Source: an optimization exercise on an open RTL-to-GDS flow (aim: small area and a short achievable clock period). Production flows keep margins and buffers that such runs may drop. The RTL was checked by simulation tests, not by an equivalence proof against the original design. Not every run is shown, and edits may drop behaviour that the tests do not exercise.

==> flow/design.v <==
module cnn(clk,rst,data_valid,data,
				data_b,
				data_w,
				result_en,
				result1);
input clk;
input rst;
input data_valid;
input [32-1 :0]data;
input [32-1 :0] data_b;
input [32*9 -1 :0] data_w;
output result_en;
output [32-1:0] result1;
reg [287:0] w_r;
reg [31:0] b_r;
always @(posedge clk) begin
	w_r <= data_w;
	b_r <= data_b;
end
reg [4:0] col, row;
always @(posedge clk) begin
	if (rst) begin
		col <= 5'd0;
		row <= 5'd0;
	end
	else if (data_valid) begin
		if (col == 5'd27) begin
			col <= 5'd0;
			row <= (row == 5'd27) ? 5'd0 : row + 5'd1;
		end
		else
			col <= col + 5'd1;
	end
end
reg v0, v1, v2, v3, v4, v5, en;
reg c0, c1, c2;
reg r0, r1, r2, r3, r4, r5;
always @(posedge clk) begin
	if (rst) begin
		v0 <= 1'b0; v1 <= 1'b0; v2 <= 1'b0; v3 <= 1'b0; v4 <= 1'b0; v5 <= 1'b0;
		en <= 1'b0;
	end
	else begin
		v0 <= data_valid;
		v1 <= v0;
		v2 <= v1;
		v3 <= v2 & c2;
		v4 <= v3;
		v5 <= v4;
		en <= v5 & r5;
	end
	c0 <= (col >= 5'd2);
	r0 <= (row >= 5'd2);
	c1 <= c0; c2 <= c1;
	r1 <= r0; r2 <= r1; r3 <= r2; r4 <= r3; r5 <= r4;
end
reg [31:0] x_r;
always @(posedge clk)
	x_r <= data;
reg xs, xz;
reg [7:0] xe;
reg [22:0] xf;
reg [25:0] x3;
always @(posedge clk) begin
	xs <= x_r[31];
	xe <= x_r[30:23];
	xf <= x_r[22:0];
	xz <= (x_r[22:0] == 23'd0);
	x3 <= {2'b01, x_r[22:0]} + {1'b1, x_r[22:0], 1'b0};
end
wire [31:0] pw [0:8];
reg  [31:0] p_r [0:8];
genvar k;
generate
	for (k = 0; k < 9; k = k + 1) begin : m
		mul mk(.xs(xs), .xe(xe), .xz(xz), .X({1'b1, xf}), .X3(x3),
			.w(w_r[32*k +: 32]), .p(pw[k]));
		always @(posedge clk)
			p_r[k] <= pw[k];
	end
endgenerate
reg [31:0] ha_r [0:2];
reg [31:0] hb_r [0:2];
reg [31:0] t_r  [0:2];
wire [31:0] hbw [0:2];
wire [31:0] tw  [0:2];
genvar i;
generate
	for (i = 0; i < 3; i = i + 1) begin : h
		add ab(.a(ha_r[i]), .b(p_r[3*i+1]), .ab(hbw[i]));
		add at(.a(hb_r[i]), .b(p_r[3*i+2]), .ab(tw[i]));
		always @(posedge clk) begin
			if (v2) begin
				ha_r[i] <= p_r[3*i];
				hb_r[i] <= hbw[i];
			end
			t_r[i] <= tw[i];
		end
	end
endgenerate
wire [31:0] d0_out, uw;
reg  [31:0] u_r, t2_r;
line_delay d0(.clk(clk), .en(v3), .din(t_r[0]), .dout(d0_out));
add au(.a(d0_out), .b(t_r[1]), .ab(uw));
always @(posedge clk) begin
	u_r <= uw;
	t2_r <= t_r[2];
end
wire [31:0] d1_out, vw;
reg  [31:0] v_r;
line_delay d1(.clk(clk), .en(v4), .din(u_r), .dout(d1_out));
add av(.a(t2_r), .b(d1_out), .ab(vw));
always @(posedge clk)
	v_r <= vw;
wire [31:0] rw;
reg  [31:0] res_r;
add ar(.a(v_r), .b(b_r), .ab(rw));
always @(posedge clk)
	res_r <= rw;
assign result_en = en;
assign result1 = res_r;
endmodule
module line_delay(clk, en, din, dout);
parameter W = 32;
parameter N = 26;
input clk;
input en;
input [W-1:0] din;
output [W-1:0] dout;
reg [W*N-1:0] q;
always @(posedge clk)
	if (en)
		q <= {q[W*(N-1)-1:0], din};
assign dout = q[W*N-1 -: W];
endmodule
module mul(xs, xe, xz, X, X3, w, p);
input xs;            
input [7:0] xe;      
input xz;            
input [23:0] X;      
input [25:0] X3;     
input [31:0] w;      
output [31:0] p;
wire [24:0] m;
mant_mul u(.X(X), .X3(X3), .W(w[22:0]), .P(m));
wire n = m[24];
wire [22:0] f = n ? m[23:1] : m[22:0];
wire z = xz | (w[22:0] == 23'd0) | (f == 23'd0);
wire [7:0] e = xe + w[30:23] + 8'd129 + {7'd0, n};
assign p = z ? 32'd0 : {xs ^ w[31], e, f};
endmodule
module mant_mul(X, X3, W, P);
input [23:0] X;     
input [25:0] X3;    
input [22:0] W;     
output [24:0] P;    
wire [24:0] Wx = {1'b1, W, 1'b0};
wire [3:0] g0 = Wx[3:0];
wire n0 = g0[3] & ~(g0[2] & g0[1] & g0[0]);
wire a01 = g0[1] ^ g0[0];
wire a02 = (g0 == 4'b0011) | (g0 == 4'b0100) | (g0 == 4'b1011) | (g0 == 4'b1100);
wire a03 = (g0 == 4'b0101) | (g0 == 4'b0110) | (g0 == 4'b1001) | (g0 == 4'b1010);
wire a04 = (g0 == 4'b0111) | (g0 == 4'b1000);
wire s01 = a01 & ~a03;
wire [25:0] M0 = ({26{s01}} & {2'b0,X}) | ({26{a02}} & {1'b0,X,1'b0}) | ({26{a03}} & X3) | ({26{a04}} & {X,2'b0});
wire [25:0] R0 = M0 ^ {26{n0}};
wire [3:0] g1 = Wx[6:3];
wire n1 = g1[3] & ~(g1[2] & g1[1] & g1[0]);
wire a11 = g1[1] ^ g1[0];
wire a12 = (g1 == 4'b0011) | (g1 == 4'b0100) | (g1 == 4'b1011) | (g1 == 4'b1100);
wire a13 = (g1 == 4'b0101) | (g1 == 4'b0110) | (g1 == 4'b1001) | (g1 == 4'b1010);
wire a14 = (g1 == 4'b0111) | (g1 == 4'b1000);
wire s11 = a11 & ~a13;
wire [25:0] M1 = ({26{s11}} & {2'b0,X}) | ({26{a12}} & {1'b0,X,1'b0}) | ({26{a13}} & X3) | ({26{a14}} & {X,2'b0});
wire [25:0] R1 = M1 ^ {26{n1}};
wire [3:0] g2 = Wx[9:6];
wire n2 = g2[3] & ~(g2[2] & g2[1] & g2[0]);
wire a21 = g2[1] ^ g2[0];
wire a22 = (g2 == 4'b0011) | (g2 == 4'b0100) | (g2 == 4'b1011) | (g2 == 4'b1100);
wire a23 = (g2 == 4'b0101) | (g2 == 4'b0110) | (g2 == 4'b1001) | (g2 == 4'b1010);
wire a24 = (g2 == 4'b0111) | (g2 == 4'b1000);
wire s21 = a21 & ~a23;
wire [25:0] M2 = ({26{s21}} & {2'b0,X}) | ({26{a22}} & {1'b0,X,1'b0}) | ({26{a23}} & X3) | ({26{a24}} & {X,2'b0});
wire [25:0] R2 = M2 ^ {26{n2}};
wire [3:0] g3 = Wx[12:9];
wire n3 = g3[3] & ~(g3[2] & g3[1] & g3[0]);
wire a31 = g3[1] ^ g3[0];
wire a32 = (g3 == 4'b0011) | (g3 == 4'b0100) | (g3 == 4'b1011) | (g3 == 4'b1100);
wire a33 = (g3 == 4'b0101) | (g3 == 4'b0110) | (g3 == 4'b1001) | (g3 == 4'b1010);
wire a34 = (g3 == 4'b0111) | (g3 == 4'b1000);
wire s31 = a31 & ~a33;
wire [25:0] M3 = ({26{s31}} & {2'b0,X}) | ({26{a32}} & {1'b0,X,1'b0}) | ({26{a33}} & X3) | ({26{a34}} & {X,2'b0});
wire [25:0] R3 = M3 ^ {26{n3}};
wire [3:0] g4 = Wx[15:12];
wire n4 = g4[3] & ~(g4[2] & g4[1] & g4[0]);
wire a41 = g4[1] ^ g4[0];
wire a42 = (g4 == 4'b0011) | (g4 == 4'b0100) | (g4 == 4'b1011) | (g4 == 4'b1100);
wire a43 = (g4 == 4'b0101) | (g4 == 4'b0110) | (g4 == 4'b1001) | (g4 == 4'b1010);
wire a44 = (g4 == 4'b0111) | (g4 == 4'b1000);
wire s41 = a41 & ~a43;
wire [25:0] M4 = ({26{s41}} & {2'b0,X}) | ({26{a42}} & {1'b0,X,1'b0}) | ({26{a43}} & X3) | ({26{a44}} & {X,2'b0});
wire [25:0] R4 = M4 ^ {26{n4}};
wire [3:0] g5 = Wx[18:15];
wire n5 = g5[3] & ~(g5[2] & g5[1] & g5[0]);
wire a51 = g5[1] ^ g5[0];
wire a52 = (g5 == 4'b0011) | (g5 == 4'b0100) | (g5 == 4'b1011) | (g5 == 4'b1100);
wire a53 = (g5 == 4'b0101) | (g5 == 4'b0110) | (g5 == 4'b1001) | (g5 == 4'b1010);
wire a54 = (g5 == 4'b0111) | (g5 == 4'b1000);
wire s51 = a51 & ~a53;
wire [25:0] M5 = ({26{s51}} & {2'b0,X}) | ({26{a52}} & {1'b0,X,1'b0}) | ({26{a53}} & X3) | ({26{a54}} & {X,2'b0});
wire [25:0] R5 = M5 ^ {26{n5}};
wire [3:0] g6 = Wx[21:18];
wire n6 = g6[3] & ~(g6[2] & g6[1] & g6[0]);
wire a61 = g6[1] ^ g6[0];
wire a62 = (g6 == 4'b0011) | (g6 == 4'b0100) | (g6 == 4'b1011) | (g6 == 4'b1100);
wire a63 = (g6 == 4'b0101) | (g6 == 4'b0110) | (g6 == 4'b1001) | (g6 == 4'b1010);
wire a64 = (g6 == 4'b0111) | (g6 == 4'b1000);
wire s61 = a61 & ~a63;
wire [25:0] M6 = ({26{s61}} & {2'b0,X}) | ({26{a62}} & {1'b0,X,1'b0}) | ({26{a63}} & X3) | ({26{a64}} & {X,2'b0});
wire [25:0] R6 = M6 ^ {26{n6}};
wire [3:0] g7 = Wx[24:21];
wire n7 = g7[3] & ~(g7[2] & g7[1] & g7[0]);
wire a71 = g7[1] ^ g7[0];
wire a72 = (g7 == 4'b0011) | (g7 == 4'b0100) | (g7 == 4'b1011) | (g7 == 4'b1100);
wire a73 = (g7 == 4'b0101) | (g7 == 4'b0110) | (g7 == 4'b1001) | (g7 == 4'b1010);
wire a74 = (g7 == 4'b0111) | (g7 == 4'b1000);
wire s71 = a71 & ~a73;
wire [25:0] M7 = ({26{s71}} & {2'b0,X}) | ({26{a72}} & {1'b0,X,1'b0}) | ({26{a73}} & X3) | ({26{a74}} & {X,2'b0});
wire [25:0] R7 = M7 ^ {26{n7}};
wire fs0 = ~n0 ^ R1[23];
wire fc0 = ~n0 & R1[23];
wire fs1 = R1[24] ^ R2[21];
wire fc1 = R1[24] & R2[21];
wire fs2 = R1[25] ^ R2[22];
wire fc2 = R1[25] & R2[22];
wire fs3 = R0[15] ^ R1[12];
wire fc3 = R0[15] & R1[12];
wire fs4 = R0[16] ^ R1[13];
wire fc4 = R0[16] & R1[13];
wire fs5 = R0[17] ^ R1[14];
wire fc5 = R0[17] & R1[14];
wire fs6 = R0[18] ^ R1[15] ^ R2[12];
wire fc6 = (R0[18] & R1[15]) | (R0[18] & R2[12]) | (R1[15] & R2[12]);
wire fs7 = R3[9] ^ R4[6];
wire fc7 = R3[9] & R4[6];
wire fs8 = R0[19] ^ R1[16] ^ R2[13];
wire fc8 = (R0[19] & R1[16]) | (R0[19] & R2[13]) | (R1[16] & R2[13]);
wire fs9 = R3[10] ^ R4[7];
wire fc9 = R3[10] & R4[7];
wire fs10 = R0[20] ^ R1[17] ^ R2[14];
wire fc10 = (R0[20] & R1[17]) | (R0[20] & R2[14]) | (R1[17] & R2[14]);
wire fs11 = R3[11] ^ R4[8];
wire fc11 = R3[11] & R4[8];
wire fs12 = R0[21] ^ R1[18] ^ R2[15];
wire fc12 = (R0[21] & R1[18]) | (R0[21] & R2[15]) | (R1[18] & R2[15]);
wire fs13 = R3[12] ^ R4[9] ^ R5[6];
wire fc13 = (R3[12] & R4[9]) | (R3[12] & R5[6]) | (R4[9] & R5[6]);
wire fs14 = R6[3] ^ R7[0];
wire fc14 = R6[3] & R7[0];
wire fs15 = R0[22] ^ R1[19] ^ R2[16];
wire fc15 = (R0[22] & R1[19]) | (R0[22] & R2[16]) | (R1[19] & R2[16]);
wire fs16 = R3[13] ^ R4[10] ^ R5[7];
wire fc16 = (R3[13] & R4[10]) | (R3[13] & R5[7]) | (R4[10] & R5[7]);
wire fs17 = R6[4] ^ R7[1];
wire fc17 = R6[4] & R7[1];
wire fs18 = R0[23] ^ R1[20] ^ R2[17];
wire fc18 = (R0[23] & R1[20]) | (R0[23] & R2[17]) | (R1[20] & R2[17]);
wire fs19 = R3[14] ^ R4[11] ^ R5[8];
wire fc19 = (R3[14] & R4[11]) | (R3[14] & R5[8]) | (R4[11] & R5[8]);
wire fs20 = R6[5] ^ R7[2];
wire fc20 = R6[5] & R7[2];
wire fs21 = R0[24] ^ R1[21] ^ R2[18];
wire fc21 = (R0[24] & R1[21]) | (R0[24] & R2[18]) | (R1[21] & R2[18]);
wire fs22 = R3[15] ^ R4[12] ^ R5[9];
wire fc22 = (R3[15] & R4[12]) | (R3[15] & R5[9]) | (R4[12] & R5[9]);
wire fs23 = R6[6] ^ R7[3] ^ X[0];
wire fc23 = (R6[6] & R7[3]) | (R6[6] & X[0]) | (R7[3] & X[0]);
wire fs24 = R0[25] ^ R1[22] ^ R2[19];
wire fc24 = (R0[25] & R1[22]) | (R0[25] & R2[19]) | (R1[22] & R2[19]);
wire fs25 = R3[16] ^ R4[13] ^ R5[10];
wire fc25 = (R3[16] & R4[13]) | (R3[16] & R5[10]) | (R4[13] & R5[10]);
wire fs26 = R6[7] ^ R7[4] ^ X[1];
wire fc26 = (R6[7] & R7[4]) | (R6[7] & X[1]) | (R7[4] & X[1]);
wire fs27 = fs0 ^ R2[20] ^ R3[17];
wire fc27 = (fs0 & R2[20]) | (fs0 & R3[17]) | (R2[20] & R3[17]);
wire fs28 = R4[14] ^ R5[11] ^ R6[8];
wire fc28 = (R4[14] & R5[11]) | (R4[14] & R6[8]) | (R5[11] & R6[8]);
wire fs29 = R7[5] ^ X[2] ^ 1'b1;
wire fc29 = (R7[5] & X[2]) | (R7[5] & 1'b1) | (X[2] & 1'b1);
wire fs30 = fc0 ^ fs1 ^ R3[18];
wire fc30 = (fc0 & fs1) | (fc0 & R3[18]) | (fs1 & R3[18]);
wire fs31 = R4[15] ^ R5[12] ^ R6[9];
wire fc31 = (R4[15] & R5[12]) | (R4[15] & R6[9]) | (R5[12] & R6[9]);
wire fs32 = R7[6] ^ X[3] ^ 1'b1;
wire fc32 = (R7[6] & X[3]) | (R7[6] & 1'b1) | (X[3] & 1'b1);
wire fs33 = fc1 ^ fs2 ^ R3[19];
wire fc33 = (fc1 & fs2) | (fc1 & R3[19]) | (fs2 & R3[19]);
wire fs34 = R4[16] ^ R5[13] ^ R6[10];
wire fc34 = (R4[16] & R5[13]) | (R4[16] & R6[10]) | (R5[13] & R6[10]);
wire fs35 = R7[7] ^ X[4] ^ 1'b1;
wire fc35 = (R7[7] & X[4]) | (R7[7] & 1'b1) | (X[4] & 1'b1);
wire fs36 = fc2 ^ ~n1 ^ R2[23];
wire fc36 = (fc2 & ~n1) | (fc2 & R2[23]) | (~n1 & R2[23]);
wire fs37 = R3[20] ^ R4[17] ^ R5[14];
wire fc37 = (R3[20] & R4[17]) | (R3[20] & R5[14]) | (R4[17] & R5[14]);
wire fs38 = R6[11] ^ R7[8] ^ X[5];
wire fc38 = (R6[11] & R7[8]) | (R6[11] & X[5]) | (R7[8] & X[5]);
wire fs39 = R2[24] ^ R3[21] ^ R4[18];
wire fc39 = (R2[24] & R3[21]) | (R2[24] & R4[18]) | (R3[21] & R4[18]);
wire fs40 = R5[15] ^ R6[12] ^ R7[9];
wire fc40 = (R5[15] & R6[12]) | (R5[15] & R7[9]) | (R6[12] & R7[9]);
wire fs41 = X[6] ^ 1'b1;
wire fc41 = X[6] & 1'b1;
wire fs42 = R2[25] ^ R3[22] ^ R4[19];
wire fc42 = (R2[25] & R3[22]) | (R2[25] & R4[19]) | (R3[22] & R4[19]);
wire fs43 = R5[16] ^ R6[13] ^ R7[10];
wire fc43 = (R5[16] & R6[13]) | (R5[16] & R7[10]) | (R6[13] & R7[10]);
wire fs44 = X[7] ^ 1'b1;
wire fc44 = X[7] & 1'b1;
wire fs45 = ~n2 ^ R3[23] ^ R4[20];
wire fc45 = (~n2 & R3[23]) | (~n2 & R4[20]) | (R3[23] & R4[20]);
wire fs46 = R5[17] ^ R6[14] ^ R7[11];
wire fc46 = (R5[17] & R6[14]) | (R5[17] & R7[11]) | (R6[14] & R7[11]);
wire fs47 = R3[24] ^ R4[21] ^ R5[18];
wire fc47 = (R3[24] & R4[21]) | (R3[24] & R5[18]) | (R4[21] & R5[18]);
wire fs48 = R6[15] ^ R7[12];
wire fc48 = R6[15] & R7[12];
wire fs49 = R3[25] ^ R4[22] ^ R5[19];
wire fc49 = (R3[25] & R4[22]) | (R3[25] & R5[19]) | (R4[22] & R5[19]);
wire fs50 = R6[16] ^ R7[13];
wire fc50 = R6[16] & R7[13];
wire fs51 = ~n3 ^ R4[23] ^ R5[20];
wire fc51 = (~n3 & R4[23]) | (~n3 & R5[20]) | (R4[23] & R5[20]);
wire fs52 = R4[24] ^ R5[21];
wire fc52 = R4[24] & R5[21];
wire fs53 = R4[25] ^ R5[22];
wire fc53 = R4[25] & R5[22];
wire fs54 = R0[9] ^ R1[6];
wire fc54 = R0[9] & R1[6];
wire fs55 = R0[10] ^ R1[7];
wire fc55 = R0[10] & R1[7];
wire fs56 = R0[11] ^ R1[8];
wire fc56 = R0[11] & R1[8];
wire fs57 = R0[12] ^ R1[9] ^ R2[6];
wire fc57 = (R0[12] & R1[9]) | (R0[12] & R2[6]) | (R1[9] & R2[6]);
wire fs58 = R3[3] ^ R4[0];
wire fc58 = R3[3] & R4[0];
wire fs59 = R0[13] ^ R1[10] ^ R2[7];
wire fc59 = (R0[13] & R1[10]) | (R0[13] & R2[7]) | (R1[10] & R2[7]);
wire fs60 = R3[4] ^ R4[1];
wire fc60 = R3[4] & R4[1];
wire fs61 = R0[14] ^ R1[11] ^ R2[8];
wire fc61 = (R0[14] & R1[11]) | (R0[14] & R2[8]) | (R1[11] & R2[8]);
wire fs62 = R3[5] ^ R4[2];
wire fc62 = R3[5] & R4[2];
wire fs63 = fs3 ^ R2[9] ^ R3[6];
wire fc63 = (fs3 & R2[9]) | (fs3 & R3[6]) | (R2[9] & R3[6]);
wire fs64 = R4[3] ^ R5[0] ^ n5;
wire fc64 = (R4[3] & R5[0]) | (R4[3] & n5) | (R5[0] & n5);
wire fs65 = fc3 ^ fs4 ^ R2[10];
wire fc65 = (fc3 & fs4) | (fc3 & R2[10]) | (fs4 & R2[10]);
wire fs66 = R3[7] ^ R4[4] ^ R5[1];
wire fc66 = (R3[7] & R4[4]) | (R3[7] & R5[1]) | (R4[4] & R5[1]);
wire fs67 = fc4 ^ fs5 ^ R2[11];
wire fc67 = (fc4 & fs5) | (fc4 & R2[11]) | (fs5 & R2[11]);
wire fs68 = R3[8] ^ R4[5] ^ R5[2];
wire fc68 = (R3[8] & R4[5]) | (R3[8] & R5[2]) | (R4[5] & R5[2]);
wire fs69 = fc5 ^ fs6 ^ fs7;
wire fc69 = (fc5 & fs6) | (fc5 & fs7) | (fs6 & fs7);
wire fs70 = R5[3] ^ R6[0] ^ n6;
wire fc70 = (R5[3] & R6[0]) | (R5[3] & n6) | (R6[0] & n6);
wire fs71 = fc6 ^ fc7 ^ fs8;
wire fc71 = (fc6 & fc7) | (fc6 & fs8) | (fc7 & fs8);
wire fs72 = fs9 ^ R5[4] ^ R6[1];
wire fc72 = (fs9 & R5[4]) | (fs9 & R6[1]) | (R5[4] & R6[1]);
wire fs73 = fc8 ^ fc9 ^ fs10;
wire fc73 = (fc8 & fc9) | (fc8 & fs10) | (fc9 & fs10);
wire fs74 = fs11 ^ R5[5] ^ R6[2];
wire fc74 = (fs11 & R5[5]) | (fs11 & R6[2]) | (R5[5] & R6[2]);
wire fs75 = fc10 ^ fc11 ^ fs12;
wire fc75 = (fc10 & fc11) | (fc10 & fs12) | (fc11 & fs12);
wire fs76 = fs13 ^ fs14 ^ n7;
wire fc76 = (fs13 & fs14) | (fs13 & n7) | (fs14 & n7);
wire fs77 = fc12 ^ fc13 ^ fc14;
wire fc77 = (fc12 & fc13) | (fc12 & fc14) | (fc13 & fc14);
wire fs78 = fs15 ^ fs16 ^ fs17;
wire fc78 = (fs15 & fs16) | (fs15 & fs17) | (fs16 & fs17);
wire fs79 = fc15 ^ fc16 ^ fc17;
wire fc79 = (fc15 & fc16) | (fc15 & fc17) | (fc16 & fc17);
wire fs80 = fs18 ^ fs19 ^ fs20;
wire fc80 = (fs18 & fs19) | (fs18 & fs20) | (fs19 & fs20);
wire fs81 = fc18 ^ fc19 ^ fc20;
wire fc81 = (fc18 & fc19) | (fc18 & fc20) | (fc19 & fc20);
wire fs82 = fs21 ^ fs22 ^ fs23;
wire fc82 = (fs21 & fs22) | (fs21 & fs23) | (fs22 & fs23);
wire fs83 = fc21 ^ fc22 ^ fc23;
wire fc83 = (fc21 & fc22) | (fc21 & fc23) | (fc22 & fc23);
wire fs84 = fs24 ^ fs25 ^ fs26;
wire fc84 = (fs24 & fs25) | (fs24 & fs26) | (fs25 & fs26);
wire fs85 = fc24 ^ fc25 ^ fc26;
wire fc85 = (fc24 & fc25) | (fc24 & fc26) | (fc25 & fc26);
wire fs86 = fs27 ^ fs28 ^ fs29;
wire fc86 = (fs27 & fs28) | (fs27 & fs29) | (fs28 & fs29);
wire fs87 = fc27 ^ fc28 ^ fc29;
wire fc87 = (fc27 & fc28) | (fc27 & fc29) | (fc28 & fc29);
wire fs88 = fs30 ^ fs31 ^ fs32;
wire fc88 = (fs30 & fs31) | (fs30 & fs32) | (fs31 & fs32);
wire fs89 = fc30 ^ fc31 ^ fc32;
wire fc89 = (fc30 & fc31) | (fc30 & fc32) | (fc31 & fc32);
wire fs90 = fs33 ^ fs34 ^ fs35;
wire fc90 = (fs33 & fs34) | (fs33 & fs35) | (fs34 & fs35);
wire fs91 = fc33 ^ fc34 ^ fc35;
wire fc91 = (fc33 & fc34) | (fc33 & fc35) | (fc34 & fc35);
wire fs92 = fs36 ^ fs37 ^ fs38;
wire fc92 = (fs36 & fs37) | (fs36 & fs38) | (fs37 & fs38);
wire fs93 = fc36 ^ fc37 ^ fc38;
wire fc93 = (fc36 & fc37) | (fc36 & fc38) | (fc37 & fc38);
wire fs94 = fs39 ^ fs40 ^ fs41;
wire fc94 = (fs39 & fs40) | (fs39 & fs41) | (fs40 & fs41);
wire fs95 = fc39 ^ fc40 ^ fc41;
wire fc95 = (fc39 & fc40) | (fc39 & fc41) | (fc40 & fc41);
wire fs96 = fs42 ^ fs43 ^ fs44;
wire fc96 = (fs42 & fs43) | (fs42 & fs44) | (fs43 & fs44);
wire fs97 = fc42 ^ fc43 ^ fc44;
wire fc97 = (fc42 & fc43) | (fc42 & fc44) | (fc43 & fc44);
wire fs98 = fs45 ^ fs46 ^ X[8];
wire fc98 = (fs45 & fs46) | (fs45 & X[8]) | (fs46 & X[8]);
wire fs99 = fc45 ^ fc46 ^ fs47;
wire fc99 = (fc45 & fc46) | (fc45 & fs47) | (fc46 & fs47);
wire fs100 = fs48 ^ X[9] ^ 1'b1;
wire fc100 = (fs48 & X[9]) | (fs48 & 1'b1) | (X[9] & 1'b1);
wire fs101 = fc47 ^ fc48 ^ fs49;
wire fc101 = (fc47 & fc48) | (fc47 & fs49) | (fc48 & fs49);
wire fs102 = fs50 ^ X[10] ^ 1'b1;
wire fc102 = (fs50 & X[10]) | (fs50 & 1'b1) | (X[10] & 1'b1);
wire fs103 = fc49 ^ fc50 ^ fs51;
wire fc103 = (fc49 & fc50) | (fc49 & fs51) | (fc50 & fs51);
wire fs104 = R6[17] ^ R7[14] ^ X[11];
wire fc104 = (R6[17] & R7[14]) | (R6[17] & X[11]) | (R7[14] & X[11]);
wire fs105 = fc51 ^ fs52 ^ R6[18];
wire fc105 = (fc51 & fs52) | (fc51 & R6[18]) | (fs52 & R6[18]);
wire fs106 = R7[15] ^ X[12] ^ 1'b1;
wire fc106 = (R7[15] & X[12]) | (R7[15] & 1'b1) | (X[12] & 1'b1);
wire fs107 = fc52 ^ fs53 ^ R6[19];
wire fc107 = (fc52 & fs53) | (fc52 & R6[19]) | (fs53 & R6[19]);
wire fs108 = R7[16] ^ X[13] ^ 1'b1;
wire fc108 = (R7[16] & X[13]) | (R7[16] & 1'b1) | (X[13] & 1'b1);
wire fs109 = fc53 ^ ~n4 ^ R5[23];
wire fc109 = (fc53 & ~n4) | (fc53 & R5[23]) | (~n4 & R5[23]);
wire fs110 = R6[20] ^ R7[17] ^ X[14];
wire fc110 = (R6[20] & R7[17]) | (R6[20] & X[14]) | (R7[17] & X[14]);
wire fs111 = R5[24] ^ R6[21] ^ R7[18];
wire fc111 = (R5[24] & R6[21]) | (R5[24] & R7[18]) | (R6[21] & R7[18]);
wire fs112 = X[15] ^ 1'b1;
wire fc112 = X[15] & 1'b1;
wire fs113 = R5[25] ^ R6[22] ^ R7[19];
wire fc113 = (R5[25] & R6[22]) | (R5[25] & R7[19]) | (R6[22] & R7[19]);
wire fs114 = X[16] ^ 1'b1;
wire fc114 = X[16] & 1'b1;
wire fs115 = ~n5 ^ R6[23] ^ R7[20];
wire fc115 = (~n5 & R6[23]) | (~n5 & R7[20]) | (R6[23] & R7[20]);
wire fs116 = R6[24] ^ R7[21];
wire fc116 = R6[24] & R7[21];
wire fs117 = R6[25] ^ R7[22];
wire fc117 = R6[25] & R7[22];
wire fs118 = R0[6] ^ R1[3];
wire fc118 = R0[6] & R1[3];
wire fs119 = R0[7] ^ R1[4];
wire fc119 = R0[7] & R1[4];
wire fs120 = R0[8] ^ R1[5];
wire fc120 = R0[8] & R1[5];
wire fs121 = fs54 ^ R2[3] ^ R3[0];
wire fc121 = (fs54 & R2[3]) | (fs54 & R3[0]) | (R2[3] & R3[0]);
wire fs122 = fc54 ^ fs55 ^ R2[4];
wire fc122 = (fc54 & fs55) | (fc54 & R2[4]) | (fs55 & R2[4]);
wire fs123 = fc55 ^ fs56 ^ R2[5];
wire fc123 = (fc55 & fs56) | (fc55 & R2[5]) | (fs56 & R2[5]);
wire fs124 = fc56 ^ fs57 ^ fs58;
wire fc124 = (fc56 & fs57) | (fc56 & fs58) | (fs57 & fs58);
wire fs125 = fc57 ^ fc58 ^ fs59;
wire fc125 = (fc57 & fc58) | (fc57 & fs59) | (fc58 & fs59);
wire fs126 = fc59 ^ fc60 ^ fs61;
wire fc126 = (fc59 & fc60) | (fc59 & fs61) | (fc60 & fs61);
wire fs127 = fc61 ^ fc62 ^ fs63;
wire fc127 = (fc61 & fc62) | (fc61 & fs63) | (fc62 & fs63);
wire fs128 = fc63 ^ fc64 ^ fs65;
wire fc128 = (fc63 & fc64) | (fc63 & fs65) | (fc64 & fs65);
wire fs129 = fc65 ^ fc66 ^ fs67;
wire fc129 = (fc65 & fc66) | (fc65 & fs67) | (fc66 & fs67);
wire fs130 = fc67 ^ fc68 ^ fs69;
wire fc130 = (fc67 & fc68) | (fc67 & fs69) | (fc68 & fs69);
wire fs131 = fc69 ^ fc70 ^ fs71;
wire fc131 = (fc69 & fc70) | (fc69 & fs71) | (fc70 & fs71);
wire fs132 = fc71 ^ fc72 ^ fs73;
wire fc132 = (fc71 & fc72) | (fc71 & fs73) | (fc72 & fs73);
wire fs133 = fc73 ^ fc74 ^ fs75;
wire fc133 = (fc73 & fc74) | (fc73 & fs75) | (fc74 & fs75);
wire fs134 = fc75 ^ fc76 ^ fs77;
wire fc134 = (fc75 & fc76) | (fc75 & fs77) | (fc76 & fs77);
wire fs135 = fc77 ^ fc78 ^ fs79;
wire fc135 = (fc77 & fc78) | (fc77 & fs79) | (fc78 & fs79);
wire fs136 = fc79 ^ fc80 ^ fs81;
wire fc136 = (fc79 & fc80) | (fc79 & fs81) | (fc80 & fs81);
wire fs137 = fc81 ^ fc82 ^ fs83;
wire fc137 = (fc81 & fc82) | (fc81 & fs83) | (fc82 & fs83);
wire fs138 = fc83 ^ fc84 ^ fs85;
wire fc138 = (fc83 & fc84) | (fc83 & fs85) | (fc84 & fs85);
wire fs139 = fc85 ^ fc86 ^ fs87;
wire fc139 = (fc85 & fc86) | (fc85 & fs87) | (fc86 & fs87);
wire fs140 = fc87 ^ fc88 ^ fs89;
wire fc140 = (fc87 & fc88) | (fc87 & fs89) | (fc88 & fs89);
wire fs141 = fc89 ^ fc90 ^ fs91;
wire fc141 = (fc89 & fc90) | (fc89 & fs91) | (fc90 & fs91);
wire fs142 = fc91 ^ fc92 ^ fs93;
wire fc142 = (fc91 & fc92) | (fc91 & fs93) | (fc92 & fs93);
wire fs143 = fc93 ^ fc94 ^ fs95;
wire fc143 = (fc93 & fc94) | (fc93 & fs95) | (fc94 & fs95);
wire fs144 = fc95 ^ fc96 ^ fs97;
wire fc144 = (fc95 & fc96) | (fc95 & fs97) | (fc96 & fs97);
wire fs145 = fc97 ^ fc98 ^ fs99;
wire fc145 = (fc97 & fc98) | (fc97 & fs99) | (fc98 & fs99);
wire fs146 = fc99 ^ fc100 ^ fs101;
wire fc146 = (fc99 & fc100) | (fc99 & fs101) | (fc100 & fs101);
wire fs147 = fc101 ^ fc102 ^ fs103;
wire fc147 = (fc101 & fc102) | (fc101 & fs103) | (fc102 & fs103);
wire fs148 = fc103 ^ fc104 ^ fs105;
wire fc148 = (fc103 & fc104) | (fc103 & fs105) | (fc104 & fs105);
wire fs149 = fc105 ^ fc106 ^ fs107;
wire fc149 = (fc105 & fc106) | (fc105 & fs107) | (fc106 & fs107);
wire fs150 = fc107 ^ fc108 ^ fs109;
wire fc150 = (fc107 & fc108) | (fc107 & fs109) | (fc108 & fs109);
wire fs151 = fc109 ^ fc110 ^ fs111;
wire fc151 = (fc109 & fc110) | (fc109 & fs111) | (fc110 & fs111);
wire fs152 = fc111 ^ fc112 ^ fs113;
wire fc152 = (fc111 & fc112) | (fc111 & fs113) | (fc112 & fs113);
wire fs153 = fc113 ^ fc114 ^ fs115;
wire fc153 = (fc113 & fc114) | (fc113 & fs115) | (fc114 & fs115);
wire fs154 = fc115 ^ fs116 ^ X[18];
wire fc154 = (fc115 & fs116) | (fc115 & X[18]) | (fs116 & X[18]);
wire fs155 = fc116 ^ fs117 ^ X[19];
wire fc155 = (fc116 & fs117) | (fc116 & X[19]) | (fs117 & X[19]);
wire fs156 = fc117 ^ ~n6 ^ R7[23];
wire fc156 = (fc117 & ~n6) | (fc117 & R7[23]) | (~n6 & R7[23]);
wire fs157 = R7[24] ^ X[21];
wire fc157 = R7[24] & X[21];
wire fs158 = R7[25] ^ X[22];
wire fc158 = R7[25] & X[22];
wire fs159 = R0[3] ^ R1[0];
wire fc159 = R0[3] & R1[0];
wire fs160 = R0[4] ^ R1[1];
wire fc160 = R0[4] & R1[1];
wire fs161 = R0[5] ^ R1[2];
wire fc161 = R0[5] & R1[2];
wire fs162 = fs118 ^ R2[0] ^ n2;
wire fc162 = (fs118 & R2[0]) | (fs118 & n2) | (R2[0] & n2);
wire fs163 = fc118 ^ fs119 ^ R2[1];
wire fc163 = (fc118 & fs119) | (fc118 & R2[1]) | (fs119 & R2[1]);
wire fs164 = fc119 ^ fs120 ^ R2[2];
wire fc164 = (fc119 & fs120) | (fc119 & R2[2]) | (fs120 & R2[2]);
wire fs165 = fc120 ^ fs121 ^ n3;
wire fc165 = (fc120 & fs121) | (fc120 & n3) | (fs121 & n3);
wire fs166 = fc121 ^ fs122 ^ R3[1];
wire fc166 = (fc121 & fs122) | (fc121 & R3[1]) | (fs122 & R3[1]);
wire fs167 = fc122 ^ fs123 ^ R3[2];
wire fc167 = (fc122 & fs123) | (fc122 & R3[2]) | (fs123 & R3[2]);
wire fs168 = fc123 ^ fs124 ^ n4;
wire fc168 = (fc123 & fs124) | (fc123 & n4) | (fs124 & n4);
wire fs169 = fc124 ^ fs125 ^ fs60;
wire fc169 = (fc124 & fs125) | (fc124 & fs60) | (fs125 & fs60);
wire fs170 = fc125 ^ fs126 ^ fs62;
wire fc170 = (fc125 & fs126) | (fc125 & fs62) | (fs126 & fs62);
wire fs171 = fc126 ^ fs127 ^ fs64;
wire fc171 = (fc126 & fs127) | (fc126 & fs64) | (fs127 & fs64);
wire fs172 = fc127 ^ fs128 ^ fs66;
wire fc172 = (fc127 & fs128) | (fc127 & fs66) | (fs128 & fs66);
wire fs173 = fc128 ^ fs129 ^ fs68;
wire fc173 = (fc128 & fs129) | (fc128 & fs68) | (fs129 & fs68);
wire fs174 = fc129 ^ fs130 ^ fs70;
wire fc174 = (fc129 & fs130) | (fc129 & fs70) | (fs130 & fs70);
wire fs175 = fc130 ^ fs131 ^ fs72;
wire fc175 = (fc130 & fs131) | (fc130 & fs72) | (fs131 & fs72);
wire fs176 = fc131 ^ fs132 ^ fs74;
wire fc176 = (fc131 & fs132) | (fc131 & fs74) | (fs132 & fs74);
wire fs177 = fc132 ^ fs133 ^ fs76;
wire fc177 = (fc132 & fs133) | (fc132 & fs76) | (fs133 & fs76);
wire fs178 = fc133 ^ fs134 ^ fs78;
wire fc178 = (fc133 & fs134) | (fc133 & fs78) | (fs134 & fs78);
wire fs179 = fc134 ^ fs135 ^ fs80;
wire fc179 = (fc134 & fs135) | (fc134 & fs80) | (fs135 & fs80);
wire fs180 = fc135 ^ fs136 ^ fs82;
wire fc180 = (fc135 & fs136) | (fc135 & fs82) | (fs136 & fs82);
wire fs181 = fc136 ^ fs137 ^ fs84;
wire fc181 = (fc136 & fs137) | (fc136 & fs84) | (fs137 & fs84);
wire fs182 = fc137 ^ fs138 ^ fs86;
wire fc182 = (fc137 & fs138) | (fc137 & fs86) | (fs138 & fs86);
wire fs183 = fc138 ^ fs139 ^ fs88;
wire fc183 = (fc138 & fs139) | (fc138 & fs88) | (fs139 & fs88);
wire fs184 = fc139 ^ fs140 ^ fs90;
wire fc184 = (fc139 & fs140) | (fc139 & fs90) | (fs140 & fs90);
wire fs185 = fc140 ^ fs141 ^ fs92;
wire fc185 = (fc140 & fs141) | (fc140 & fs92) | (fs141 & fs92);
wire fs186 = fc141 ^ fs142 ^ fs94;
wire fc186 = (fc141 & fs142) | (fc141 & fs94) | (fs142 & fs94);
wire fs187 = fc142 ^ fs143 ^ fs96;
wire fc187 = (fc142 & fs143) | (fc142 & fs96) | (fs143 & fs96);
wire fs188 = fc143 ^ fs144 ^ fs98;
wire fc188 = (fc143 & fs144) | (fc143 & fs98) | (fs144 & fs98);
wire fs189 = fc144 ^ fs145 ^ fs100;
wire fc189 = (fc144 & fs145) | (fc144 & fs100) | (fs145 & fs100);
wire fs190 = fc145 ^ fs146 ^ fs102;
wire fc190 = (fc145 & fs146) | (fc145 & fs102) | (fs146 & fs102);
wire fs191 = fc146 ^ fs147 ^ fs104;
wire fc191 = (fc146 & fs147) | (fc146 & fs104) | (fs147 & fs104);
wire fs192 = fc147 ^ fs148 ^ fs106;
wire fc192 = (fc147 & fs148) | (fc147 & fs106) | (fs148 & fs106);
wire fs193 = fc148 ^ fs149 ^ fs108;
wire fc193 = (fc148 & fs149) | (fc148 & fs108) | (fs149 & fs108);
wire fs194 = fc149 ^ fs150 ^ fs110;
wire fc194 = (fc149 & fs150) | (fc149 & fs110) | (fs150 & fs110);
wire fs195 = fc150 ^ fs151 ^ fs112;
wire fc195 = (fc150 & fs151) | (fc150 & fs112) | (fs151 & fs112);
wire fs196 = fc151 ^ fs152 ^ fs114;
wire fc196 = (fc151 & fs152) | (fc151 & fs114) | (fs152 & fs114);
wire fs197 = fc152 ^ fs153 ^ X[17];
wire fc197 = (fc152 & fs153) | (fc152 & X[17]) | (fs153 & X[17]);
wire fs198 = fc153 ^ fs154 ^ 1'b1;
wire fc198 = (fc153 & fs154) | (fc153 & 1'b1) | (fs154 & 1'b1);
wire fs199 = fc154 ^ fs155 ^ 1'b1;
wire fc199 = (fc154 & fs155) | (fc154 & 1'b1) | (fs155 & 1'b1);
wire fs200 = fc155 ^ fs156 ^ X[20];
wire fc200 = (fc155 & fs156) | (fc155 & X[20]) | (fs156 & X[20]);
wire fs201 = fc156 ^ fs157 ^ 1'b1;
wire fc201 = (fc156 & fs157) | (fc156 & 1'b1) | (fs157 & 1'b1);
wire fs202 = fc157 ^ fs158 ^ 1'b1;
wire fc202 = (fc157 & fs158) | (fc157 & 1'b1) | (fs158 & 1'b1);
wire fs203 = fc158 ^ ~n7 ^ 1'b1;
wire fc203 = (fc158 & ~n7) | (fc158 & 1'b1) | (~n7 & 1'b1);
wire [47:0] ra = {fc202, fc201, fc200, fc199, fc198, fc197, fc196, fc195, fc194, fc193, fc192, fc191, fc190, fc189, fc188, fc187, fc186, fc185, fc184, fc183, fc182, fc181, fc180, fc179, fc178, fc177, fc176, fc175, fc174, fc173, fc172, fc171, fc170, fc169, fc168, fc167, fc166, fc165, fc164, fc163, fc162, fc161, fc160, fc159, fs159, R0[2], R0[1], R0[0]};
wire [47:0] rb = {fs203, fs202, fs201, fs200, fs199, fs198, fs197, fs196, fs195, fs194, fs193, fs192, fs191, fs190, fs189, fs188, fs187, fs186, fs185, fs184, fs183, fs182, fs181, fs180, fs179, fs178, fs177, fs176, fs175, fs174, fs173, fs172, fs171, fs170, fs169, fs168, fs167, fs166, fs165, fs164, fs163, fs162, fs161, fs160, n1, 1'b0, 1'b0, n0};
wire [47:0] sum = ra + rb;
assign P = sum[47:23];
endmodule
module add(a, b, ab);
input  [31:0] a;
input  [31:0] b;
output [31:0] ab;
wire sa = a[31], sb = b[31];
wire [7:0] ea = a[30:23], eb = b[30:23];
wire [22:0] fa = a[22:0], fb = b[22:0];
wire sub = sa ^ sb;
wire gt = a[30:0] > b[30:0];
wire [7:0] emax = gt ? ea : eb;
wire [7:0] diff = gt ? (ea - eb) : (eb - ea);
wire [22:0] fmax = gt ? fa : fb;
wire [22:0] fmin = gt ? fb : fa;
wire sign = sub ? (gt ? sa : sb) : sa;
wire [23:0] mmin = {1'b1, fmin} >> diff[3:0];
wire [23:0] msh = (diff > 8'd14) ? 24'd0 : mmin;
wire [24:0] mmax = {2'b01, fmax};
wire [24:0] val = sub ? (mmax - {1'b0, msh}) : (mmax + {1'b0, msh});
reg [3:0] k;
reg found;
integer i;
always @* begin
	k = 4'd0;
	found = 1'b0;
	for (i = 13; i >= 0; i = i - 1)
		if (val[23-i]) begin
			k = i[3:0];
			found = 1'b1;
		end
end
wire [23:0] nsh = val[23:0] << k;
wire [8:0] esub = {1'b0, emax} - {5'd0, k};
reg [31:0] r;
always @* begin
	if (sub) begin
		if (!found) r = {sign, 31'd0};
		else if (esub[8]) r = 32'd0;
		else r = {sign, esub[7:0], nsh[22:0]};
	end
	else begin
		if (val[24]) r = {sign, emax + 8'd1, val[23:1]};
		else r = {sign, emax, val[22:0]};
	end
end
assign ab = r;
endmodule
==> flow/run.sh <==
#!/bin/bash
# synth_recipe.tcl (not shown) runs the flow's synth.tcl, then flattens the netlist and writes it again
# the make line also repeats each setting of config.mk as NAME=value (left out here)
make -C /OpenROAD-flow-scripts/flow DESIGN_CONFIG=/design/flow/config.mk WORK_HOME=/design/flow/orfs CLKGATE_MAP_FILE= SYNTH_SCRIPT=/design/flow/synth_recipe.tcl finish
==> flow/config.mk <==
export PLATFORM = sky130hd
export DESIGN_NAME = cnn
export DESIGN_NICKNAME = cnn
export VERILOG_FILES = /design/flow/design.v
export SDC_FILE = /design/flow/constraint.sdc
export NUM_CORES = 4
export LEC_CHECK = 0
export CAP_MARGIN = 20
export CORE_MARGIN = 2
export CORE_UTILIZATION = 45
export PLACE_DENSITY = 0.6
export SLEW_MARGIN = 20
==> flow/constraint.sdc <==
create_clock -name core_clock -period 64.0 [get_ports {clk}]
set_input_delay 12.8000 -clock core_clock [delete_from_list [all_inputs] [get_ports {clk}]]
set_output_delay 12.8000 -clock core_clock [all_outputs]
set_load 0.01 [all_outputs]
Figure 1. Signal wires on met1 (run 1).
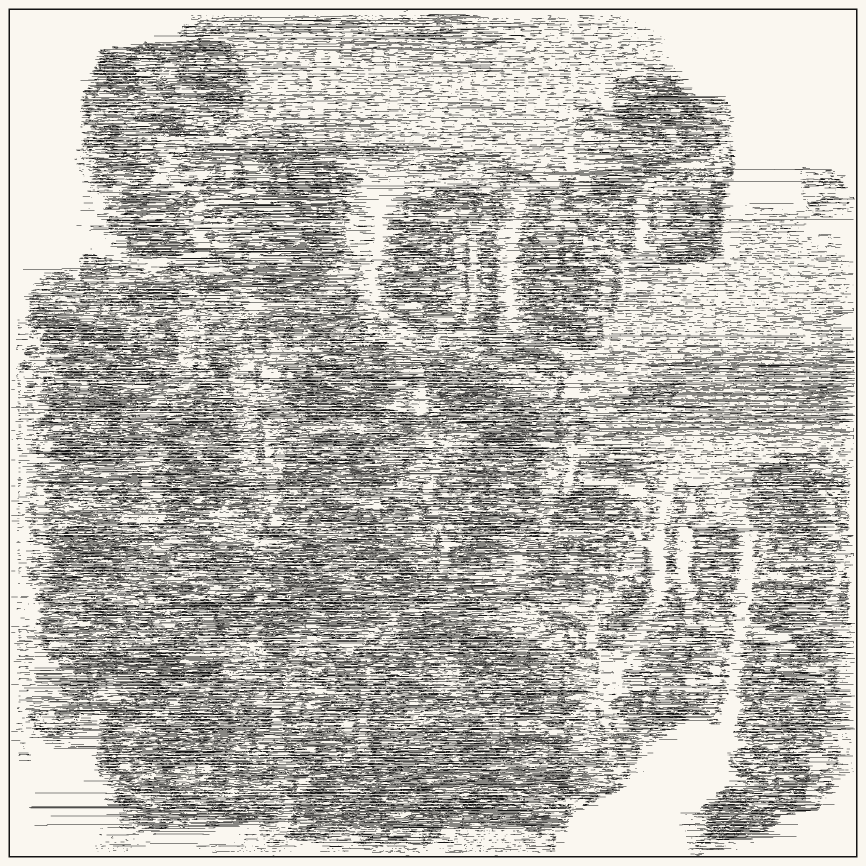
wire length on this layer: 408 mm
nets with wire on the layer: 32588
share of all routed wire: 40%

Figure 2. Met2 routing (run 1).
The bar under the picture is 200 um long. Cells faint in the background.
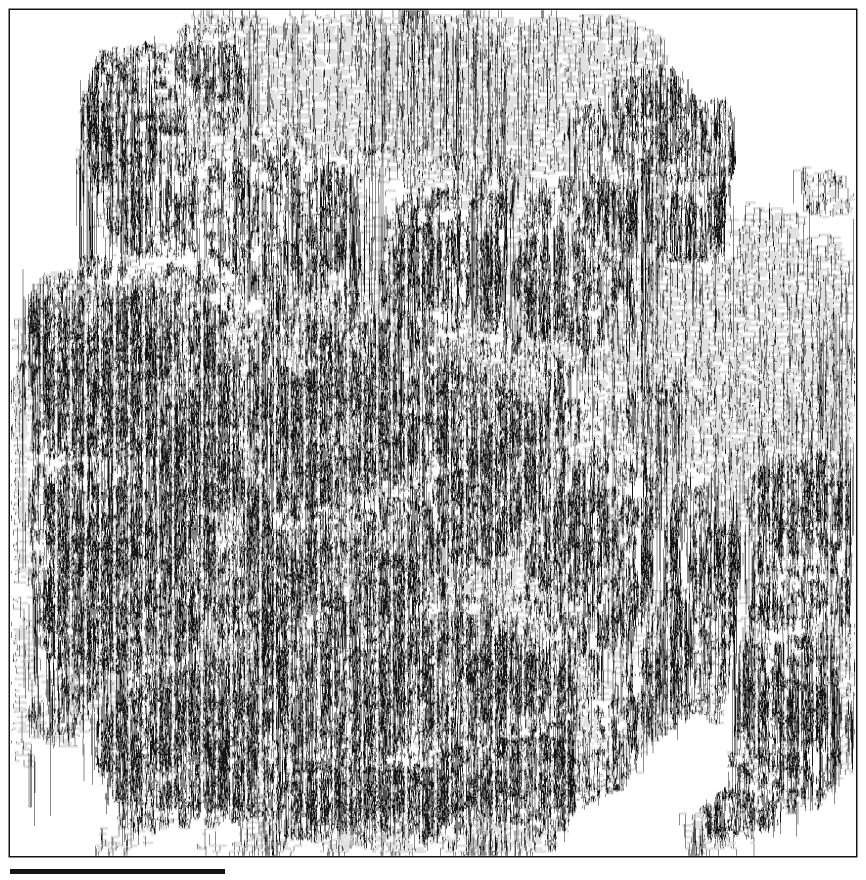
longest straight run: 278 um
nets with wire on the layer: 26836

Figure 3. Metal 3 (run 1).
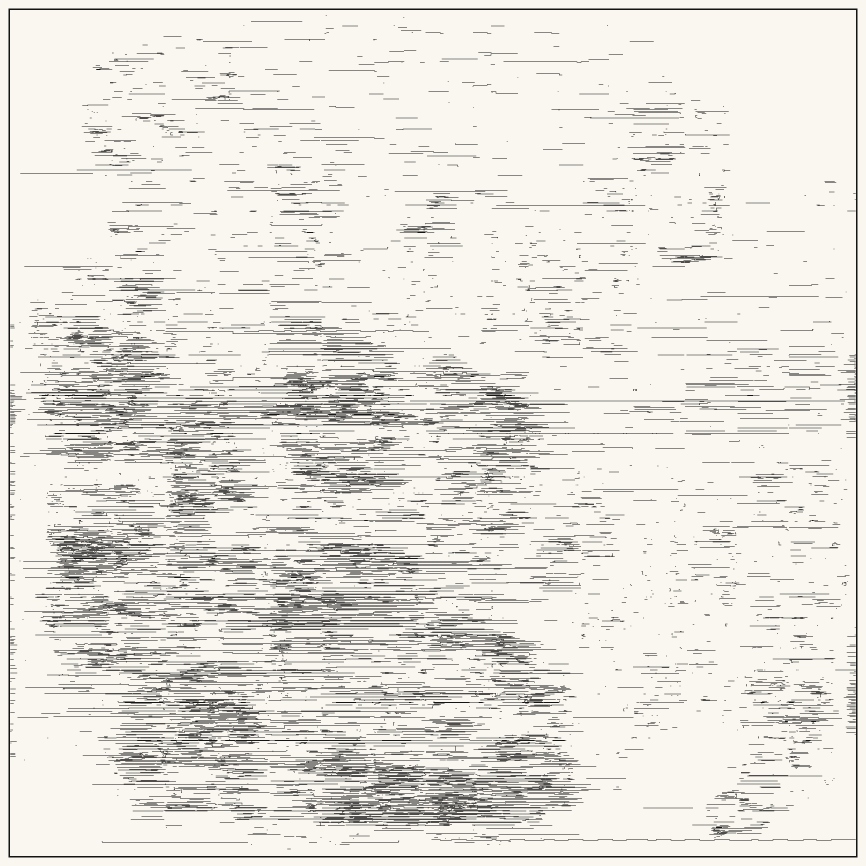
wire length on this layer: 107 mm
nets with wire on the layer: 2800
longest straight run: 404 um
main direction: horizontal
share of all routed wire: 10%

==> run 1: state kept, by name (all words and copies together), names as in the netlist, 5 cells and up <==
name	cells
b_r	32
col	5
d0.q	832
d1.q	832
ha_r	96
hb_r	96
p_r	288
res_r	32
row	5
t2_r	32
t_r	96
u_r	32
v_r	32
w_r	288
x3	26
x_r	32
xe	8
xf	22
==> run 1: synth_stat cells (all sizes together), types with 356 or more instances <==
cell type and instances:
nand2 4301, inv 3312, o21ai 2366, clkbuf 2063, xnor2 2013, edfxtp 1856, ha 1811, a21oi 1784
nor2 1755, a221oi 1427, fa 1414, mux2i 1098, dfxtp 948, nand3 751, buf 439, xor2 430
a21o 356
==> run 1: through the flow <==
| stage | std cells | hold WS, ps | area [um^2] |
|---|---|---|---|
| global route | 39545 | 328 | 297000 |
| floorplan | 32334 | 310 | 276000 |
| detailed placement | 38984 | 312 | 287000 |
| finish | 39568 | 322 | 297000 |
| CTS | 39535 | 324 | 297000 |
| global placement | 38983 | 311 | 287000 |
==> notes.md, run 1 <==
Status -> finished clean
Post-synthesis mux area share -> 0.0642
Antenna viol nets, final -> 0
Root Buffer Master -> clkbuf_16
Post-synthesis compound-gate area fraction -> 0.187
Count of cell types in the netlist -> 123
Drt via density -> 6.12
Hold_buf cts -> 0
#MultiIn Comb -> 23686
Hold Path Sink -> t2_r[6]$_DFF_P_
First DRT Iteration DRCs -> 28045
Largest net degree at the start of global routing -> 194
Kind of cell adding the most delay to the critical path -> buffers and inverters
Clock buffer count -> 392
Setup Fix Bufs, Post-CTS -> 0
Io pins -> 388
Worst EP required -> 51200 ps
Max-cap violations -> 0
Final Cycle Share -> 0.230
Met3 Use GR -> 0.0777
Synthesized instance count -> 32334
Storage cell area -> 74900 um^2
Main combinational cell family by area after synthesis -> compound AO/OA/AOI/OAI gates
# Taps -> 8092
# resized after CTS -> 0
Crit. End Element -> output pin
Slew HR -> 0.156
Core area -> 611000 um^2
Worst-skew pair later-pin latency -> 1050 ps
Post-synth EDFFs -> 1856
CTS tree -> done
Initial antenna violation count -> 42
Wl on met1 -> 408000 um
Largest class -> multi-input combinational cells
WHS Path Cells -> 0
Figure 4. Clock tree after CTS (run 1).
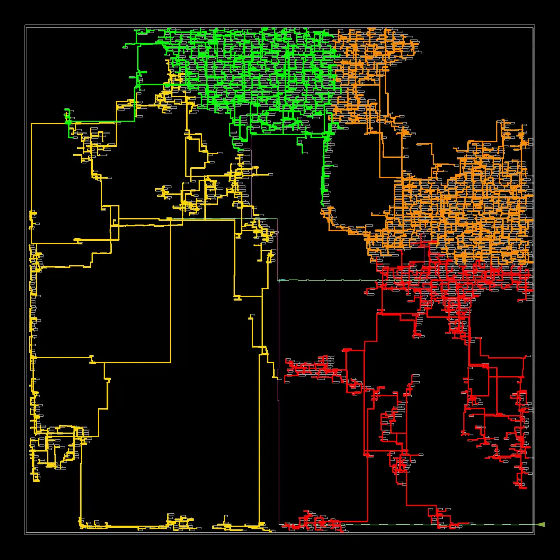

==> run 2: too many edits to list; what changed since run 1 <==
flow/design.v: 688 -> 1352 lines; modules unchanged: 1
  cnn: edited, 122 -> 114 lines
  pp_sel: new, 5 lines
  pp_sel_0: new, 5 lines
  pp_sel_24: new, 5 lines
  pp_sel_25: new, 5 lines
  csa_fa: new, 6 lines
  mant_mul: edited, 491 -> 1151 lines
  add: edited, 46 -> 45 lines
  removed: line_delay
==> module csa_fa as of run 2 <==
module csa_fa(a, b, c, s, co);
input a, b, c;
output s, co;
assign s = a ^ b ^ c;
assign co = (a & b) | (a & c) | (b & c);
endmodule
==> module pp_sel_25 as of run 2 <==
module pp_sel_25(s3, c, rn);
input s3, c;
output rn;
assign rn = ~(s3 & c);
endmodule
==> module cnn as of run 2 <==
module cnn(clk,rst,data_valid,data,
				data_b,
				data_w,
				result_en,
				result1);
input clk;
input rst;
input data_valid;
input [32-1 :0]data;
input [32-1 :0] data_b;
input [32*9 -1 :0] data_w;
output result_en;
output [32-1:0] result1;
reg [287:0] w_r;
reg [31:0] b_r;
always @(posedge clk) begin
	w_r <= data_w;
	b_r <= data_b;
end
reg [4:0] col, row;
always @(posedge clk) begin
	if (rst) begin
		col <= 5'd0;
		row <= 5'd0;
	end
	else if (data_valid) begin
		if (col == 5'd27) begin
			col <= 5'd0;
			row <= (row == 5'd27) ? 5'd0 : row + 5'd1;
		end
		else
			col <= col + 5'd1;
	end
end
reg v0, v2, v3, v4, en;
reg c0, c2;
reg r0, r2, r3, r4;
always @(posedge clk) begin
	if (rst) begin
		v0 <= 1'b0; v2 <= 1'b0; v3 <= 1'b0; v4 <= 1'b0;
		en <= 1'b0;
	end
	else begin
		v0 <= data_valid;
		v2 <= v0;
		v3 <= v2 & c2;
		v4 <= v3;
		en <= v4 & r4;
	end
	c0 <= (col >= 5'd2);
	r0 <= (row >= 5'd2);
	c2 <= c0;
	r2 <= r0; r3 <= r2; r4 <= r3;
end
reg [31:0] x_r;
always @(posedge clk)
	x_r <= data;
wire xs = x_r[31];
wire [7:0] xe = x_r[30:23];
wire [22:0] xf = x_r[22:0];
wire xz = (xf == 23'd0);
wire [25:0] x3 = {2'b01, xf} + {1'b1, xf, 1'b0};
wire [31:0] pw [0:8];
reg  [31:0] p_r [0:8];
genvar k;
generate
	for (k = 0; k < 9; k = k + 1) begin : m
		mul mk(.xs(xs), .xe(xe), .xz(xz), .X({1'b1, xf}), .X3(x3),
			.w(w_r[32*k +: 32]), .p(pw[k]));
		always @(posedge clk)
			p_r[k] <= pw[k];
	end
endgenerate
reg [31:0] ha_r [0:2];
reg [31:0] hb_r [0:2];
reg [31:0] t_r  [0:2];
wire [31:0] hbw [0:2];
wire [31:0] tw  [0:2];
genvar i;
generate
	for (i = 0; i < 3; i = i + 1) begin : h
		add ab(.a(ha_r[i]), .b(p_r[3*i+1]), .ab(hbw[i]));
		add at(.a(hb_r[i]), .b(p_r[3*i+2]), .ab(tw[i]));
		always @(posedge clk) begin
			if (v2) begin
				ha_r[i] <= p_r[3*i];
				hb_r[i] <= hbw[i];
			end
			t_r[i] <= tw[i];
		end
	end
endgenerate
reg [32*26-1:0] d0, d1;
wire [31:0] d0_out = d0[32*26-1 -: 32];
wire [31:0] d1_out = d1[32*26-1 -: 32];
wire [31:0] uw, vw;
reg  [31:0] v_r;
add au(.a(d0_out), .b(t_r[1]), .ab(uw));
add av(.a(t_r[2]), .b(d1_out), .ab(vw));
always @(posedge clk) begin
	if (v3) begin
		d0 <= {d0[32*25-1:0], t_r[0]};
		d1 <= {d1[32*25-1:0], uw};
	end
	v_r <= vw;
end
wire [31:0] rw;
reg  [31:0] res_r;
add ar(.a(v_r), .b(b_r), .ab(rw));
always @(posedge clk)
	res_r <= rw;
assign result_en = en;
assign result1 = res_r;
endmodule
==> module add as of run 2 <==
module add(a, b, ab);
input  [31:0] a;
input  [31:0] b;
output [31:0] ab;
wire sa = a[31], sb = b[31];
wire sub = sa ^ sb;
wire gt = a[30:0] > b[30:0];
wire [30:0] mx = gt ? a[30:0] : b[30:0];
wire [30:0] mn = gt ? b[30:0] : a[30:0];
wire [7:0] emax = mx[30:23];
wire [7:0] diff = mx[30:23] - mn[30:23];
wire sign = sub ? (gt ? sa : sb) : sa;
wire [23:0] mmin = {1'b1, mn[22:0]} >> diff[3:0];
wire far = (diff[7:4] != 4'd0) | (diff[3:0] == 4'd15);
wire [23:0] msh = far ? 24'd0 : mmin;
wire [25:0] t = {2'b01, mx[22:0], 1'b1} + {1'b0, {1'b0, msh} ^ {25{sub}}, sub};
wire [24:0] val = t[25:1];
reg [3:0] k;
reg found;
integer i;
always @* begin
	k = 4'd0;
	found = 1'b0;
	for (i = 13; i >= 0; i = i - 1)
		if (val[23-i]) begin
			k = i[3:0];
			found = 1'b1;
		end
end
wire [23:0] nsh = val[23:0] << k;
wire [8:0] esub = {1'b0, emax} - {5'd0, k};
reg [31:0] r;
always @* begin
	if (sub) begin
		if (!found) r = {sign, 31'd0};
		else if (esub[8]) r = 32'd0;
		else r = {sign, esub[7:0], nsh[22:0]};
	end
	else begin
		if (val[24]) r = {sign, emax + 8'd1, val[23:1]};
		else r = {sign, emax, val[22:0]};
	end
end
assign ab = r;
endmodule
==> module pp_sel_24 as of run 2 <==
module pp_sel_24(s2, s3, c, rn);
input s2, s3, c;
output rn;
assign rn = ~(s2 | (s3 & c));
endmodule
==> module pp_sel_0 as of run 2 <==
module pp_sel_0(s1, s3, a, c, rn);
input s1, s3, a, c;
output rn;
assign rn = ~((s1 & a) | (s3 & c));
endmodule
==> module pp_sel as of run 2 <==
module pp_sel(s1, s2, s3, a, b, c, rn);
input s1, s2, s3, a, b, c;
output rn;
assign rn = ~((s1 & a) | (s2 & b) | (s3 & c));
endmodule
==> flow/flow/run.sh (new file) <==
#!/bin/bash
# Standard layout, with two changes to how it is made:
# - port buffers are buf_2 cells (every input and output port still gets one);
# - the timing repairs (floorplan, CTS, global route) aim for a setup slack
#   close to what the input/output delays allow, instead of the default 0.
set -euo pipefail
bash standard.sh SETUP_SLACK_MARGIN=49.7 "BUFFER_PORTS_ARGS=-buffer_cell sky130_fd_sc_hd__buf_2" finish > make_finish.log 2>&1
==> flow/standard.sh (new file) <==
#!/bin/bash
# synth_recipe.tcl (not shown) runs the flow's synth.tcl, then flattens the netlist and writes it again
# the make line also repeats each setting of config.mk as NAME=value (left out here)
make -C /OpenROAD-flow-scripts/flow DESIGN_CONFIG=/design/flow/config.mk WORK_HOME=/design/flow/orfs CLKGATE_MAP_FILE= SYNTH_SCRIPT=/design/flow/synth_recipe.tcl "${@:-finish}"
--- a/flow/config.mk
+++ b/flow/config.mk
@@ -7,6 +7,10 @@
 export LEC_CHECK = 0
 export CAP_MARGIN = 20
+export CELL_PAD_IN_SITES_DETAIL_PLACEMENT = 1
+export CELL_PAD_IN_SITES_GLOBAL_PLACEMENT = 1
 export CORE_MARGIN = 2
-export CORE_UTILIZATION = 45
+export CORE_UTILIZATION = 40
 export PLACE_DENSITY = 0.6
 export SLEW_MARGIN = 20
+export SYNTH_HIERARCHICAL = 1
+export SYNTH_MINIMUM_KEEP_SIZE = 0
removed: flow/run.sh
Figure 5. Clock tree after CTS (run 2).
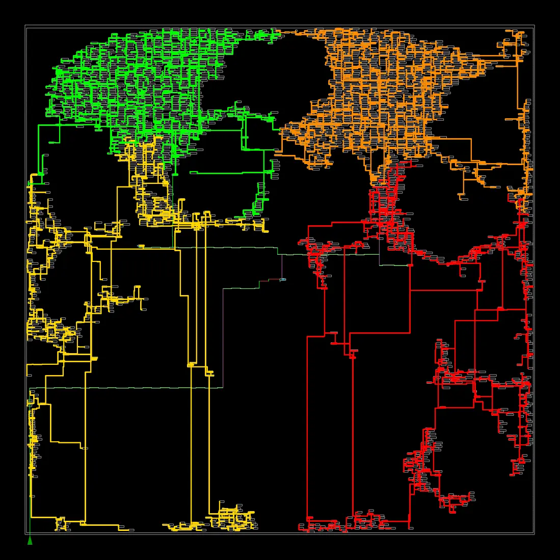
Root Buffer Master: clkbuf_16
CTS Sinks: 2677
Num CTS Buffers: 297

Figure 6. Track usage over the die (run 2).
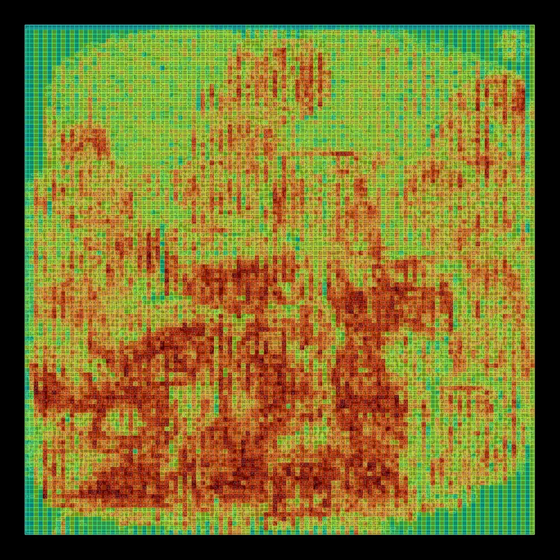
Total Routing Usage GR: 0.321
met3 Use GR: 0.0845
per-cell routed wire length: 32.5 um
M1 GR Usage: 0.428
gr busiest metal: met2

Figure 7. Signal wires on met1 (run 2).
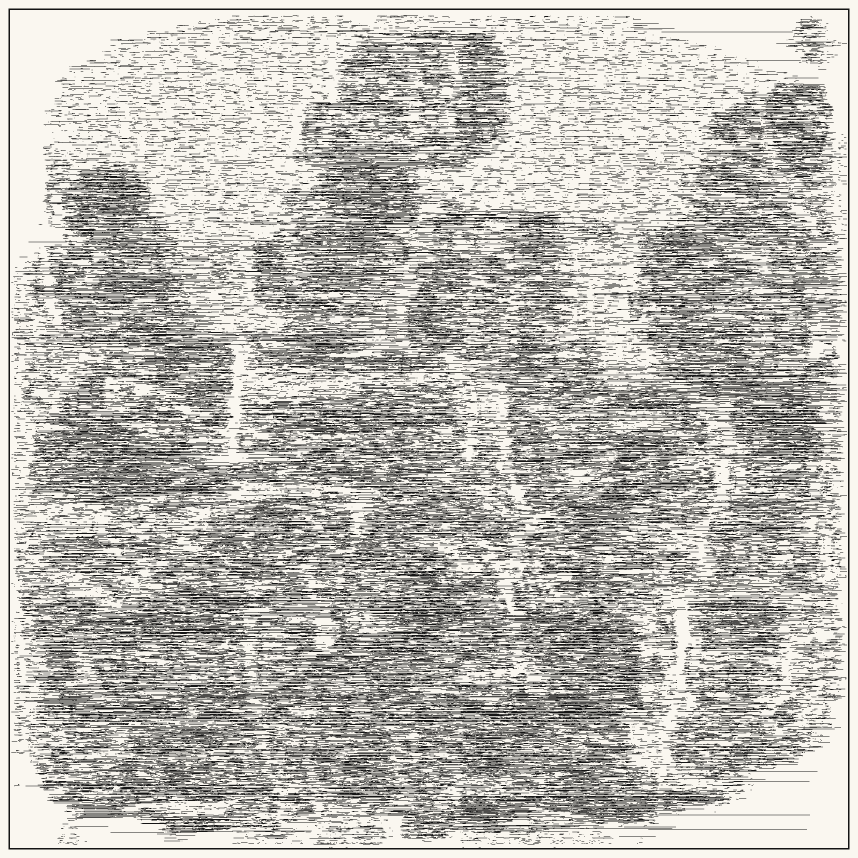
longest straight run: 148 um
nets with wire on the layer: 24761
share of all routed wire: 40%

==> run 2 against run 1 <==
  * Still clean on timing, DRC and antenna
  * Worst setup slack gained 490 ps
  * Critical path depth did not move
  * Global-route usage is 0.30 points higher
  * Design area is 10% lower
  * Highest routed layer unchanged
==> notes.md, run 2 <==
Status -> finished clean (unchanged)
Max-cap violations -> 0 (unchanged)
Hold Slack -> 327 ps (was 322 ps)
Worst EP required -> 51200 ps (about the same)
Storage cell area -> 72300 um^2 (was 74900 um^2)
Placed cell count -> 30686 (was 38984)
Hold_buf cts -> 0 (unchanged)
Drt via density -> 6.90 (was 6.12)
Initial antenna violation count -> 23 (was 42)
Placed inst area -> 257000 um^2 (was 287000 um^2)
Core area -> 599000 um^2 (was 611000 um^2)
Io pins -> 388 (unchanged)
Largest registers -> d0 (832), d1 (832) (was d0.q (832), d1.q (832))
# resized after CTS -> 6 (was 0)
Crit. End Element -> output pin (unchanged)
Antenna viol nets, final -> 0 (unchanged)
Synthesized instance count -> 21880 (was 32334)
Final Cycle Share -> 0.222 (was 0.230)
First DRT Iteration DRCs -> 38115 (was 28045)
Max Fclk -> 70.3 MHz (was 67.9 MHz)
WHS Path Cells -> 0 (unchanged)
Worst-skew pair later-pin latency -> 1050 ps (about the same)
CTS tree -> done (unchanged)
Final Instance Count excl. Fillers -> 31244 (was 39568)
Post-route cell area -> 267000 um^2 (was 297000 um^2)
## run 2: how the worst max path moves through the flow
stage                                endpoint  slack (ps)
after floorplan            p_r[0][29]$_DFF_P_       49840
after global placement    row[2]$_SDFFE_PP0P_       49710
after detailed placement  row[4]$_SDFFE_PP0P_       49720
after CTS                         result1[16]       49700
after global routing              result1[16]       49680
final                             result1[20]       49770
## run 2: area by class of cell
cell class / instances / area share
antenna: 20 / 0.000187
clock buffer: 395 / 0.0303
clock inverter: 141 / 0.00640
inverter: 605 / 0.00866
multi-input combinational: 18387 / 0.621
sequential: 2677 / 0.270
tap: 8008 / 0.0375
timing repair buffer: 1011 / 0.0260
## run 2: through the flow
stage | setup WS, ps | util
2_1_floorplan | 49840 | -
3_3_place_gp | 49710 | 0.430
3_5_place_dp | 49720 | 0.430
4_1_cts | 49700 | 0.446
5_1_grt | 49680 | 0.446
6_report | 49770 | 0.446
Figure 8. Metal 3 (run 2).
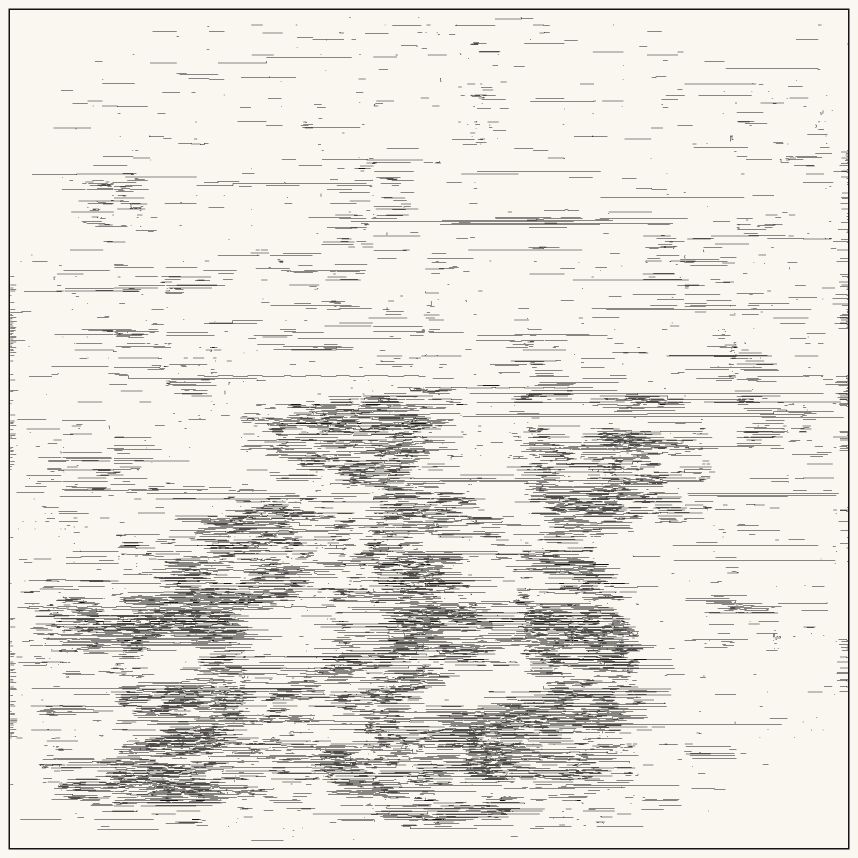

## Run 3: what changed since run 2
--- a/flow/design.v
+++ b/flow/design.v
@@ -60,18 +60,31 @@
 wire [22:0] xf = x_r[22:0];
 wire xz = (xf == 23'd0);
 wire [25:0] x3 = {2'b01, xf} + {1'b1, xf, 1'b0};
+reg [31:0] xp_r;
+reg [25:0] xp3_r;
+always @(posedge clk)
+	if (v0) begin
+		xp_r <= x_r;
+		xp3_r <= x3;
+	end
+wire xpz = (xp_r[22:0] == 23'd0);
 wire [31:0] pw [0:8];
 reg  [31:0] p_r [0:8];
 genvar k;
 generate
 	for (k = 0; k < 9; k = k + 1) begin : m
-		mul mk(.xs(xs), .xe(xe), .xz(xz), .X({1'b1, xf}), .X3(x3),
-			.w(w_r[32*k +: 32]), .p(pw[k]));
+		if (k % 3 == 0) begin : prev
+			mul mk(.xs(xp_r[31]), .xe(xp_r[30:23]), .xz(xpz), .X({1'b1, xp_r[22:0]}),
+				.X3(xp3_r), .w(w_r[32*k +: 32]), .p(pw[k]));
+		end
+		else begin : cur
+			mul mk(.xs(xs), .xe(xe), .xz(xz), .X({1'b1, xf}), .X3(x3),
+				.w(w_r[32*k +: 32]), .p(pw[k]));
+		end
 		always @(posedge clk)
 			p_r[k] <= pw[k];
 	end
 endgenerate
-reg [31:0] ha_r [0:2];
 reg [31:0] hb_r [0:2];
 reg [31:0] t_r  [0:2];
 wire [31:0] hbw [0:2];
@@ -79,13 +92,11 @@
 genvar i;
 generate
 	for (i = 0; i < 3; i = i + 1) begin : h
-		add ab(.a(ha_r[i]), .b(p_r[3*i+1]), .ab(hbw[i]));
+		add ab(.a(p_r[3*i]), .b(p_r[3*i+1]), .ab(hbw[i]));
 		add at(.a(hb_r[i]), .b(p_r[3*i+2]), .ab(tw[i]));
 		always @(posedge clk) begin
-			if (v2) begin
-				ha_r[i] <= p_r[3*i];
+			if (v2)
 				hb_r[i] <= hbw[i];
-			end
 			t_r[i] <= tw[i];
 		end
 	end
@@ -133,11 +144,6 @@
 output rn;
 assign rn = ~((s1 & a) | (s2 & b) | (s3 & c));
 endmodule
-module pp_sel_0(s1, s3, a, c, rn);
-input s1, s3, a, c;
-output rn;
-assign rn = ~((s1 & a) | (s3 & c));
-endmodule
 module pp_sel_24(s2, s3, c, rn);
 input s2, s3, c;
 output rn;
@@ -197,7 +203,7 @@
 wire s11_2 = Wf[23] & ~Wf[22];
 wire s11_3 = Wf[23] & Wf[22];
 wire r0_0;
-pp_sel_0 ps1(.s1(s0_1), .s3(s0_3), .a(X[0]), .c(X3[0]), .rn(r0_0));
+pp_sel ps1(.s1(s0_1), .s2(s0_2), .s3(s0_3), .a(X[0]), .b(1'b0), .c(X3[0]), .rn(r0_0));
 wire r0_1;
 pp_sel ps2(.s1(s0_1), .s2(s0_2), .s3(s0_3), .a(X[1]), .b(X[0]), .c(X3[1]), .rn(r0_1));
 wire r0_2;
@@ -249,7 +255,7 @@
 wire r0_25;
 pp_sel_25 ps26(.s3(s0_3), .c(X3[25]), .rn(r0_25));
 wire r1_0;
-pp_sel_0 ps27(.s1(s1_1), .s3(s1_3), .a(X[0]), .c(X3[0]), .rn(r1_0));
+pp_sel ps27(.s1(s1_1), .s2(s1_2), .s3(s1_3), .a(X[0]), .b(1'b0), .c(X3[0]), .rn(r1_0));
 wire r1_1;
 pp_sel ps28(.s1(s1_1), .s2(s1_2), .s3(s1_3), .a(X[1]), .b(X[0]), .c(X3[1]), .rn(r1_1));
 wire r1_2;
@@ -301,7 +307,7 @@
 wire r1_25;
 pp_sel_25 ps52(.s3(s1_3), .c(X3[25]), .rn(r1_25));
 wire r2_0;
-pp_sel_0 ps53(.s1(s2_1), .s3(s2_3), .a(X[0]), .c(X3[0]), .rn(r2_0));
+pp_sel ps53(.s1(s2_1), .s2(s2_2), .s3(s2_3), .a(X[0]), .b(1'b0), .c(X3[0]), .rn(r2_0));
 wire r2_1;
 pp_sel ps54(.s1(s2_1), .s2(s2_2), .s3(s2_3), .a(X[1]), .b(X[0]), .c(X3[1]), .rn(r2_1));
 wire r2_2;
@@ -353,7 +359,7 @@
 wire r2_25;
 pp_sel_25 ps78(.s3(s2_3), .c(X3[25]), .rn(r2_25));
 wire r3_0;
-pp_sel_0 ps79(.s1(s3_1), .s3(s3_3), .a(X[0]), .c(X3[0]), .rn(r3_0));
+pp_sel ps79(.s1(s3_1), .s2(s3_2), .s3(s3_3), .a(X[0]), .b(1'b0), .c(X3[0]), .rn(r3_0));
 wire r3_1;
 pp_sel ps80(.s1(s3_1), .s2(s3_2), .s3(s3_3), .a(X[1]), .b(X[0]), .c(X3[1]), .rn(r3_1));
 wire r3_2;
@@ -405,7 +411,7 @@
 wire r3_25;
 pp_sel_25 ps104(.s3(s3_3), .c(X3[25]), .rn(r3_25));
 wire r4_0;
-pp_sel_0 ps105(.s1(s4_1), .s3(s4_3), .a(X[0]), .c(X3[0]), .rn(r4_0));
+pp_sel ps105(.s1(s4_1), .s2(s4_2), .s3(s4_3), .a(X[0]), .b(1'b0), .c(X3[0]), .rn(r4_0));
 wire r4_1;
 pp_sel ps106(.s1(s4_1), .s2(s4_2), .s3(s4_3), .a(X[1]), .b(X[0]), .c(X3[1]), .rn(r4_1));
 wire r4_2;
@@ -457,7 +463,7 @@
 wire r4_25;
 pp_sel_25 ps130(.s3(s4_3), .c(X3[25]), .rn(r4_25));
 wire r5_0;
-pp_sel_0 ps131(.s1(s5_1), .s3(s5_3), .a(X[0]), .c(X3[0]), .rn(r5_0));
+pp_sel ps131(.s1(s5_1), .s2(s5_2), .s3(s5_3), .a(X[0]), .b(1'b0), .c(X3[0]), .rn(r5_0));
 wire r5_1;
 pp_sel ps132(.s1(s5_1), .s2(s5_2), .s3(s5_3), .a(X[1]), .b(X[0]), .c(X3[1]), .rn(r5_1));
 wire r5_2;
@@ -509,7 +515,7 @@
 wire r5_25;
 pp_sel_25 ps156(.s3(s5_3), .c(X3[25]), .rn(r5_25));
 wire r6_0;
-pp_sel_0 ps157(.s1(s6_1), .s3(s6_3), .a(X[0]), .c(X3[0]), .rn(r6_0));
+pp_sel ps157(.s1(s6_1), .s2(s6_2), .s3(s6_3), .a(X[0]), .b(1'b0), .c(X3[0]), .rn(r6_0));
 wire r6_1;
 pp_sel ps158(.s1(s6_1), .s2(s6_2), .s3(s6_3), .a(X[1]), .b(X[0]), .c(X3[1]), .rn(r6_1));
 wire r6_2;
@@ -561,7 +567,7 @@
 wire r6_25;
 pp_sel_25 ps182(.s3(s6_3), .c(X3[25]), .rn(r6_25));
 wire r7_0;
-pp_sel_0 ps183(.s1(s7_1), .s3(s7_3), .a(X[0]), .c(X3[0]), .rn(r7_0));
+pp_sel ps183(.s1(s7_1), .s2(s7_2), .s3(s7_3), .a(X[0]), .b(1'b0), .c(X3[0]), .rn(r7_0));
 wire r7_1;
 pp_sel ps184(.s1(s7_1), .s2(s7_2), .s3(s7_3), .a(X[1]), .b(X[0]), .c(X3[1]), .rn(r7_1));
 wire r7_2;
@@ -613,7 +619,7 @@
 wire r7_25;
 pp_sel_25 ps208(.s3(s7_3), .c(X3[25]), .rn(r7_25));
 wire r8_0;
-pp_sel_0 ps209(.s1(s8_1), .s3(s8_3), .a(X[0]), .c(X3[0]), .rn(r8_0));
+pp_sel ps209(.s1(s8_1), .s2(s8_2), .s3(s8_3), .a(X[0]), .b(1'b0), .c(X3[0]), .rn(r8_0));
 wire r8_1;
 pp_sel ps210(.s1(s8_1), .s2(s8_2), .s3(s8_3), .a(X[1]), .b(X[0]), .c(X3[1]), .rn(r8_1));
 wire r8_2;
@@ -665,7 +671,7 @@
 wire r8_25;
 pp_sel_25 ps234(.s3(s8_3), .c(X3[25]), .rn(r8_25));
 wire r9_0;
-pp_sel_0 ps235(.s1(s9_1), .s3(s9_3), .a(X[0]), .c(X3[0]), .rn(r9_0));
+pp_sel ps235(.s1(s9_1), .s2(s9_2), .s3(s9_3), .a(X[0]), .b(1'b0), .c(X3[0]), .rn(r9_0));
 wire r9_1;
 pp_sel ps236(.s1(s9_1), .s2(s9_2), .s3(s9_3), .a(X[1]), .b(X[0]), .c(X3[1]), .rn(r9_1));
 wire r9_2;
@@ -717,7 +723,7 @@
 wire r9_25;
 pp_sel_25 ps260(.s3(s9_3), .c(X3[25]), .rn(r9_25));
 wire r10_0;
-pp_sel_0 ps261(.s1(s10_1), .s3(s10_3), .a(X[0]), .c(X3[0]), .rn(r10_0));
+pp_sel ps261(.s1(s10_1), .s2(s10_2), .s3(s10_3), .a(X[0]), .b(1'b0), .c(X3[0]), .rn(r10_0));
 wire r10_1;
 pp_sel ps262(.s1(s10_1), .s2(s10_2), .s3(s10_3), .a(X[1]), .b(X[0]), .c(X3[1]), .rn(r10_1));
 wire r10_2;
@@ -769,7 +775,7 @@
 wire r10_25;
 pp_sel_25 ps286(.s3(s10_3), .c(X3[25]), .rn(r10_25));
 wire r11_0;
-pp_sel_0 ps287(.s1(s11_1), .s3(s11_3), .a(X[0]), .c(X3[0]), .rn(r11_0));
+pp_sel ps287(.s1(s11_1), .s2(s11_2), .s3(s11_3), .a(X[0]), .b(1'b0), .c(X3[0]), .rn(r11_0));
 wire r11_1;
 pp_sel ps288(.s1(s11_1), .s2(s11_2), .s3(s11_3), .a(X[1]), .b(X[0]), .c(X3[1]), .rn(r11_1));
 wire r11_2;
==> flow/flow/run.sh (replaced) <==
#!/bin/bash
# Standard layout (standard.sh), with these changes to how it is made:
# - synthesis runs flow/synth_mix.tcl: the standard flow's synthesis script with the fp
#   adder module mapped by ABC's area script (registers are unchanged);
# - port buffers are buf_2 cells (every input and output port still gets one);
# - the timing repairs (floorplan, CTS, global route) aim for a setup slack
#   close to what the input/output delays allow, instead of the default 0.
# Each ORFS step writes its full log under orfs/logs/; make's own output goes
# to make_finish.log.
set -euo pipefail
bash standard.sh "SYNTH_SCRIPT=$PWD/flow/synth_mix.tcl" SETUP_SLACK_MARGIN=49.7 \
  "BUFFER_PORTS_ARGS=-buffer_cell sky130_fd_sc_hd__buf_2" finish > make_finish.log 2>&1
==> flow/flow/synth_mix.tcl (new file) <==
# The standard synthesis script (synth_recipe.tcl), with one change: the
# fp adder module `add` is mapped by ABC's area script, every other module by
# the standard (speed) script. The adder holds no registers, so the registers
# and their names are those of the standard synthesis.
proc synth {args} { yosys synth -nofsm -noshare {*}$args }
set f [open $::env(SCRIPTS_DIR)/synth.tcl]
set src [read $f]
close $f
set old "  log_cmd abc {*}\$abc_args\n"
set new "  log_cmd abc {*}\[lreplace \$abc_args 1 1 \$::env(SCRIPTS_DIR)/abc_area.script\] add\n  log_cmd abc {*}\$abc_args\n"
set n [string first $old $src]
if { $n < 0 } { error "synth_mix.tcl: abc call not found in synth.tcl" }
set src [string replace $src $n [expr { $n + [string length $old] - 1 }] $new]
eval $src
# left out here: clear keep_hierarchy, flatten, clean up, hide names made inside functions, write 1_2_yosys.v
--- a/flow/config.mk
+++ b/flow/config.mk
@@ -9,8 +9,10 @@
 export CELL_PAD_IN_SITES_DETAIL_PLACEMENT = 1
 export CELL_PAD_IN_SITES_GLOBAL_PLACEMENT = 1
 export CORE_MARGIN = 2
-export CORE_UTILIZATION = 40
-export PLACE_DENSITY = 0.6
+export CORE_UTILIZATION = 35
+export CTS_CLUSTER_DIAMETER = 100
+export CTS_CLUSTER_SIZE = 25
+export PLACE_DENSITY = 0.5
 export SLEW_MARGIN = 20
 export SYNTH_HIERARCHICAL = 1
 export SYNTH_MINIMUM_KEEP_SIZE = 0
Figure 9. Metal 3 (run 3).
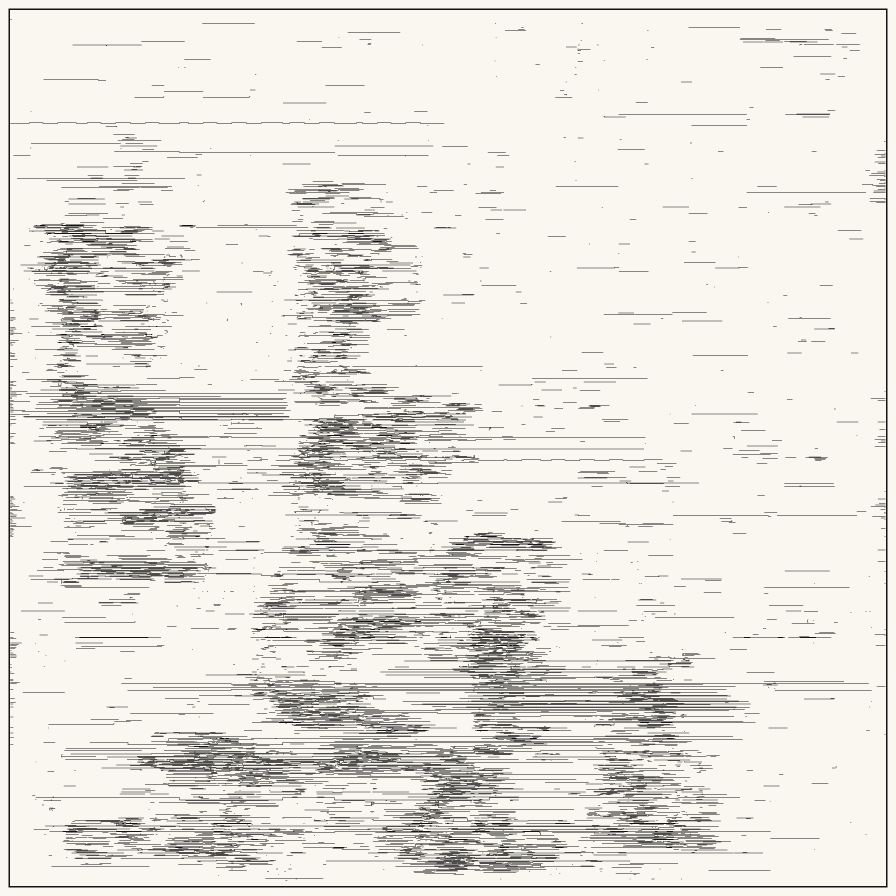
share of all routed wire: 11%
wire length on this layer: 113 mm
nets with wire on the layer: 1785
longest straight run: 500 um
main direction: horizontal

Figure 10. Met2 routing (run 3).
The bar under the picture is 200 um long. Cells faint in the background.
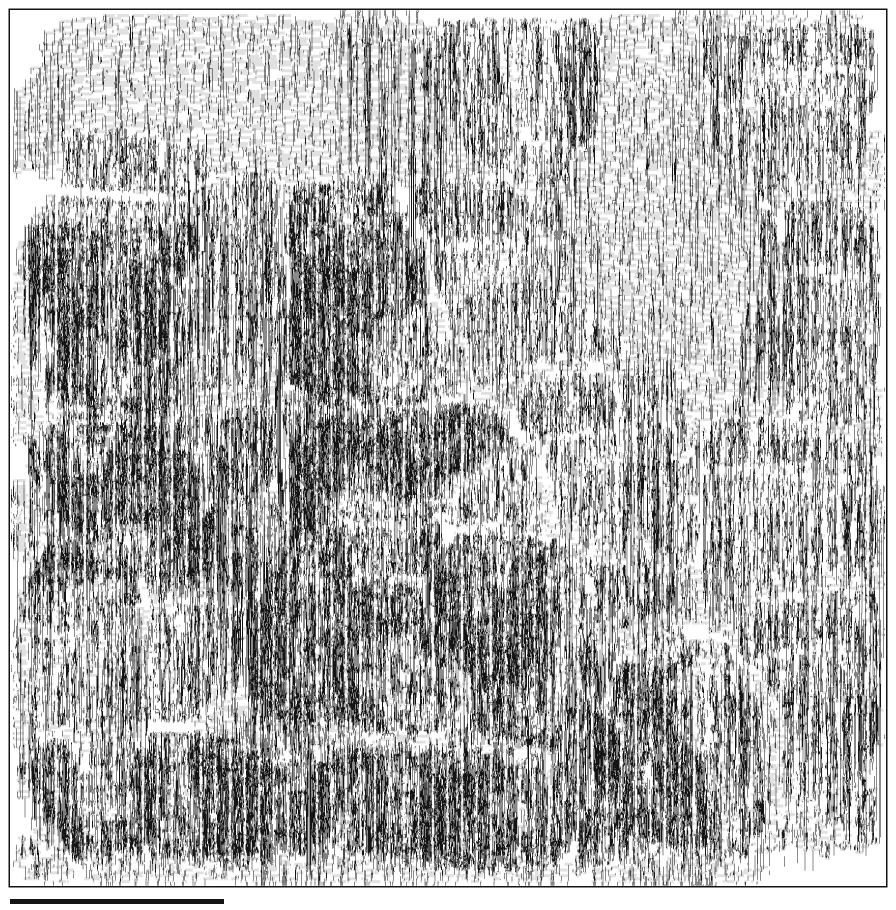
longest straight run: 265 um
share of all routed wire: 44%

Figure 11. Signal wires on met1 (run 3).
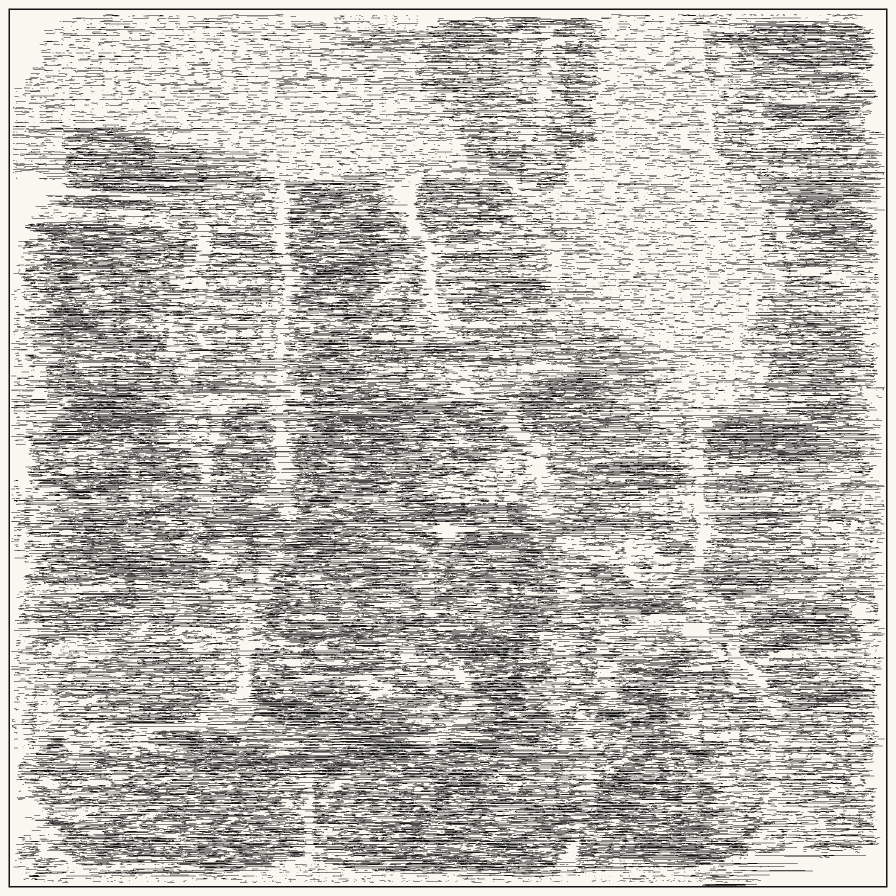
share of all routed wire: 41%
main direction: horizontal

==> run 3 against run 2 <==
  * Still clean on timing, DRC and antenna
  * Critical path depth stayed put
  * Hold slack better by 5.1 ps
  * Flip-flop and latch count fell by 39
  * Worst setup slack better by 17 ps
  * Clock skew rose by 1.2 ps
  * Register-to-register slack better by 620 ps
  * Via count is 2.4% lower
  * Global-route usage fell by 1.7 points
==> notes.md, run 3 <==
CTS tree -> done (unchanged)
M1 GR Usage -> 0.401 (was 0.428)
Placed cell count -> 33282 (was 30686)
Kind of cell adding the most delay to the critical path -> flip-flops (unchanged)
Io pins -> 388 (unchanged)
Setup Fix Bufs, Post-CTS -> 0 (unchanged)
Per-cell routed wire length -> 31.4 um (was 32.5 um)
Largest registers -> d0 (832), d1 (832) (unchanged)
Status -> finished clean (unchanged)
Met3 Use GR -> 0.0876 (was 0.0845)
Initial antenna violation count -> 23 (unchanged)
Fin util -> 0.387 (was 0.446)
Max Fclk -> 70.4 MHz (was 70.3 MHz)
Synthesized instance count -> 23423 (was 21880)
Hold_buf cts -> 0 (unchanged)
Antenna viol nets, final -> 0 (unchanged)
Hold Slack -> 332 ps (was 327 ps)
CTS Sinks -> 2638 (was 2677)
Gr busiest metal -> met2 (unchanged)
Final Cycle Share -> 0.222 (about the same)
Largest net degree at the start of global routing -> 134 (was 192)
Final Instance Count excl. Fillers -> 33600 (was 31244)
Max-cap violations -> 0 (unchanged)
Slew HR -> 0.138 (was 0.0868)
Slowest stage delay, CP -> 300 ps (was 310 ps)
Worst slack at placement -> 49660 ps (was 49720 ps)
DP HPWL -> 721000 um (was 677000 um)
Min Tclk post-route -> 14210 ps (was 14230 ps)
Placed inst area -> 251000 um^2 (was 257000 um^2)
# resized after CTS -> 5 (was 6)
Drt via density -> 6.27 (was 6.90)
Port bufs -> 387 (unchanged)
Root Buffer Master -> clkbuf_16 (unchanged)
Syn. warnings -> 14 (was 16)
Worst-skew pair later-pin latency -> 980 ps (was 1050 ps)
Num CTS Buffers -> 158 (was 297)
Core area -> 663000 um^2 (was 599000 um^2)
Worst EP required -> 51200 ps (about the same)
Crit. End Element -> output pin (unchanged)
Post-route cell area -> 257000 um^2 (was 267000 um^2)
==> run 3: cell count changes in the layout (fill, tap and decap cells not counted), moves of 377 or more <==
cell	change
a21oi_1	-532
nand2_1	+2495
nor2_1	-377
xnor2_1	-441
nand3_1	+1386
mux2i_1	-486
inv_1	+919
==> run 3: area by class of cell <==
class / count / area [um^2]
multi-input combinational: 19223 / 156000
antenna: 29 / 72.6
tap: 8879 / 11100
timing repair buffer: 957 / 6410
fill: 74939 / 406000
clock inverter: 67 / 1150
clock buffer: 221 / 4260
inverter: 1586 / 6020
sequential: 2638 / 71100
==> run 3: metal layers <==
metal,wire length (um),vias up
met5,108,-
met4,46900,10
met3,113000,2308
met2,460000,11170
met1,435000,106057
li1,-,90966
==> run 3: final timing paths <==
path                       start                  to  slack [ps]  cells after the start
setup reg to reg  x_r[7]$_DFF_P_  p_r[5][29]$_DFF_P_       50930                     37
setup / recovery   en$_SDFF_PP0_           result_en       49790                      1
hold / removal        c0$_DFF_P_          c2$_DFF_P_         330                      0
hold reg to reg       c0$_DFF_P_          c2$_DFF_P_         330                      0
Figure 12. Clock tree after CTS (run 3).
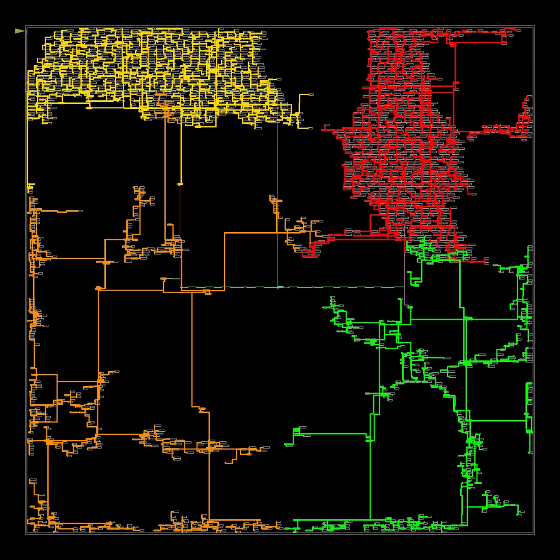

## Run 4: what changed since run 3
--- a/flow/design.v
+++ b/flow/design.v
@@ -144,6 +144,11 @@
 output rn;
 assign rn = ~((s1 & a) | (s2 & b) | (s3 & c));
 endmodule
+module pp_sel_0(s1, s3, a, c, rn);
+input s1, s3, a, c;
+output rn;
+assign rn = ~((s1 & a) | (s3 & c));
+endmodule
 module pp_sel_24(s2, s3, c, rn);
 input s2, s3, c;
 output rn;
@@ -203,7 +208,7 @@
 wire s11_2 = Wf[23] & ~Wf[22];
 wire s11_3 = Wf[23] & Wf[22];
 wire r0_0;
-pp_sel ps1(.s1(s0_1), .s2(s0_2), .s3(s0_3), .a(X[0]), .b(1'b0), .c(X3[0]), .rn(r0_0));
+pp_sel_0 ps1(.s1(s0_1), .s3(s0_3), .a(X[0]), .c(X3[0]), .rn(r0_0));
 wire r0_1;
 pp_sel ps2(.s1(s0_1), .s2(s0_2), .s3(s0_3), .a(X[1]), .b(X[0]), .c(X3[1]), .rn(r0_1));
 wire r0_2;
@@ -255,7 +260,7 @@
 wire r0_25;
 pp_sel_25 ps26(.s3(s0_3), .c(X3[25]), .rn(r0_25));
 wire r1_0;
-pp_sel ps27(.s1(s1_1), .s2(s1_2), .s3(s1_3), .a(X[0]), .b(1'b0), .c(X3[0]), .rn(r1_0));
+pp_sel_0 ps27(.s1(s1_1), .s3(s1_3), .a(X[0]), .c(X3[0]), .rn(r1_0));
 wire r1_1;
 pp_sel ps28(.s1(s1_1), .s2(s1_2), .s3(s1_3), .a(X[1]), .b(X[0]), .c(X3[1]), .rn(r1_1));
 wire r1_2;
@@ -307,7 +312,7 @@
 wire r1_25;
 pp_sel_25 ps52(.s3(s1_3), .c(X3[25]), .rn(r1_25));
 wire r2_0;
-pp_sel ps53(.s1(s2_1), .s2(s2_2), .s3(s2_3), .a(X[0]), .b(1'b0), .c(X3[0]), .rn(r2_0));
+pp_sel_0 ps53(.s1(s2_1), .s3(s2_3), .a(X[0]), .c(X3[0]), .rn(r2_0));
 wire r2_1;
 pp_sel ps54(.s1(s2_1), .s2(s2_2), .s3(s2_3), .a(X[1]), .b(X[0]), .c(X3[1]), .rn(r2_1));
 wire r2_2;
@@ -359,7 +364,7 @@
 wire r2_25;
 pp_sel_25 ps78(.s3(s2_3), .c(X3[25]), .rn(r2_25));
 wire r3_0;
-pp_sel ps79(.s1(s3_1), .s2(s3_2), .s3(s3_3), .a(X[0]), .b(1'b0), .c(X3[0]), .rn(r3_0));
+pp_sel_0 ps79(.s1(s3_1), .s3(s3_3), .a(X[0]), .c(X3[0]), .rn(r3_0));
 wire r3_1;
 pp_sel ps80(.s1(s3_1), .s2(s3_2), .s3(s3_3), .a(X[1]), .b(X[0]), .c(X3[1]), .rn(r3_1));
 wire r3_2;
@@ -411,7 +416,7 @@
 wire r3_25;
 pp_sel_25 ps104(.s3(s3_3), .c(X3[25]), .rn(r3_25));
 wire r4_0;
-pp_sel ps105(.s1(s4_1), .s2(s4_2), .s3(s4_3), .a(X[0]), .b(1'b0), .c(X3[0]), .rn(r4_0));
+pp_sel_0 ps105(.s1(s4_1), .s3(s4_3), .a(X[0]), .c(X3[0]), .rn(r4_0));
 wire r4_1;
 pp_sel ps106(.s1(s4_1), .s2(s4_2), .s3(s4_3), .a(X[1]), .b(X[0]), .c(X3[1]), .rn(r4_1));
 wire r4_2;
@@ -463,7 +468,7 @@
 wire r4_25;
 pp_sel_25 ps130(.s3(s4_3), .c(X3[25]), .rn(r4_25));
 wire r5_0;
-pp_sel ps131(.s1(s5_1), .s2(s5_2), .s3(s5_3), .a(X[0]), .b(1'b0), .c(X3[0]), .rn(r5_0));
+pp_sel_0 ps131(.s1(s5_1), .s3(s5_3), .a(X[0]), .c(X3[0]), .rn(r5_0));
 wire r5_1;
 pp_sel ps132(.s1(s5_1), .s2(s5_2), .s3(s5_3), .a(X[1]), .b(X[0]), .c(X3[1]), .rn(r5_1));
 wire r5_2;
@@ -515,7 +520,7 @@
 wire r5_25;
 pp_sel_25 ps156(.s3(s5_3), .c(X3[25]), .rn(r5_25));
 wire r6_0;
-pp_sel ps157(.s1(s6_1), .s2(s6_2), .s3(s6_3), .a(X[0]), .b(1'b0), .c(X3[0]), .rn(r6_0));
+pp_sel_0 ps157(.s1(s6_1), .s3(s6_3), .a(X[0]), .c(X3[0]), .rn(r6_0));
 wire r6_1;
 pp_sel ps158(.s1(s6_1), .s2(s6_2), .s3(s6_3), .a(X[1]), .b(X[0]), .c(X3[1]), .rn(r6_1));
 wire r6_2;
@@ -567,7 +572,7 @@
 wire r6_25;
 pp_sel_25 ps182(.s3(s6_3), .c(X3[25]), .rn(r6_25));
 wire r7_0;
-pp_sel ps183(.s1(s7_1), .s2(s7_2), .s3(s7_3), .a(X[0]), .b(1'b0), .c(X3[0]), .rn(r7_0));
+pp_sel_0 ps183(.s1(s7_1), .s3(s7_3), .a(X[0]), .c(X3[0]), .rn(r7_0));
 wire r7_1;
 pp_sel ps184(.s1(s7_1), .s2(s7_2), .s3(s7_3), .a(X[1]), .b(X[0]), .c(X3[1]), .rn(r7_1));
 wire r7_2;
@@ -619,7 +624,7 @@
 wire r7_25;
 pp_sel_25 ps208(.s3(s7_3), .c(X3[25]), .rn(r7_25));
 wire r8_0;
-pp_sel ps209(.s1(s8_1), .s2(s8_2), .s3(s8_3), .a(X[0]), .b(1'b0), .c(X3[0]), .rn(r8_0));
+pp_sel_0 ps209(.s1(s8_1), .s3(s8_3), .a(X[0]), .c(X3[0]), .rn(r8_0));
 wire r8_1;
 pp_sel ps210(.s1(s8_1), .s2(s8_2), .s3(s8_3), .a(X[1]), .b(X[0]), .c(X3[1]), .rn(r8_1));
 wire r8_2;
@@ -671,7 +676,7 @@
 wire r8_25;
 pp_sel_25 ps234(.s3(s8_3), .c(X3[25]), .rn(r8_25));
 wire r9_0;
-pp_sel ps235(.s1(s9_1), .s2(s9_2), .s3(s9_3), .a(X[0]), .b(1'b0), .c(X3[0]), .rn(r9_0));
+pp_sel_0 ps235(.s1(s9_1), .s3(s9_3), .a(X[0]), .c(X3[0]), .rn(r9_0));
 wire r9_1;
 pp_sel ps236(.s1(s9_1), .s2(s9_2), .s3(s9_3), .a(X[1]), .b(X[0]), .c(X3[1]), .rn(r9_1));
 wire r9_2;
@@ -723,7 +728,7 @@
 wire r9_25;
 pp_sel_25 ps260(.s3(s9_3), .c(X3[25]), .rn(r9_25));
 wire r10_0;
-pp_sel ps261(.s1(s10_1), .s2(s10_2), .s3(s10_3), .a(X[0]), .b(1'b0), .c(X3[0]), .rn(r10_0));
+pp_sel_0 ps261(.s1(s10_1), .s3(s10_3), .a(X[0]), .c(X3[0]), .rn(r10_0));
 wire r10_1;
 pp_sel ps262(.s1(s10_1), .s2(s10_2), .s3(s10_3), .a(X[1]), .b(X[0]), .c(X3[1]), .rn(r10_1));
 wire r10_2;
@@ -775,7 +780,7 @@
 wire r10_25;
 pp_sel_25 ps286(.s3(s10_3), .c(X3[25]), .rn(r10_25));
 wire r11_0;
-pp_sel ps287(.s1(s11_1), .s2(s11_2), .s3(s11_3), .a(X[0]), .b(1'b0), .c(X3[0]), .rn(r11_0));
+pp_sel_0 ps287(.s1(s11_1), .s3(s11_3), .a(X[0]), .c(X3[0]), .rn(r11_0));
 wire r11_1;
 pp_sel ps288(.s1(s11_1), .s2(s11_2), .s3(s11_3), .a(X[1]), .b(X[0]), .c(X3[1]), .rn(r11_1));
 wire r11_2;
@@ -1308,8 +1313,188 @@
 csa_fa f792(.a(r10_25), .b(r11_23), .c(1'b1), .s(t791s), .co(t791c));
 wire [47:0] an = {r11_25, t791c, t789c, t787c, t785c, t783c, t781c, t779c, t777c, t775c, t773c, t771c, t769c, t767c, t765c, t763c, t761c, t759c, t757c, t755c, t753c, t751c, t749c, t747c, t745c, t743c, t741c, t739c, t737c, t735c, t733c, t731c, t729c, t727c, t725c, t723c, t721c, t719c, t717c, t715c, t713c, t711c, t709c, t709s, r0_3, r0_2, r0_1, r0_0};
 wire [47:0] bn = {1'b1, r11_24, t791s, t789s, t787s, t785s, t783s, t781s, t779s, t777s, t775s, t773s, t771s, t769s, t767s, t765s, t763s, t761s, t759s, t757s, t755s, t753s, t751s, t749s, t747s, t745s, t743s, t741s, t739s, t737s, t735s, t733s, t731s, t729s, t727s, t725s, t723s, t721s, t719s, t717s, t715s, t713s, t711s, r2_0, r1_1, r1_0, 1'b1, 1'b1};
-wire [47:0] sn = an + bn + 48'd1;
-assign P = ~sn[47:23];
+wire [47:0] pp = an ^ bn;
+wire [47:0] gg = an & bn;
+wire cg0 = gg[0] | (pp[0] & 1'b1);
+wire cp0 = pp[0] & 1'b0;
+wire cg1 = gg[2] | (pp[2] & gg[1]);
+wire cp1 = pp[2] & pp[1];
+wire cg2 = gg[4] | (pp[4] & gg[3]);
+wire cp2 = pp[4] & pp[3];
+wire cg3 = gg[6] | (pp[6] & gg[5]);
+wire cp3 = pp[6] & pp[5];
+wire cg4 = gg[8] | (pp[8] & gg[7]);
+wire cp4 = pp[8] & pp[7];
+wire cg5 = gg[10] | (pp[10] & gg[9]);
+wire cp5 = pp[10] & pp[9];
+wire cg6 = gg[12] | (pp[12] & gg[11]);
+wire cp6 = pp[12] & pp[11];
+wire cg7 = gg[14] | (pp[14] & gg[13]);
+wire cp7 = pp[14] & pp[13];
+wire cg8 = gg[16] | (pp[16] & gg[15]);
+wire cp8 = pp[16] & pp[15];
+wire cg9 = gg[18] | (pp[18] & gg[17]);
+wire cp9 = pp[18] & pp[17];
+wire cg10 = gg[20] | (pp[20] & gg[19]);
+wire cp10 = pp[20] & pp[19];
+wire cg11 = gg[22] | (pp[22] & gg[21]);
+wire cp11 = pp[22] & pp[21];
+wire cg12 = gg[24] | (pp[24] & gg[23]);
+wire cp12 = pp[24] & pp[23];
+wire cg13 = gg[26] | (pp[26] & gg[25]);
+wire cp13 = pp[26] & pp[25];
+wire cg14 = gg[28] | (pp[28] & gg[27]);
+wire cp14 = pp[28] & pp[27];
+wire cg15 = gg[30] | (pp[30] & gg[29]);
+wire cp15 = pp[30] & pp[29];
+wire cg16 = gg[32] | (pp[32] & gg[31]);
+wire cp16 = pp[32] & pp[31];
+wire cg17 = gg[34] | (pp[34] & gg[33]);
+wire cp17 = pp[34] & pp[33];
+wire cg18 = gg[36] | (pp[36] & gg[35]);
+wire cp18 = pp[36] & pp[35];
+wire cg19 = gg[38] | (pp[38] & gg[37]);
+wire cp19 = pp[38] & pp[37];
+wire cg20 = gg[40] | (pp[40] & gg[39]);
+wire cp20 = pp[40] & pp[39];
+wire cg21 = gg[42] | (pp[42] & gg[41]);
+wire cp21 = pp[42] & pp[41];
+wire cg22 = gg[44] | (pp[44] & gg[43]);
+wire cp22 = pp[44] & pp[43];
+wire cg23 = gg[46] | (pp[46] & gg[45]);
+wire cp23 = pp[46] & pp[45];
+wire cg24 = cg1 | (cp1 & cg0);
+wire cp24 = cp1 & cp0;
+wire cg25 = cg3 | (cp3 & cg2);
+wire cp25 = cp3 & cp2;
+wire cg26 = cg5 | (cp5 & cg4);
+wire cp26 = cp5 & cp4;
+wire cg27 = cg7 | (cp7 & cg6);
+wire cp27 = cp7 & cp6;
+wire cg28 = cg9 | (cp9 & cg8);
+wire cp28 = cp9 & cp8;
+wire cg29 = cg11 | (cp11 & cg10);
+wire cp29 = cp11 & cp10;
+wire cg30 = cg13 | (cp13 & cg12);
+wire cp30 = cp13 & cp12;
+wire cg31 = cg15 | (cp15 & cg14);
+wire cp31 = cp15 & cp14;
+wire cg32 = cg17 | (cp17 & cg16);
+wire cp32 = cp17 & cp16;
+wire cg33 = cg19 | (cp19 & cg18);
+wire cp33 = cp19 & cp18;
+wire cg34 = cg21 | (cp21 & cg20);
+wire cp34 = cp21 & cp20;
+wire cg35 = cg23 | (cp23 & cg22);
+wire cp35 = cp23 & cp22;
+wire cg36 = cg25 | (cp25 & cg24);
+wire cp36 = cp25 & cp24;
+wire cg37 = cg27 | (cp27 & cg26);
+wire cp37 = cp27 & cp26;
+wire cg38 = cg29 | (cp29 & cg28);
+wire cp38 = cp29 & cp28;
+wire cg39 = cg31 | (cp31 & cg30);
+wire cp39 = cp31 & cp30;
+wire cg40 = cg33 | (cp33 & cg32);
+wire cp40 = cp33 & cp32;
+wire cg41 = cg35 | (cp35 & cg34);
+wire cp41 = cp35 & cp34;
+wire cg42 = cg37 | (cp37 & cg36);
+wire cp42 = cp37 & cp36;
+wire cg43 = cg39 | (cp39 & cg38);
+wire cp43 = cp39 & cp38;
+wire cg44 = cg41 | (cp41 & cg40);
+wire cp44 = cp41 & cp40;
+wire cg45 = cg43 | (cp43 & cg42);
+wire cp45 = cp43 & cp42;
+wire cg46 = cg44 | (cp44 & cg45);
+wire cp46 = cp44 & cp45;
+wire cg47 = cg38 | (cp38 & cg42);
+wire cp47 = cp38 & cp42;
+wire cg48 = cg40 | (cp40 & cg45);
+wire cp48 = cp40 & cp45;
+wire cg49 = cg26 | (cp26 & cg36);
+wire cp49 = cp26 & cp36;
+wire cg50 = cg28 | (cp28 & cg42);
+wire cp50 = cp28 & cp42;
+wire cg51 = cg30 | (cp30 & cg47);
+wire cp51 = cp30 & cp47;
+wire cg52 = cg32 | (cp32 & cg45);
+wire cp52 = cp32 & cp45;
+wire cg53 = cg34 | (cp34 & cg48);
+wire cp53 = cp34 & cp48;
+wire cg54 = cg2 | (cp2 & cg24);
+wire cp54 = cp2 & cp24;
+wire cg55 = cg4 | (cp4 & cg36);
+wire cp55 = cp4 & cp36;
+wire cg56 = cg6 | (cp6 & cg49);
+wire cp56 = cp6 & cp49;
+wire cg57 = cg8 | (cp8 & cg42);
+wire cp57 = cp8 & cp42;
+wire cg58 = cg10 | (cp10 & cg50);
+wire cp58 = cp10 & cp50;
+wire cg59 = cg12 | (cp12 & cg47);
+wire cp59 = cp12 & cp47;
+wire cg60 = cg14 | (cp14 & cg51);
+wire cp60 = cp14 & cp51;
+wire cg61 = cg16 | (cp16 & cg45);
+wire cp61 = cp16 & cp45;
+wire cg62 = cg18 | (cp18 & cg52);
+wire cp62 = cp18 & cp52;
+wire cg63 = cg20 | (cp20 & cg48);
+wire cp63 = cp20 & cp48;
+wire cg64 = cg22 | (cp22 & cg53);
+wire cp64 = cp22 & cp53;
+wire cg65 = gg[1] | (pp[1] & cg0);
+wire cp65 = pp[1] & cp0;
+wire cg66 = gg[3] | (pp[3] & cg24);
+wire cp66 = pp[3] & cp24;
+wire cg67 = gg[5] | (pp[5] & cg54);
+wire cp67 = pp[5] & cp54;
+wire cg68 = gg[7] | (pp[7] & cg36);
+wire cp68 = pp[7] & cp36;
+wire cg69 = gg[9] | (pp[9] & cg55);
+wire cp69 = pp[9] & cp55;
+wire cg70 = gg[11] | (pp[11] & cg49);
+wire cp70 = pp[11] & cp49;
+wire cg71 = gg[13] | (pp[13] & cg56);
+wire cp71 = pp[13] & cp56;
+wire cg72 = gg[15] | (pp[15] & cg42);
+wire cp72 = pp[15] & cp42;
+wire cg73 = gg[17] | (pp[17] & cg57);
+wire cp73 = pp[17] & cp57;
+wire cg74 = gg[19] | (pp[19] & cg50);
+wire cp74 = pp[19] & cp50;
+wire cg75 = gg[21] | (pp[21] & cg58);
+wire cp75 = pp[21] & cp58;
+wire cg76 = gg[23] | (pp[23] & cg47);
+wire cp76 = pp[23] & cp47;
+wire cg77 = gg[25] | (pp[25] & cg59);
+wire cp77 = pp[25] & cp59;
+wire cg78 = gg[27] | (pp[27] & cg51);
+wire cp78 = pp[27] & cp51;
+wire cg79 = gg[29] | (pp[29] & cg60);
+wire cp79 = pp[29] & cp60;
+wire cg80 = gg[31] | (pp[31] & cg45);
+wire cp80 = pp[31] & cp45;
+wire cg81 = gg[33] | (pp[33] & cg61);
+wire cp81 = pp[33] & cp61;
+wire cg82 = gg[35] | (pp[35] & cg52);
+wire cp82 = pp[35] & cp52;
+wire cg83 = gg[37] | (pp[37] & cg62);
+wire cp83 = pp[37] & cp62;
+wire cg84 = gg[39] | (pp[39] & cg48);
+wire cp84 = pp[39] & cp48;
+wire cg85 = gg[41] | (pp[41] & cg63);
+wire cp85 = pp[41] & cp63;
+wire cg86 = gg[43] | (pp[43] & cg53);
+wire cp86 = pp[43] & cp53;
+wire cg87 = gg[45] | (pp[45] & cg64);
+wire cp87 = pp[45] & cp64;
+wire cg88 = gg[47] | (pp[47] & cg46);
+wire cp88 = pp[47] & cp46;
+wire [24:0] sn = {pp[47] ^ cg46, pp[46] ^ cg87, pp[45] ^ cg64, pp[44] ^ cg86, pp[43] ^ cg53, pp[42] ^ cg85, pp[41] ^ cg63, pp[40] ^ cg84, pp[39] ^ cg48, pp[38] ^ cg83, pp[37] ^ cg62, pp[36] ^ cg82, pp[35] ^ cg52, pp[34] ^ cg81, pp[33] ^ cg61, pp[32] ^ cg80, pp[31] ^ cg45, pp[30] ^ cg79, pp[29] ^ cg60, pp[28] ^ cg78, pp[27] ^ cg51, pp[26] ^ cg77, pp[25] ^ cg59, pp[24] ^ cg76, pp[23] ^ cg47};
+assign P = ~sn;
 endmodule
 module add(a, b, ab);
 input  [31:0] a;
Figure 13. Clock tree after CTS (run 4).
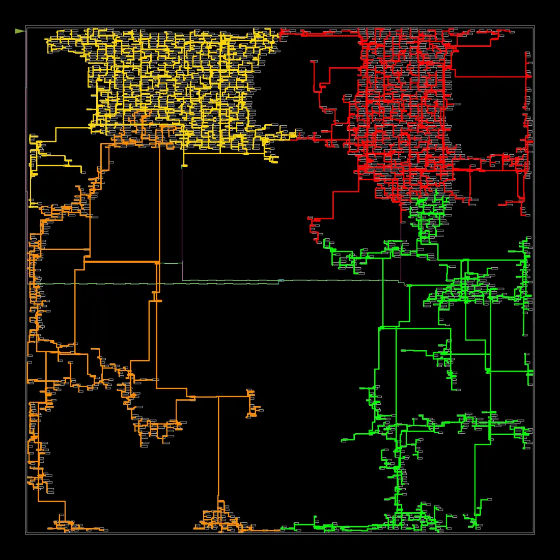
seq_cells: 2638
htree depth: 4
Num CTS Buffers: 155

Figure 14. Met2 routing (run 4).
The bar under the picture is 200 um long. Cells faint in the background.
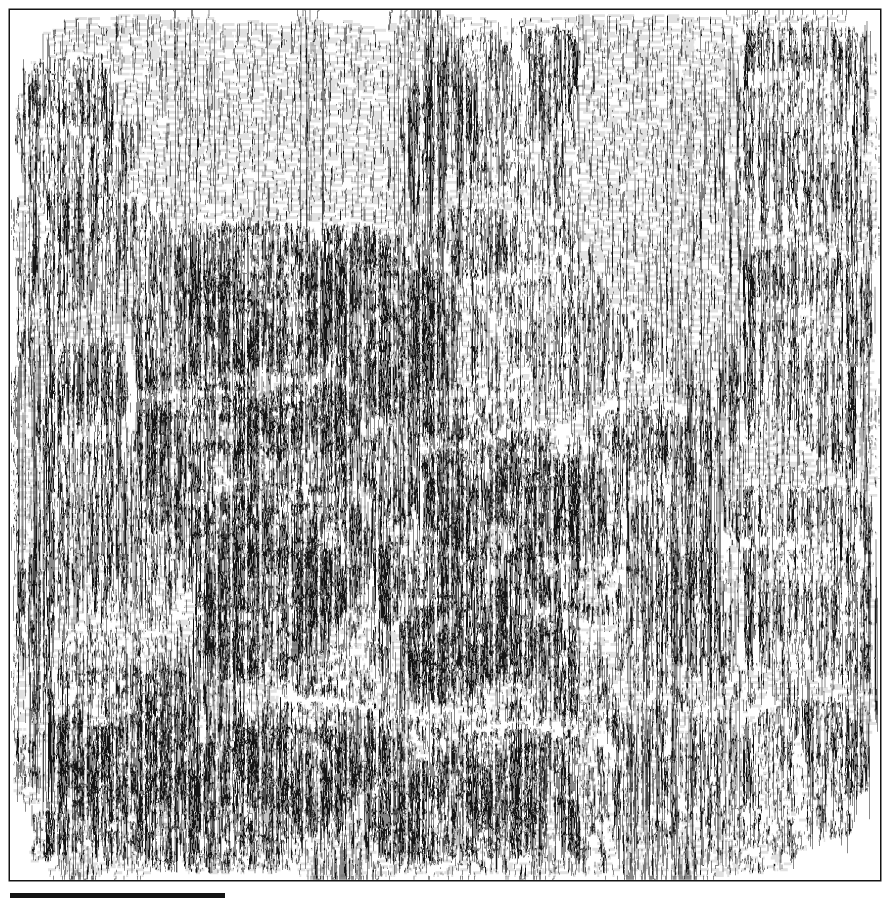
share of all routed wire: 45%
longest straight run: 206 um
wire length on this layer: 451 mm
main direction: vertical
nets with wire on the layer: 23378

==> run 4 against run 3 <==
  * Still clean
  * Hold slack gained 2.8 ps
  * Register-to-register slack lost 70 ps
  * Critical endpoint is now result1[23]
==> notes.md, run 4 <==
Status -> finished clean (unchanged)
Met3 Use GR -> 0.0735 (was 0.0876)
Worst-skew pair later-pin latency -> 960 ps (was 980 ps)
Worst slack at placement -> 49640 ps (was 49660 ps)
Slew HR -> 0.184 (was 0.138)
DP HPWL -> 687000 um (was 721000 um)
Signal buffers -> 984 (was 957)
Multi-input gate area -> 150000 um^2 (was 156000 um^2)
CP Depth -> 1 (unchanged)
WHS Path Cells -> 0 (unchanged)
Core area -> 646000 um^2 (was 663000 um^2)
Top Metal Used -> met5 (unchanged)
Clk cell area share -> 0.0208 (was 0.0211)
Min Tclk post-route -> 14200 ps (was 14210 ps)
Storage cell area -> 71100 um^2 (about the same)
Multi-input logic portion of the cell area -> 0.600 (was 0.610)
Max-cap violations -> 0 (unchanged)
CTS Sinks -> 2638 (unchanged)
Kind of cell adding the most delay to the critical path -> flip-flops (unchanged)
First DRT Iteration DRCs -> 31876 (was 35143)
Worst Reg2Reg Path Length in Cells -> 29 (was 37)
Number of diodes -> 19 (was 29)
Hold_buf cts -> 0 (unchanged)
#MultiIn Comb -> 17761 (was 19223)
Seq/total area -> 0.284 (was 0.277)
Clock buffer count -> 216 (was 221)
M1 GR Usage -> 0.393 (was 0.401)
Root Buffer Master -> clkbuf_16 (unchanged)
Worst EP required -> 51200 ps (about the same)
Drt via density -> 6.20 (was 6.27)
Fillers -> 71954 (was 74939)
Largest net degree at the start of global routing -> 195 (was 134)
Signal inverters -> 1666 (was 1586)
Largest class -> multi-input combinational cells (unchanged)
Final Cycle Share -> 0.222 (about the same)
# Taps -> 8613 (was 8879)
Crit. End Element -> output pin (unchanged)
Final Worst Setup Slack -> 49800 ps (was 49790 ps)
Initial antenna violation count -> 36 (was 23)
Figure 15. Track usage over the die (run 4).
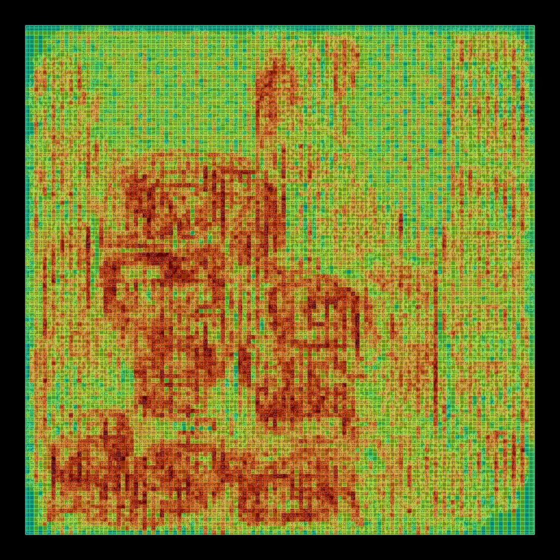
met2 GRT Util: 0.471
per-cell routed wire length: 31.3 um

[run 4: worst register-to-register path: cells and delay by family (launching register included)]
kind / cells / cell delay [ps]
and+or+nand+nor: 9 / 2500
DFF: 1 / 730
xor gates and xnor gates: 2 / 1010
adders and majority gates: 8 / 3770
AOI/OAI and AO/OA: 8 / 3630
buffers and inverters: 2 / 1380
[run 4: final timing paths]
kind                                         from  slack, ps            endpoint
worst max-delay path            res_r[23]$_DFF_P_      49800         result1[23]
worst max register to register     x_r[3]$_DFF_P_      50860  p_r[5][25]$_DFF_P_
worst min-delay path                   r3$_DFF_P_        330          r4$_DFF_P_
worst min register to register         r3$_DFF_P_        330          r4$_DFF_P_
[run 4: per-stage QoR]
stage	cell area, um^2	std cells	utilization	hold slack (ps)
after global placement	245000	31656	0.379	311
after detailed placement	245000	31658	0.379	314
final	250000	31954	0.388	335
after CTS	250000	31931	0.388	337
after global routing	250000	31948	0.388	345
after floorplan	230000	22599	-	310

==> gallery <==
The metal 4 layer.
Cells faint in the background.
picture 1
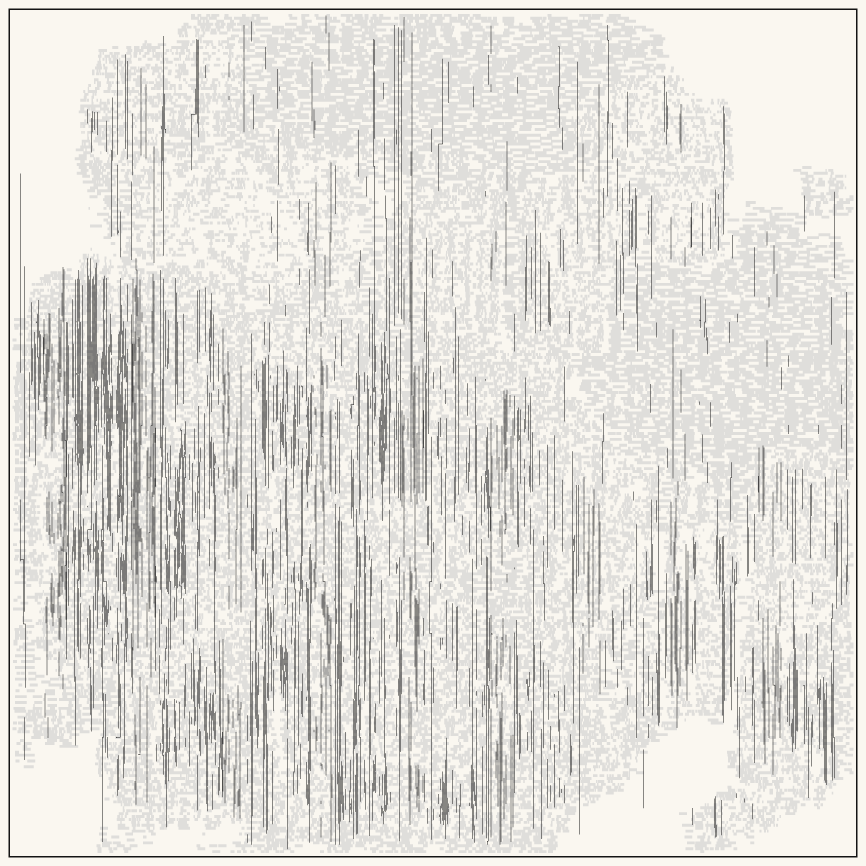
picture 2
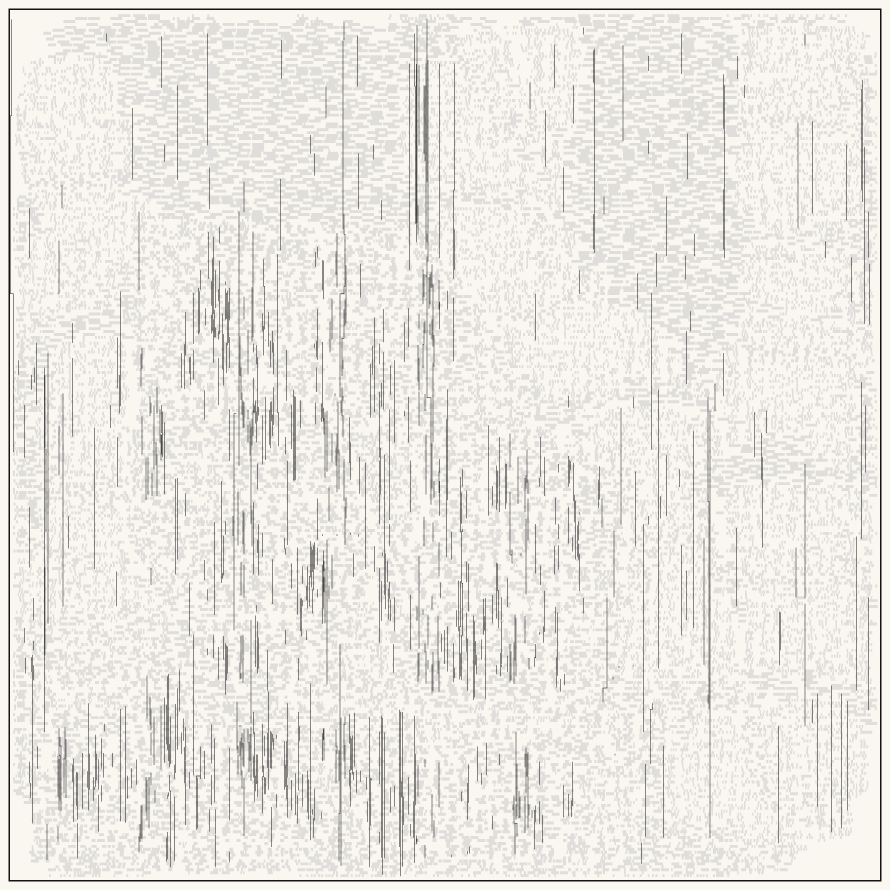
picture 3
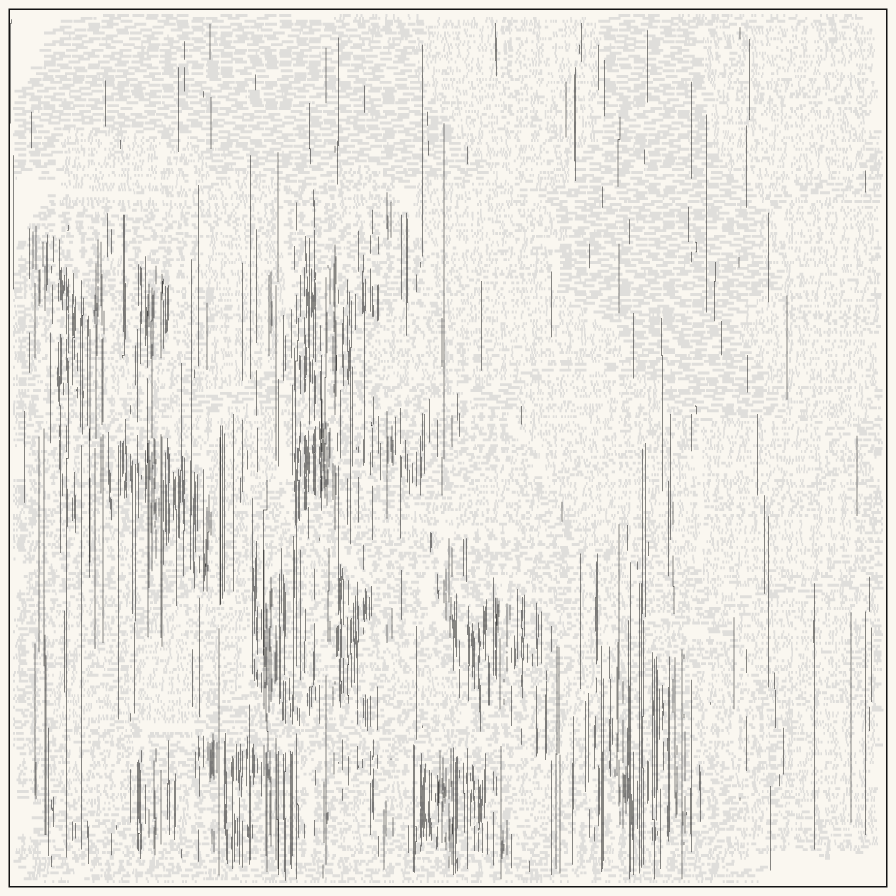
picture 4
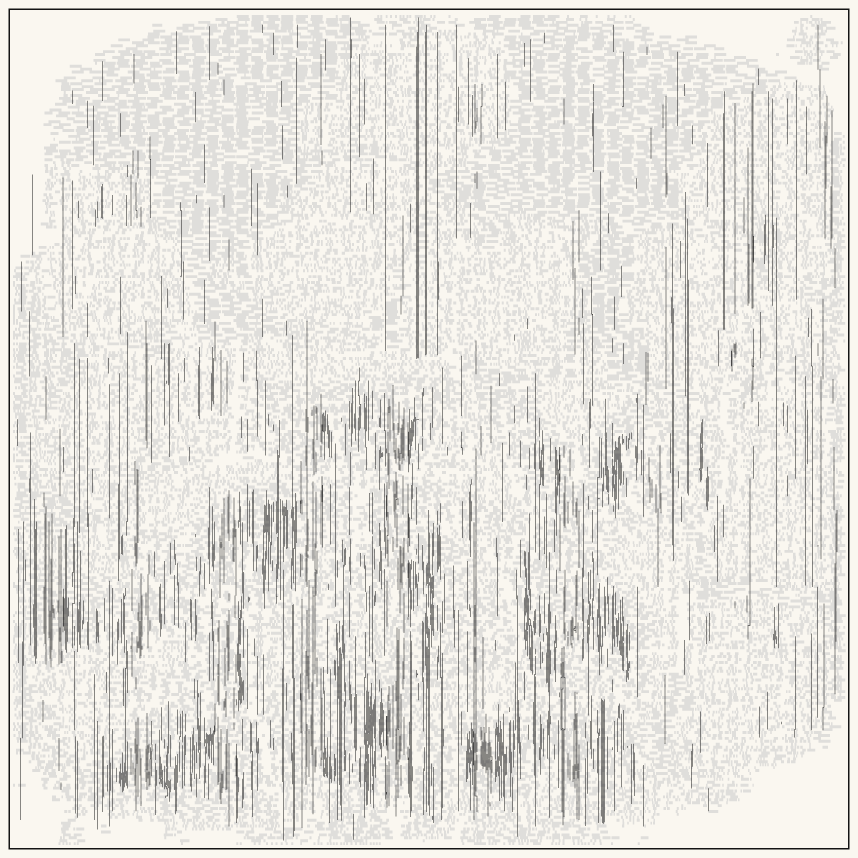
Picture 1 is run 1.
Picture 3 is run 3.
Picture 2 is run 4.
Picture 4 is run 2.

Key to picture 4:
share of all routed wire: 5.5%
longest straight run: 343 um
wire length on this layer: 55.8 mm
nets with wire on the layer: 681

-- re-timing with driven ports --
No port has a modelled driver above. Below, the same layouts with a new extraction and two added sets of constraints.
Step 1, drivers: a clkbuf_16 drives clk and a buf_2 each remaining input, both assumed.
Step 2, shift: input delay + t, output delay - t, t = (earliest + latest rising clock arrival at the registers) / 2. This alone moves slack from input paths to output paths.
Slacks: ideal / step 1 / step 2; pairs: ideal / step 1.
run | t (ns) | slack for setup (ns) | hold WS [ns]
run 1 | 1.118 | 49.283 / 49.138 / 49.707 | 0.322 / 0.322 / 0.322
run 2 | 1.131 | 49.774 / 49.644 / 49.712 | 0.327 / 0.327 / 0.327
run 3 | 1.075 | 49.791 / 49.654 / 49.689 | 0.332 / 0.332 / 0.332
run 4 | 1.083 | 49.795 / 49.655 / 49.658 | 0.335 / 0.335 / 0.335
After both steps setup and hold are still met in every run listed. For run 4, which loses most, drivers alone change the setup slack by -0.140 ns; drivers and shift together by -0.137 ns.
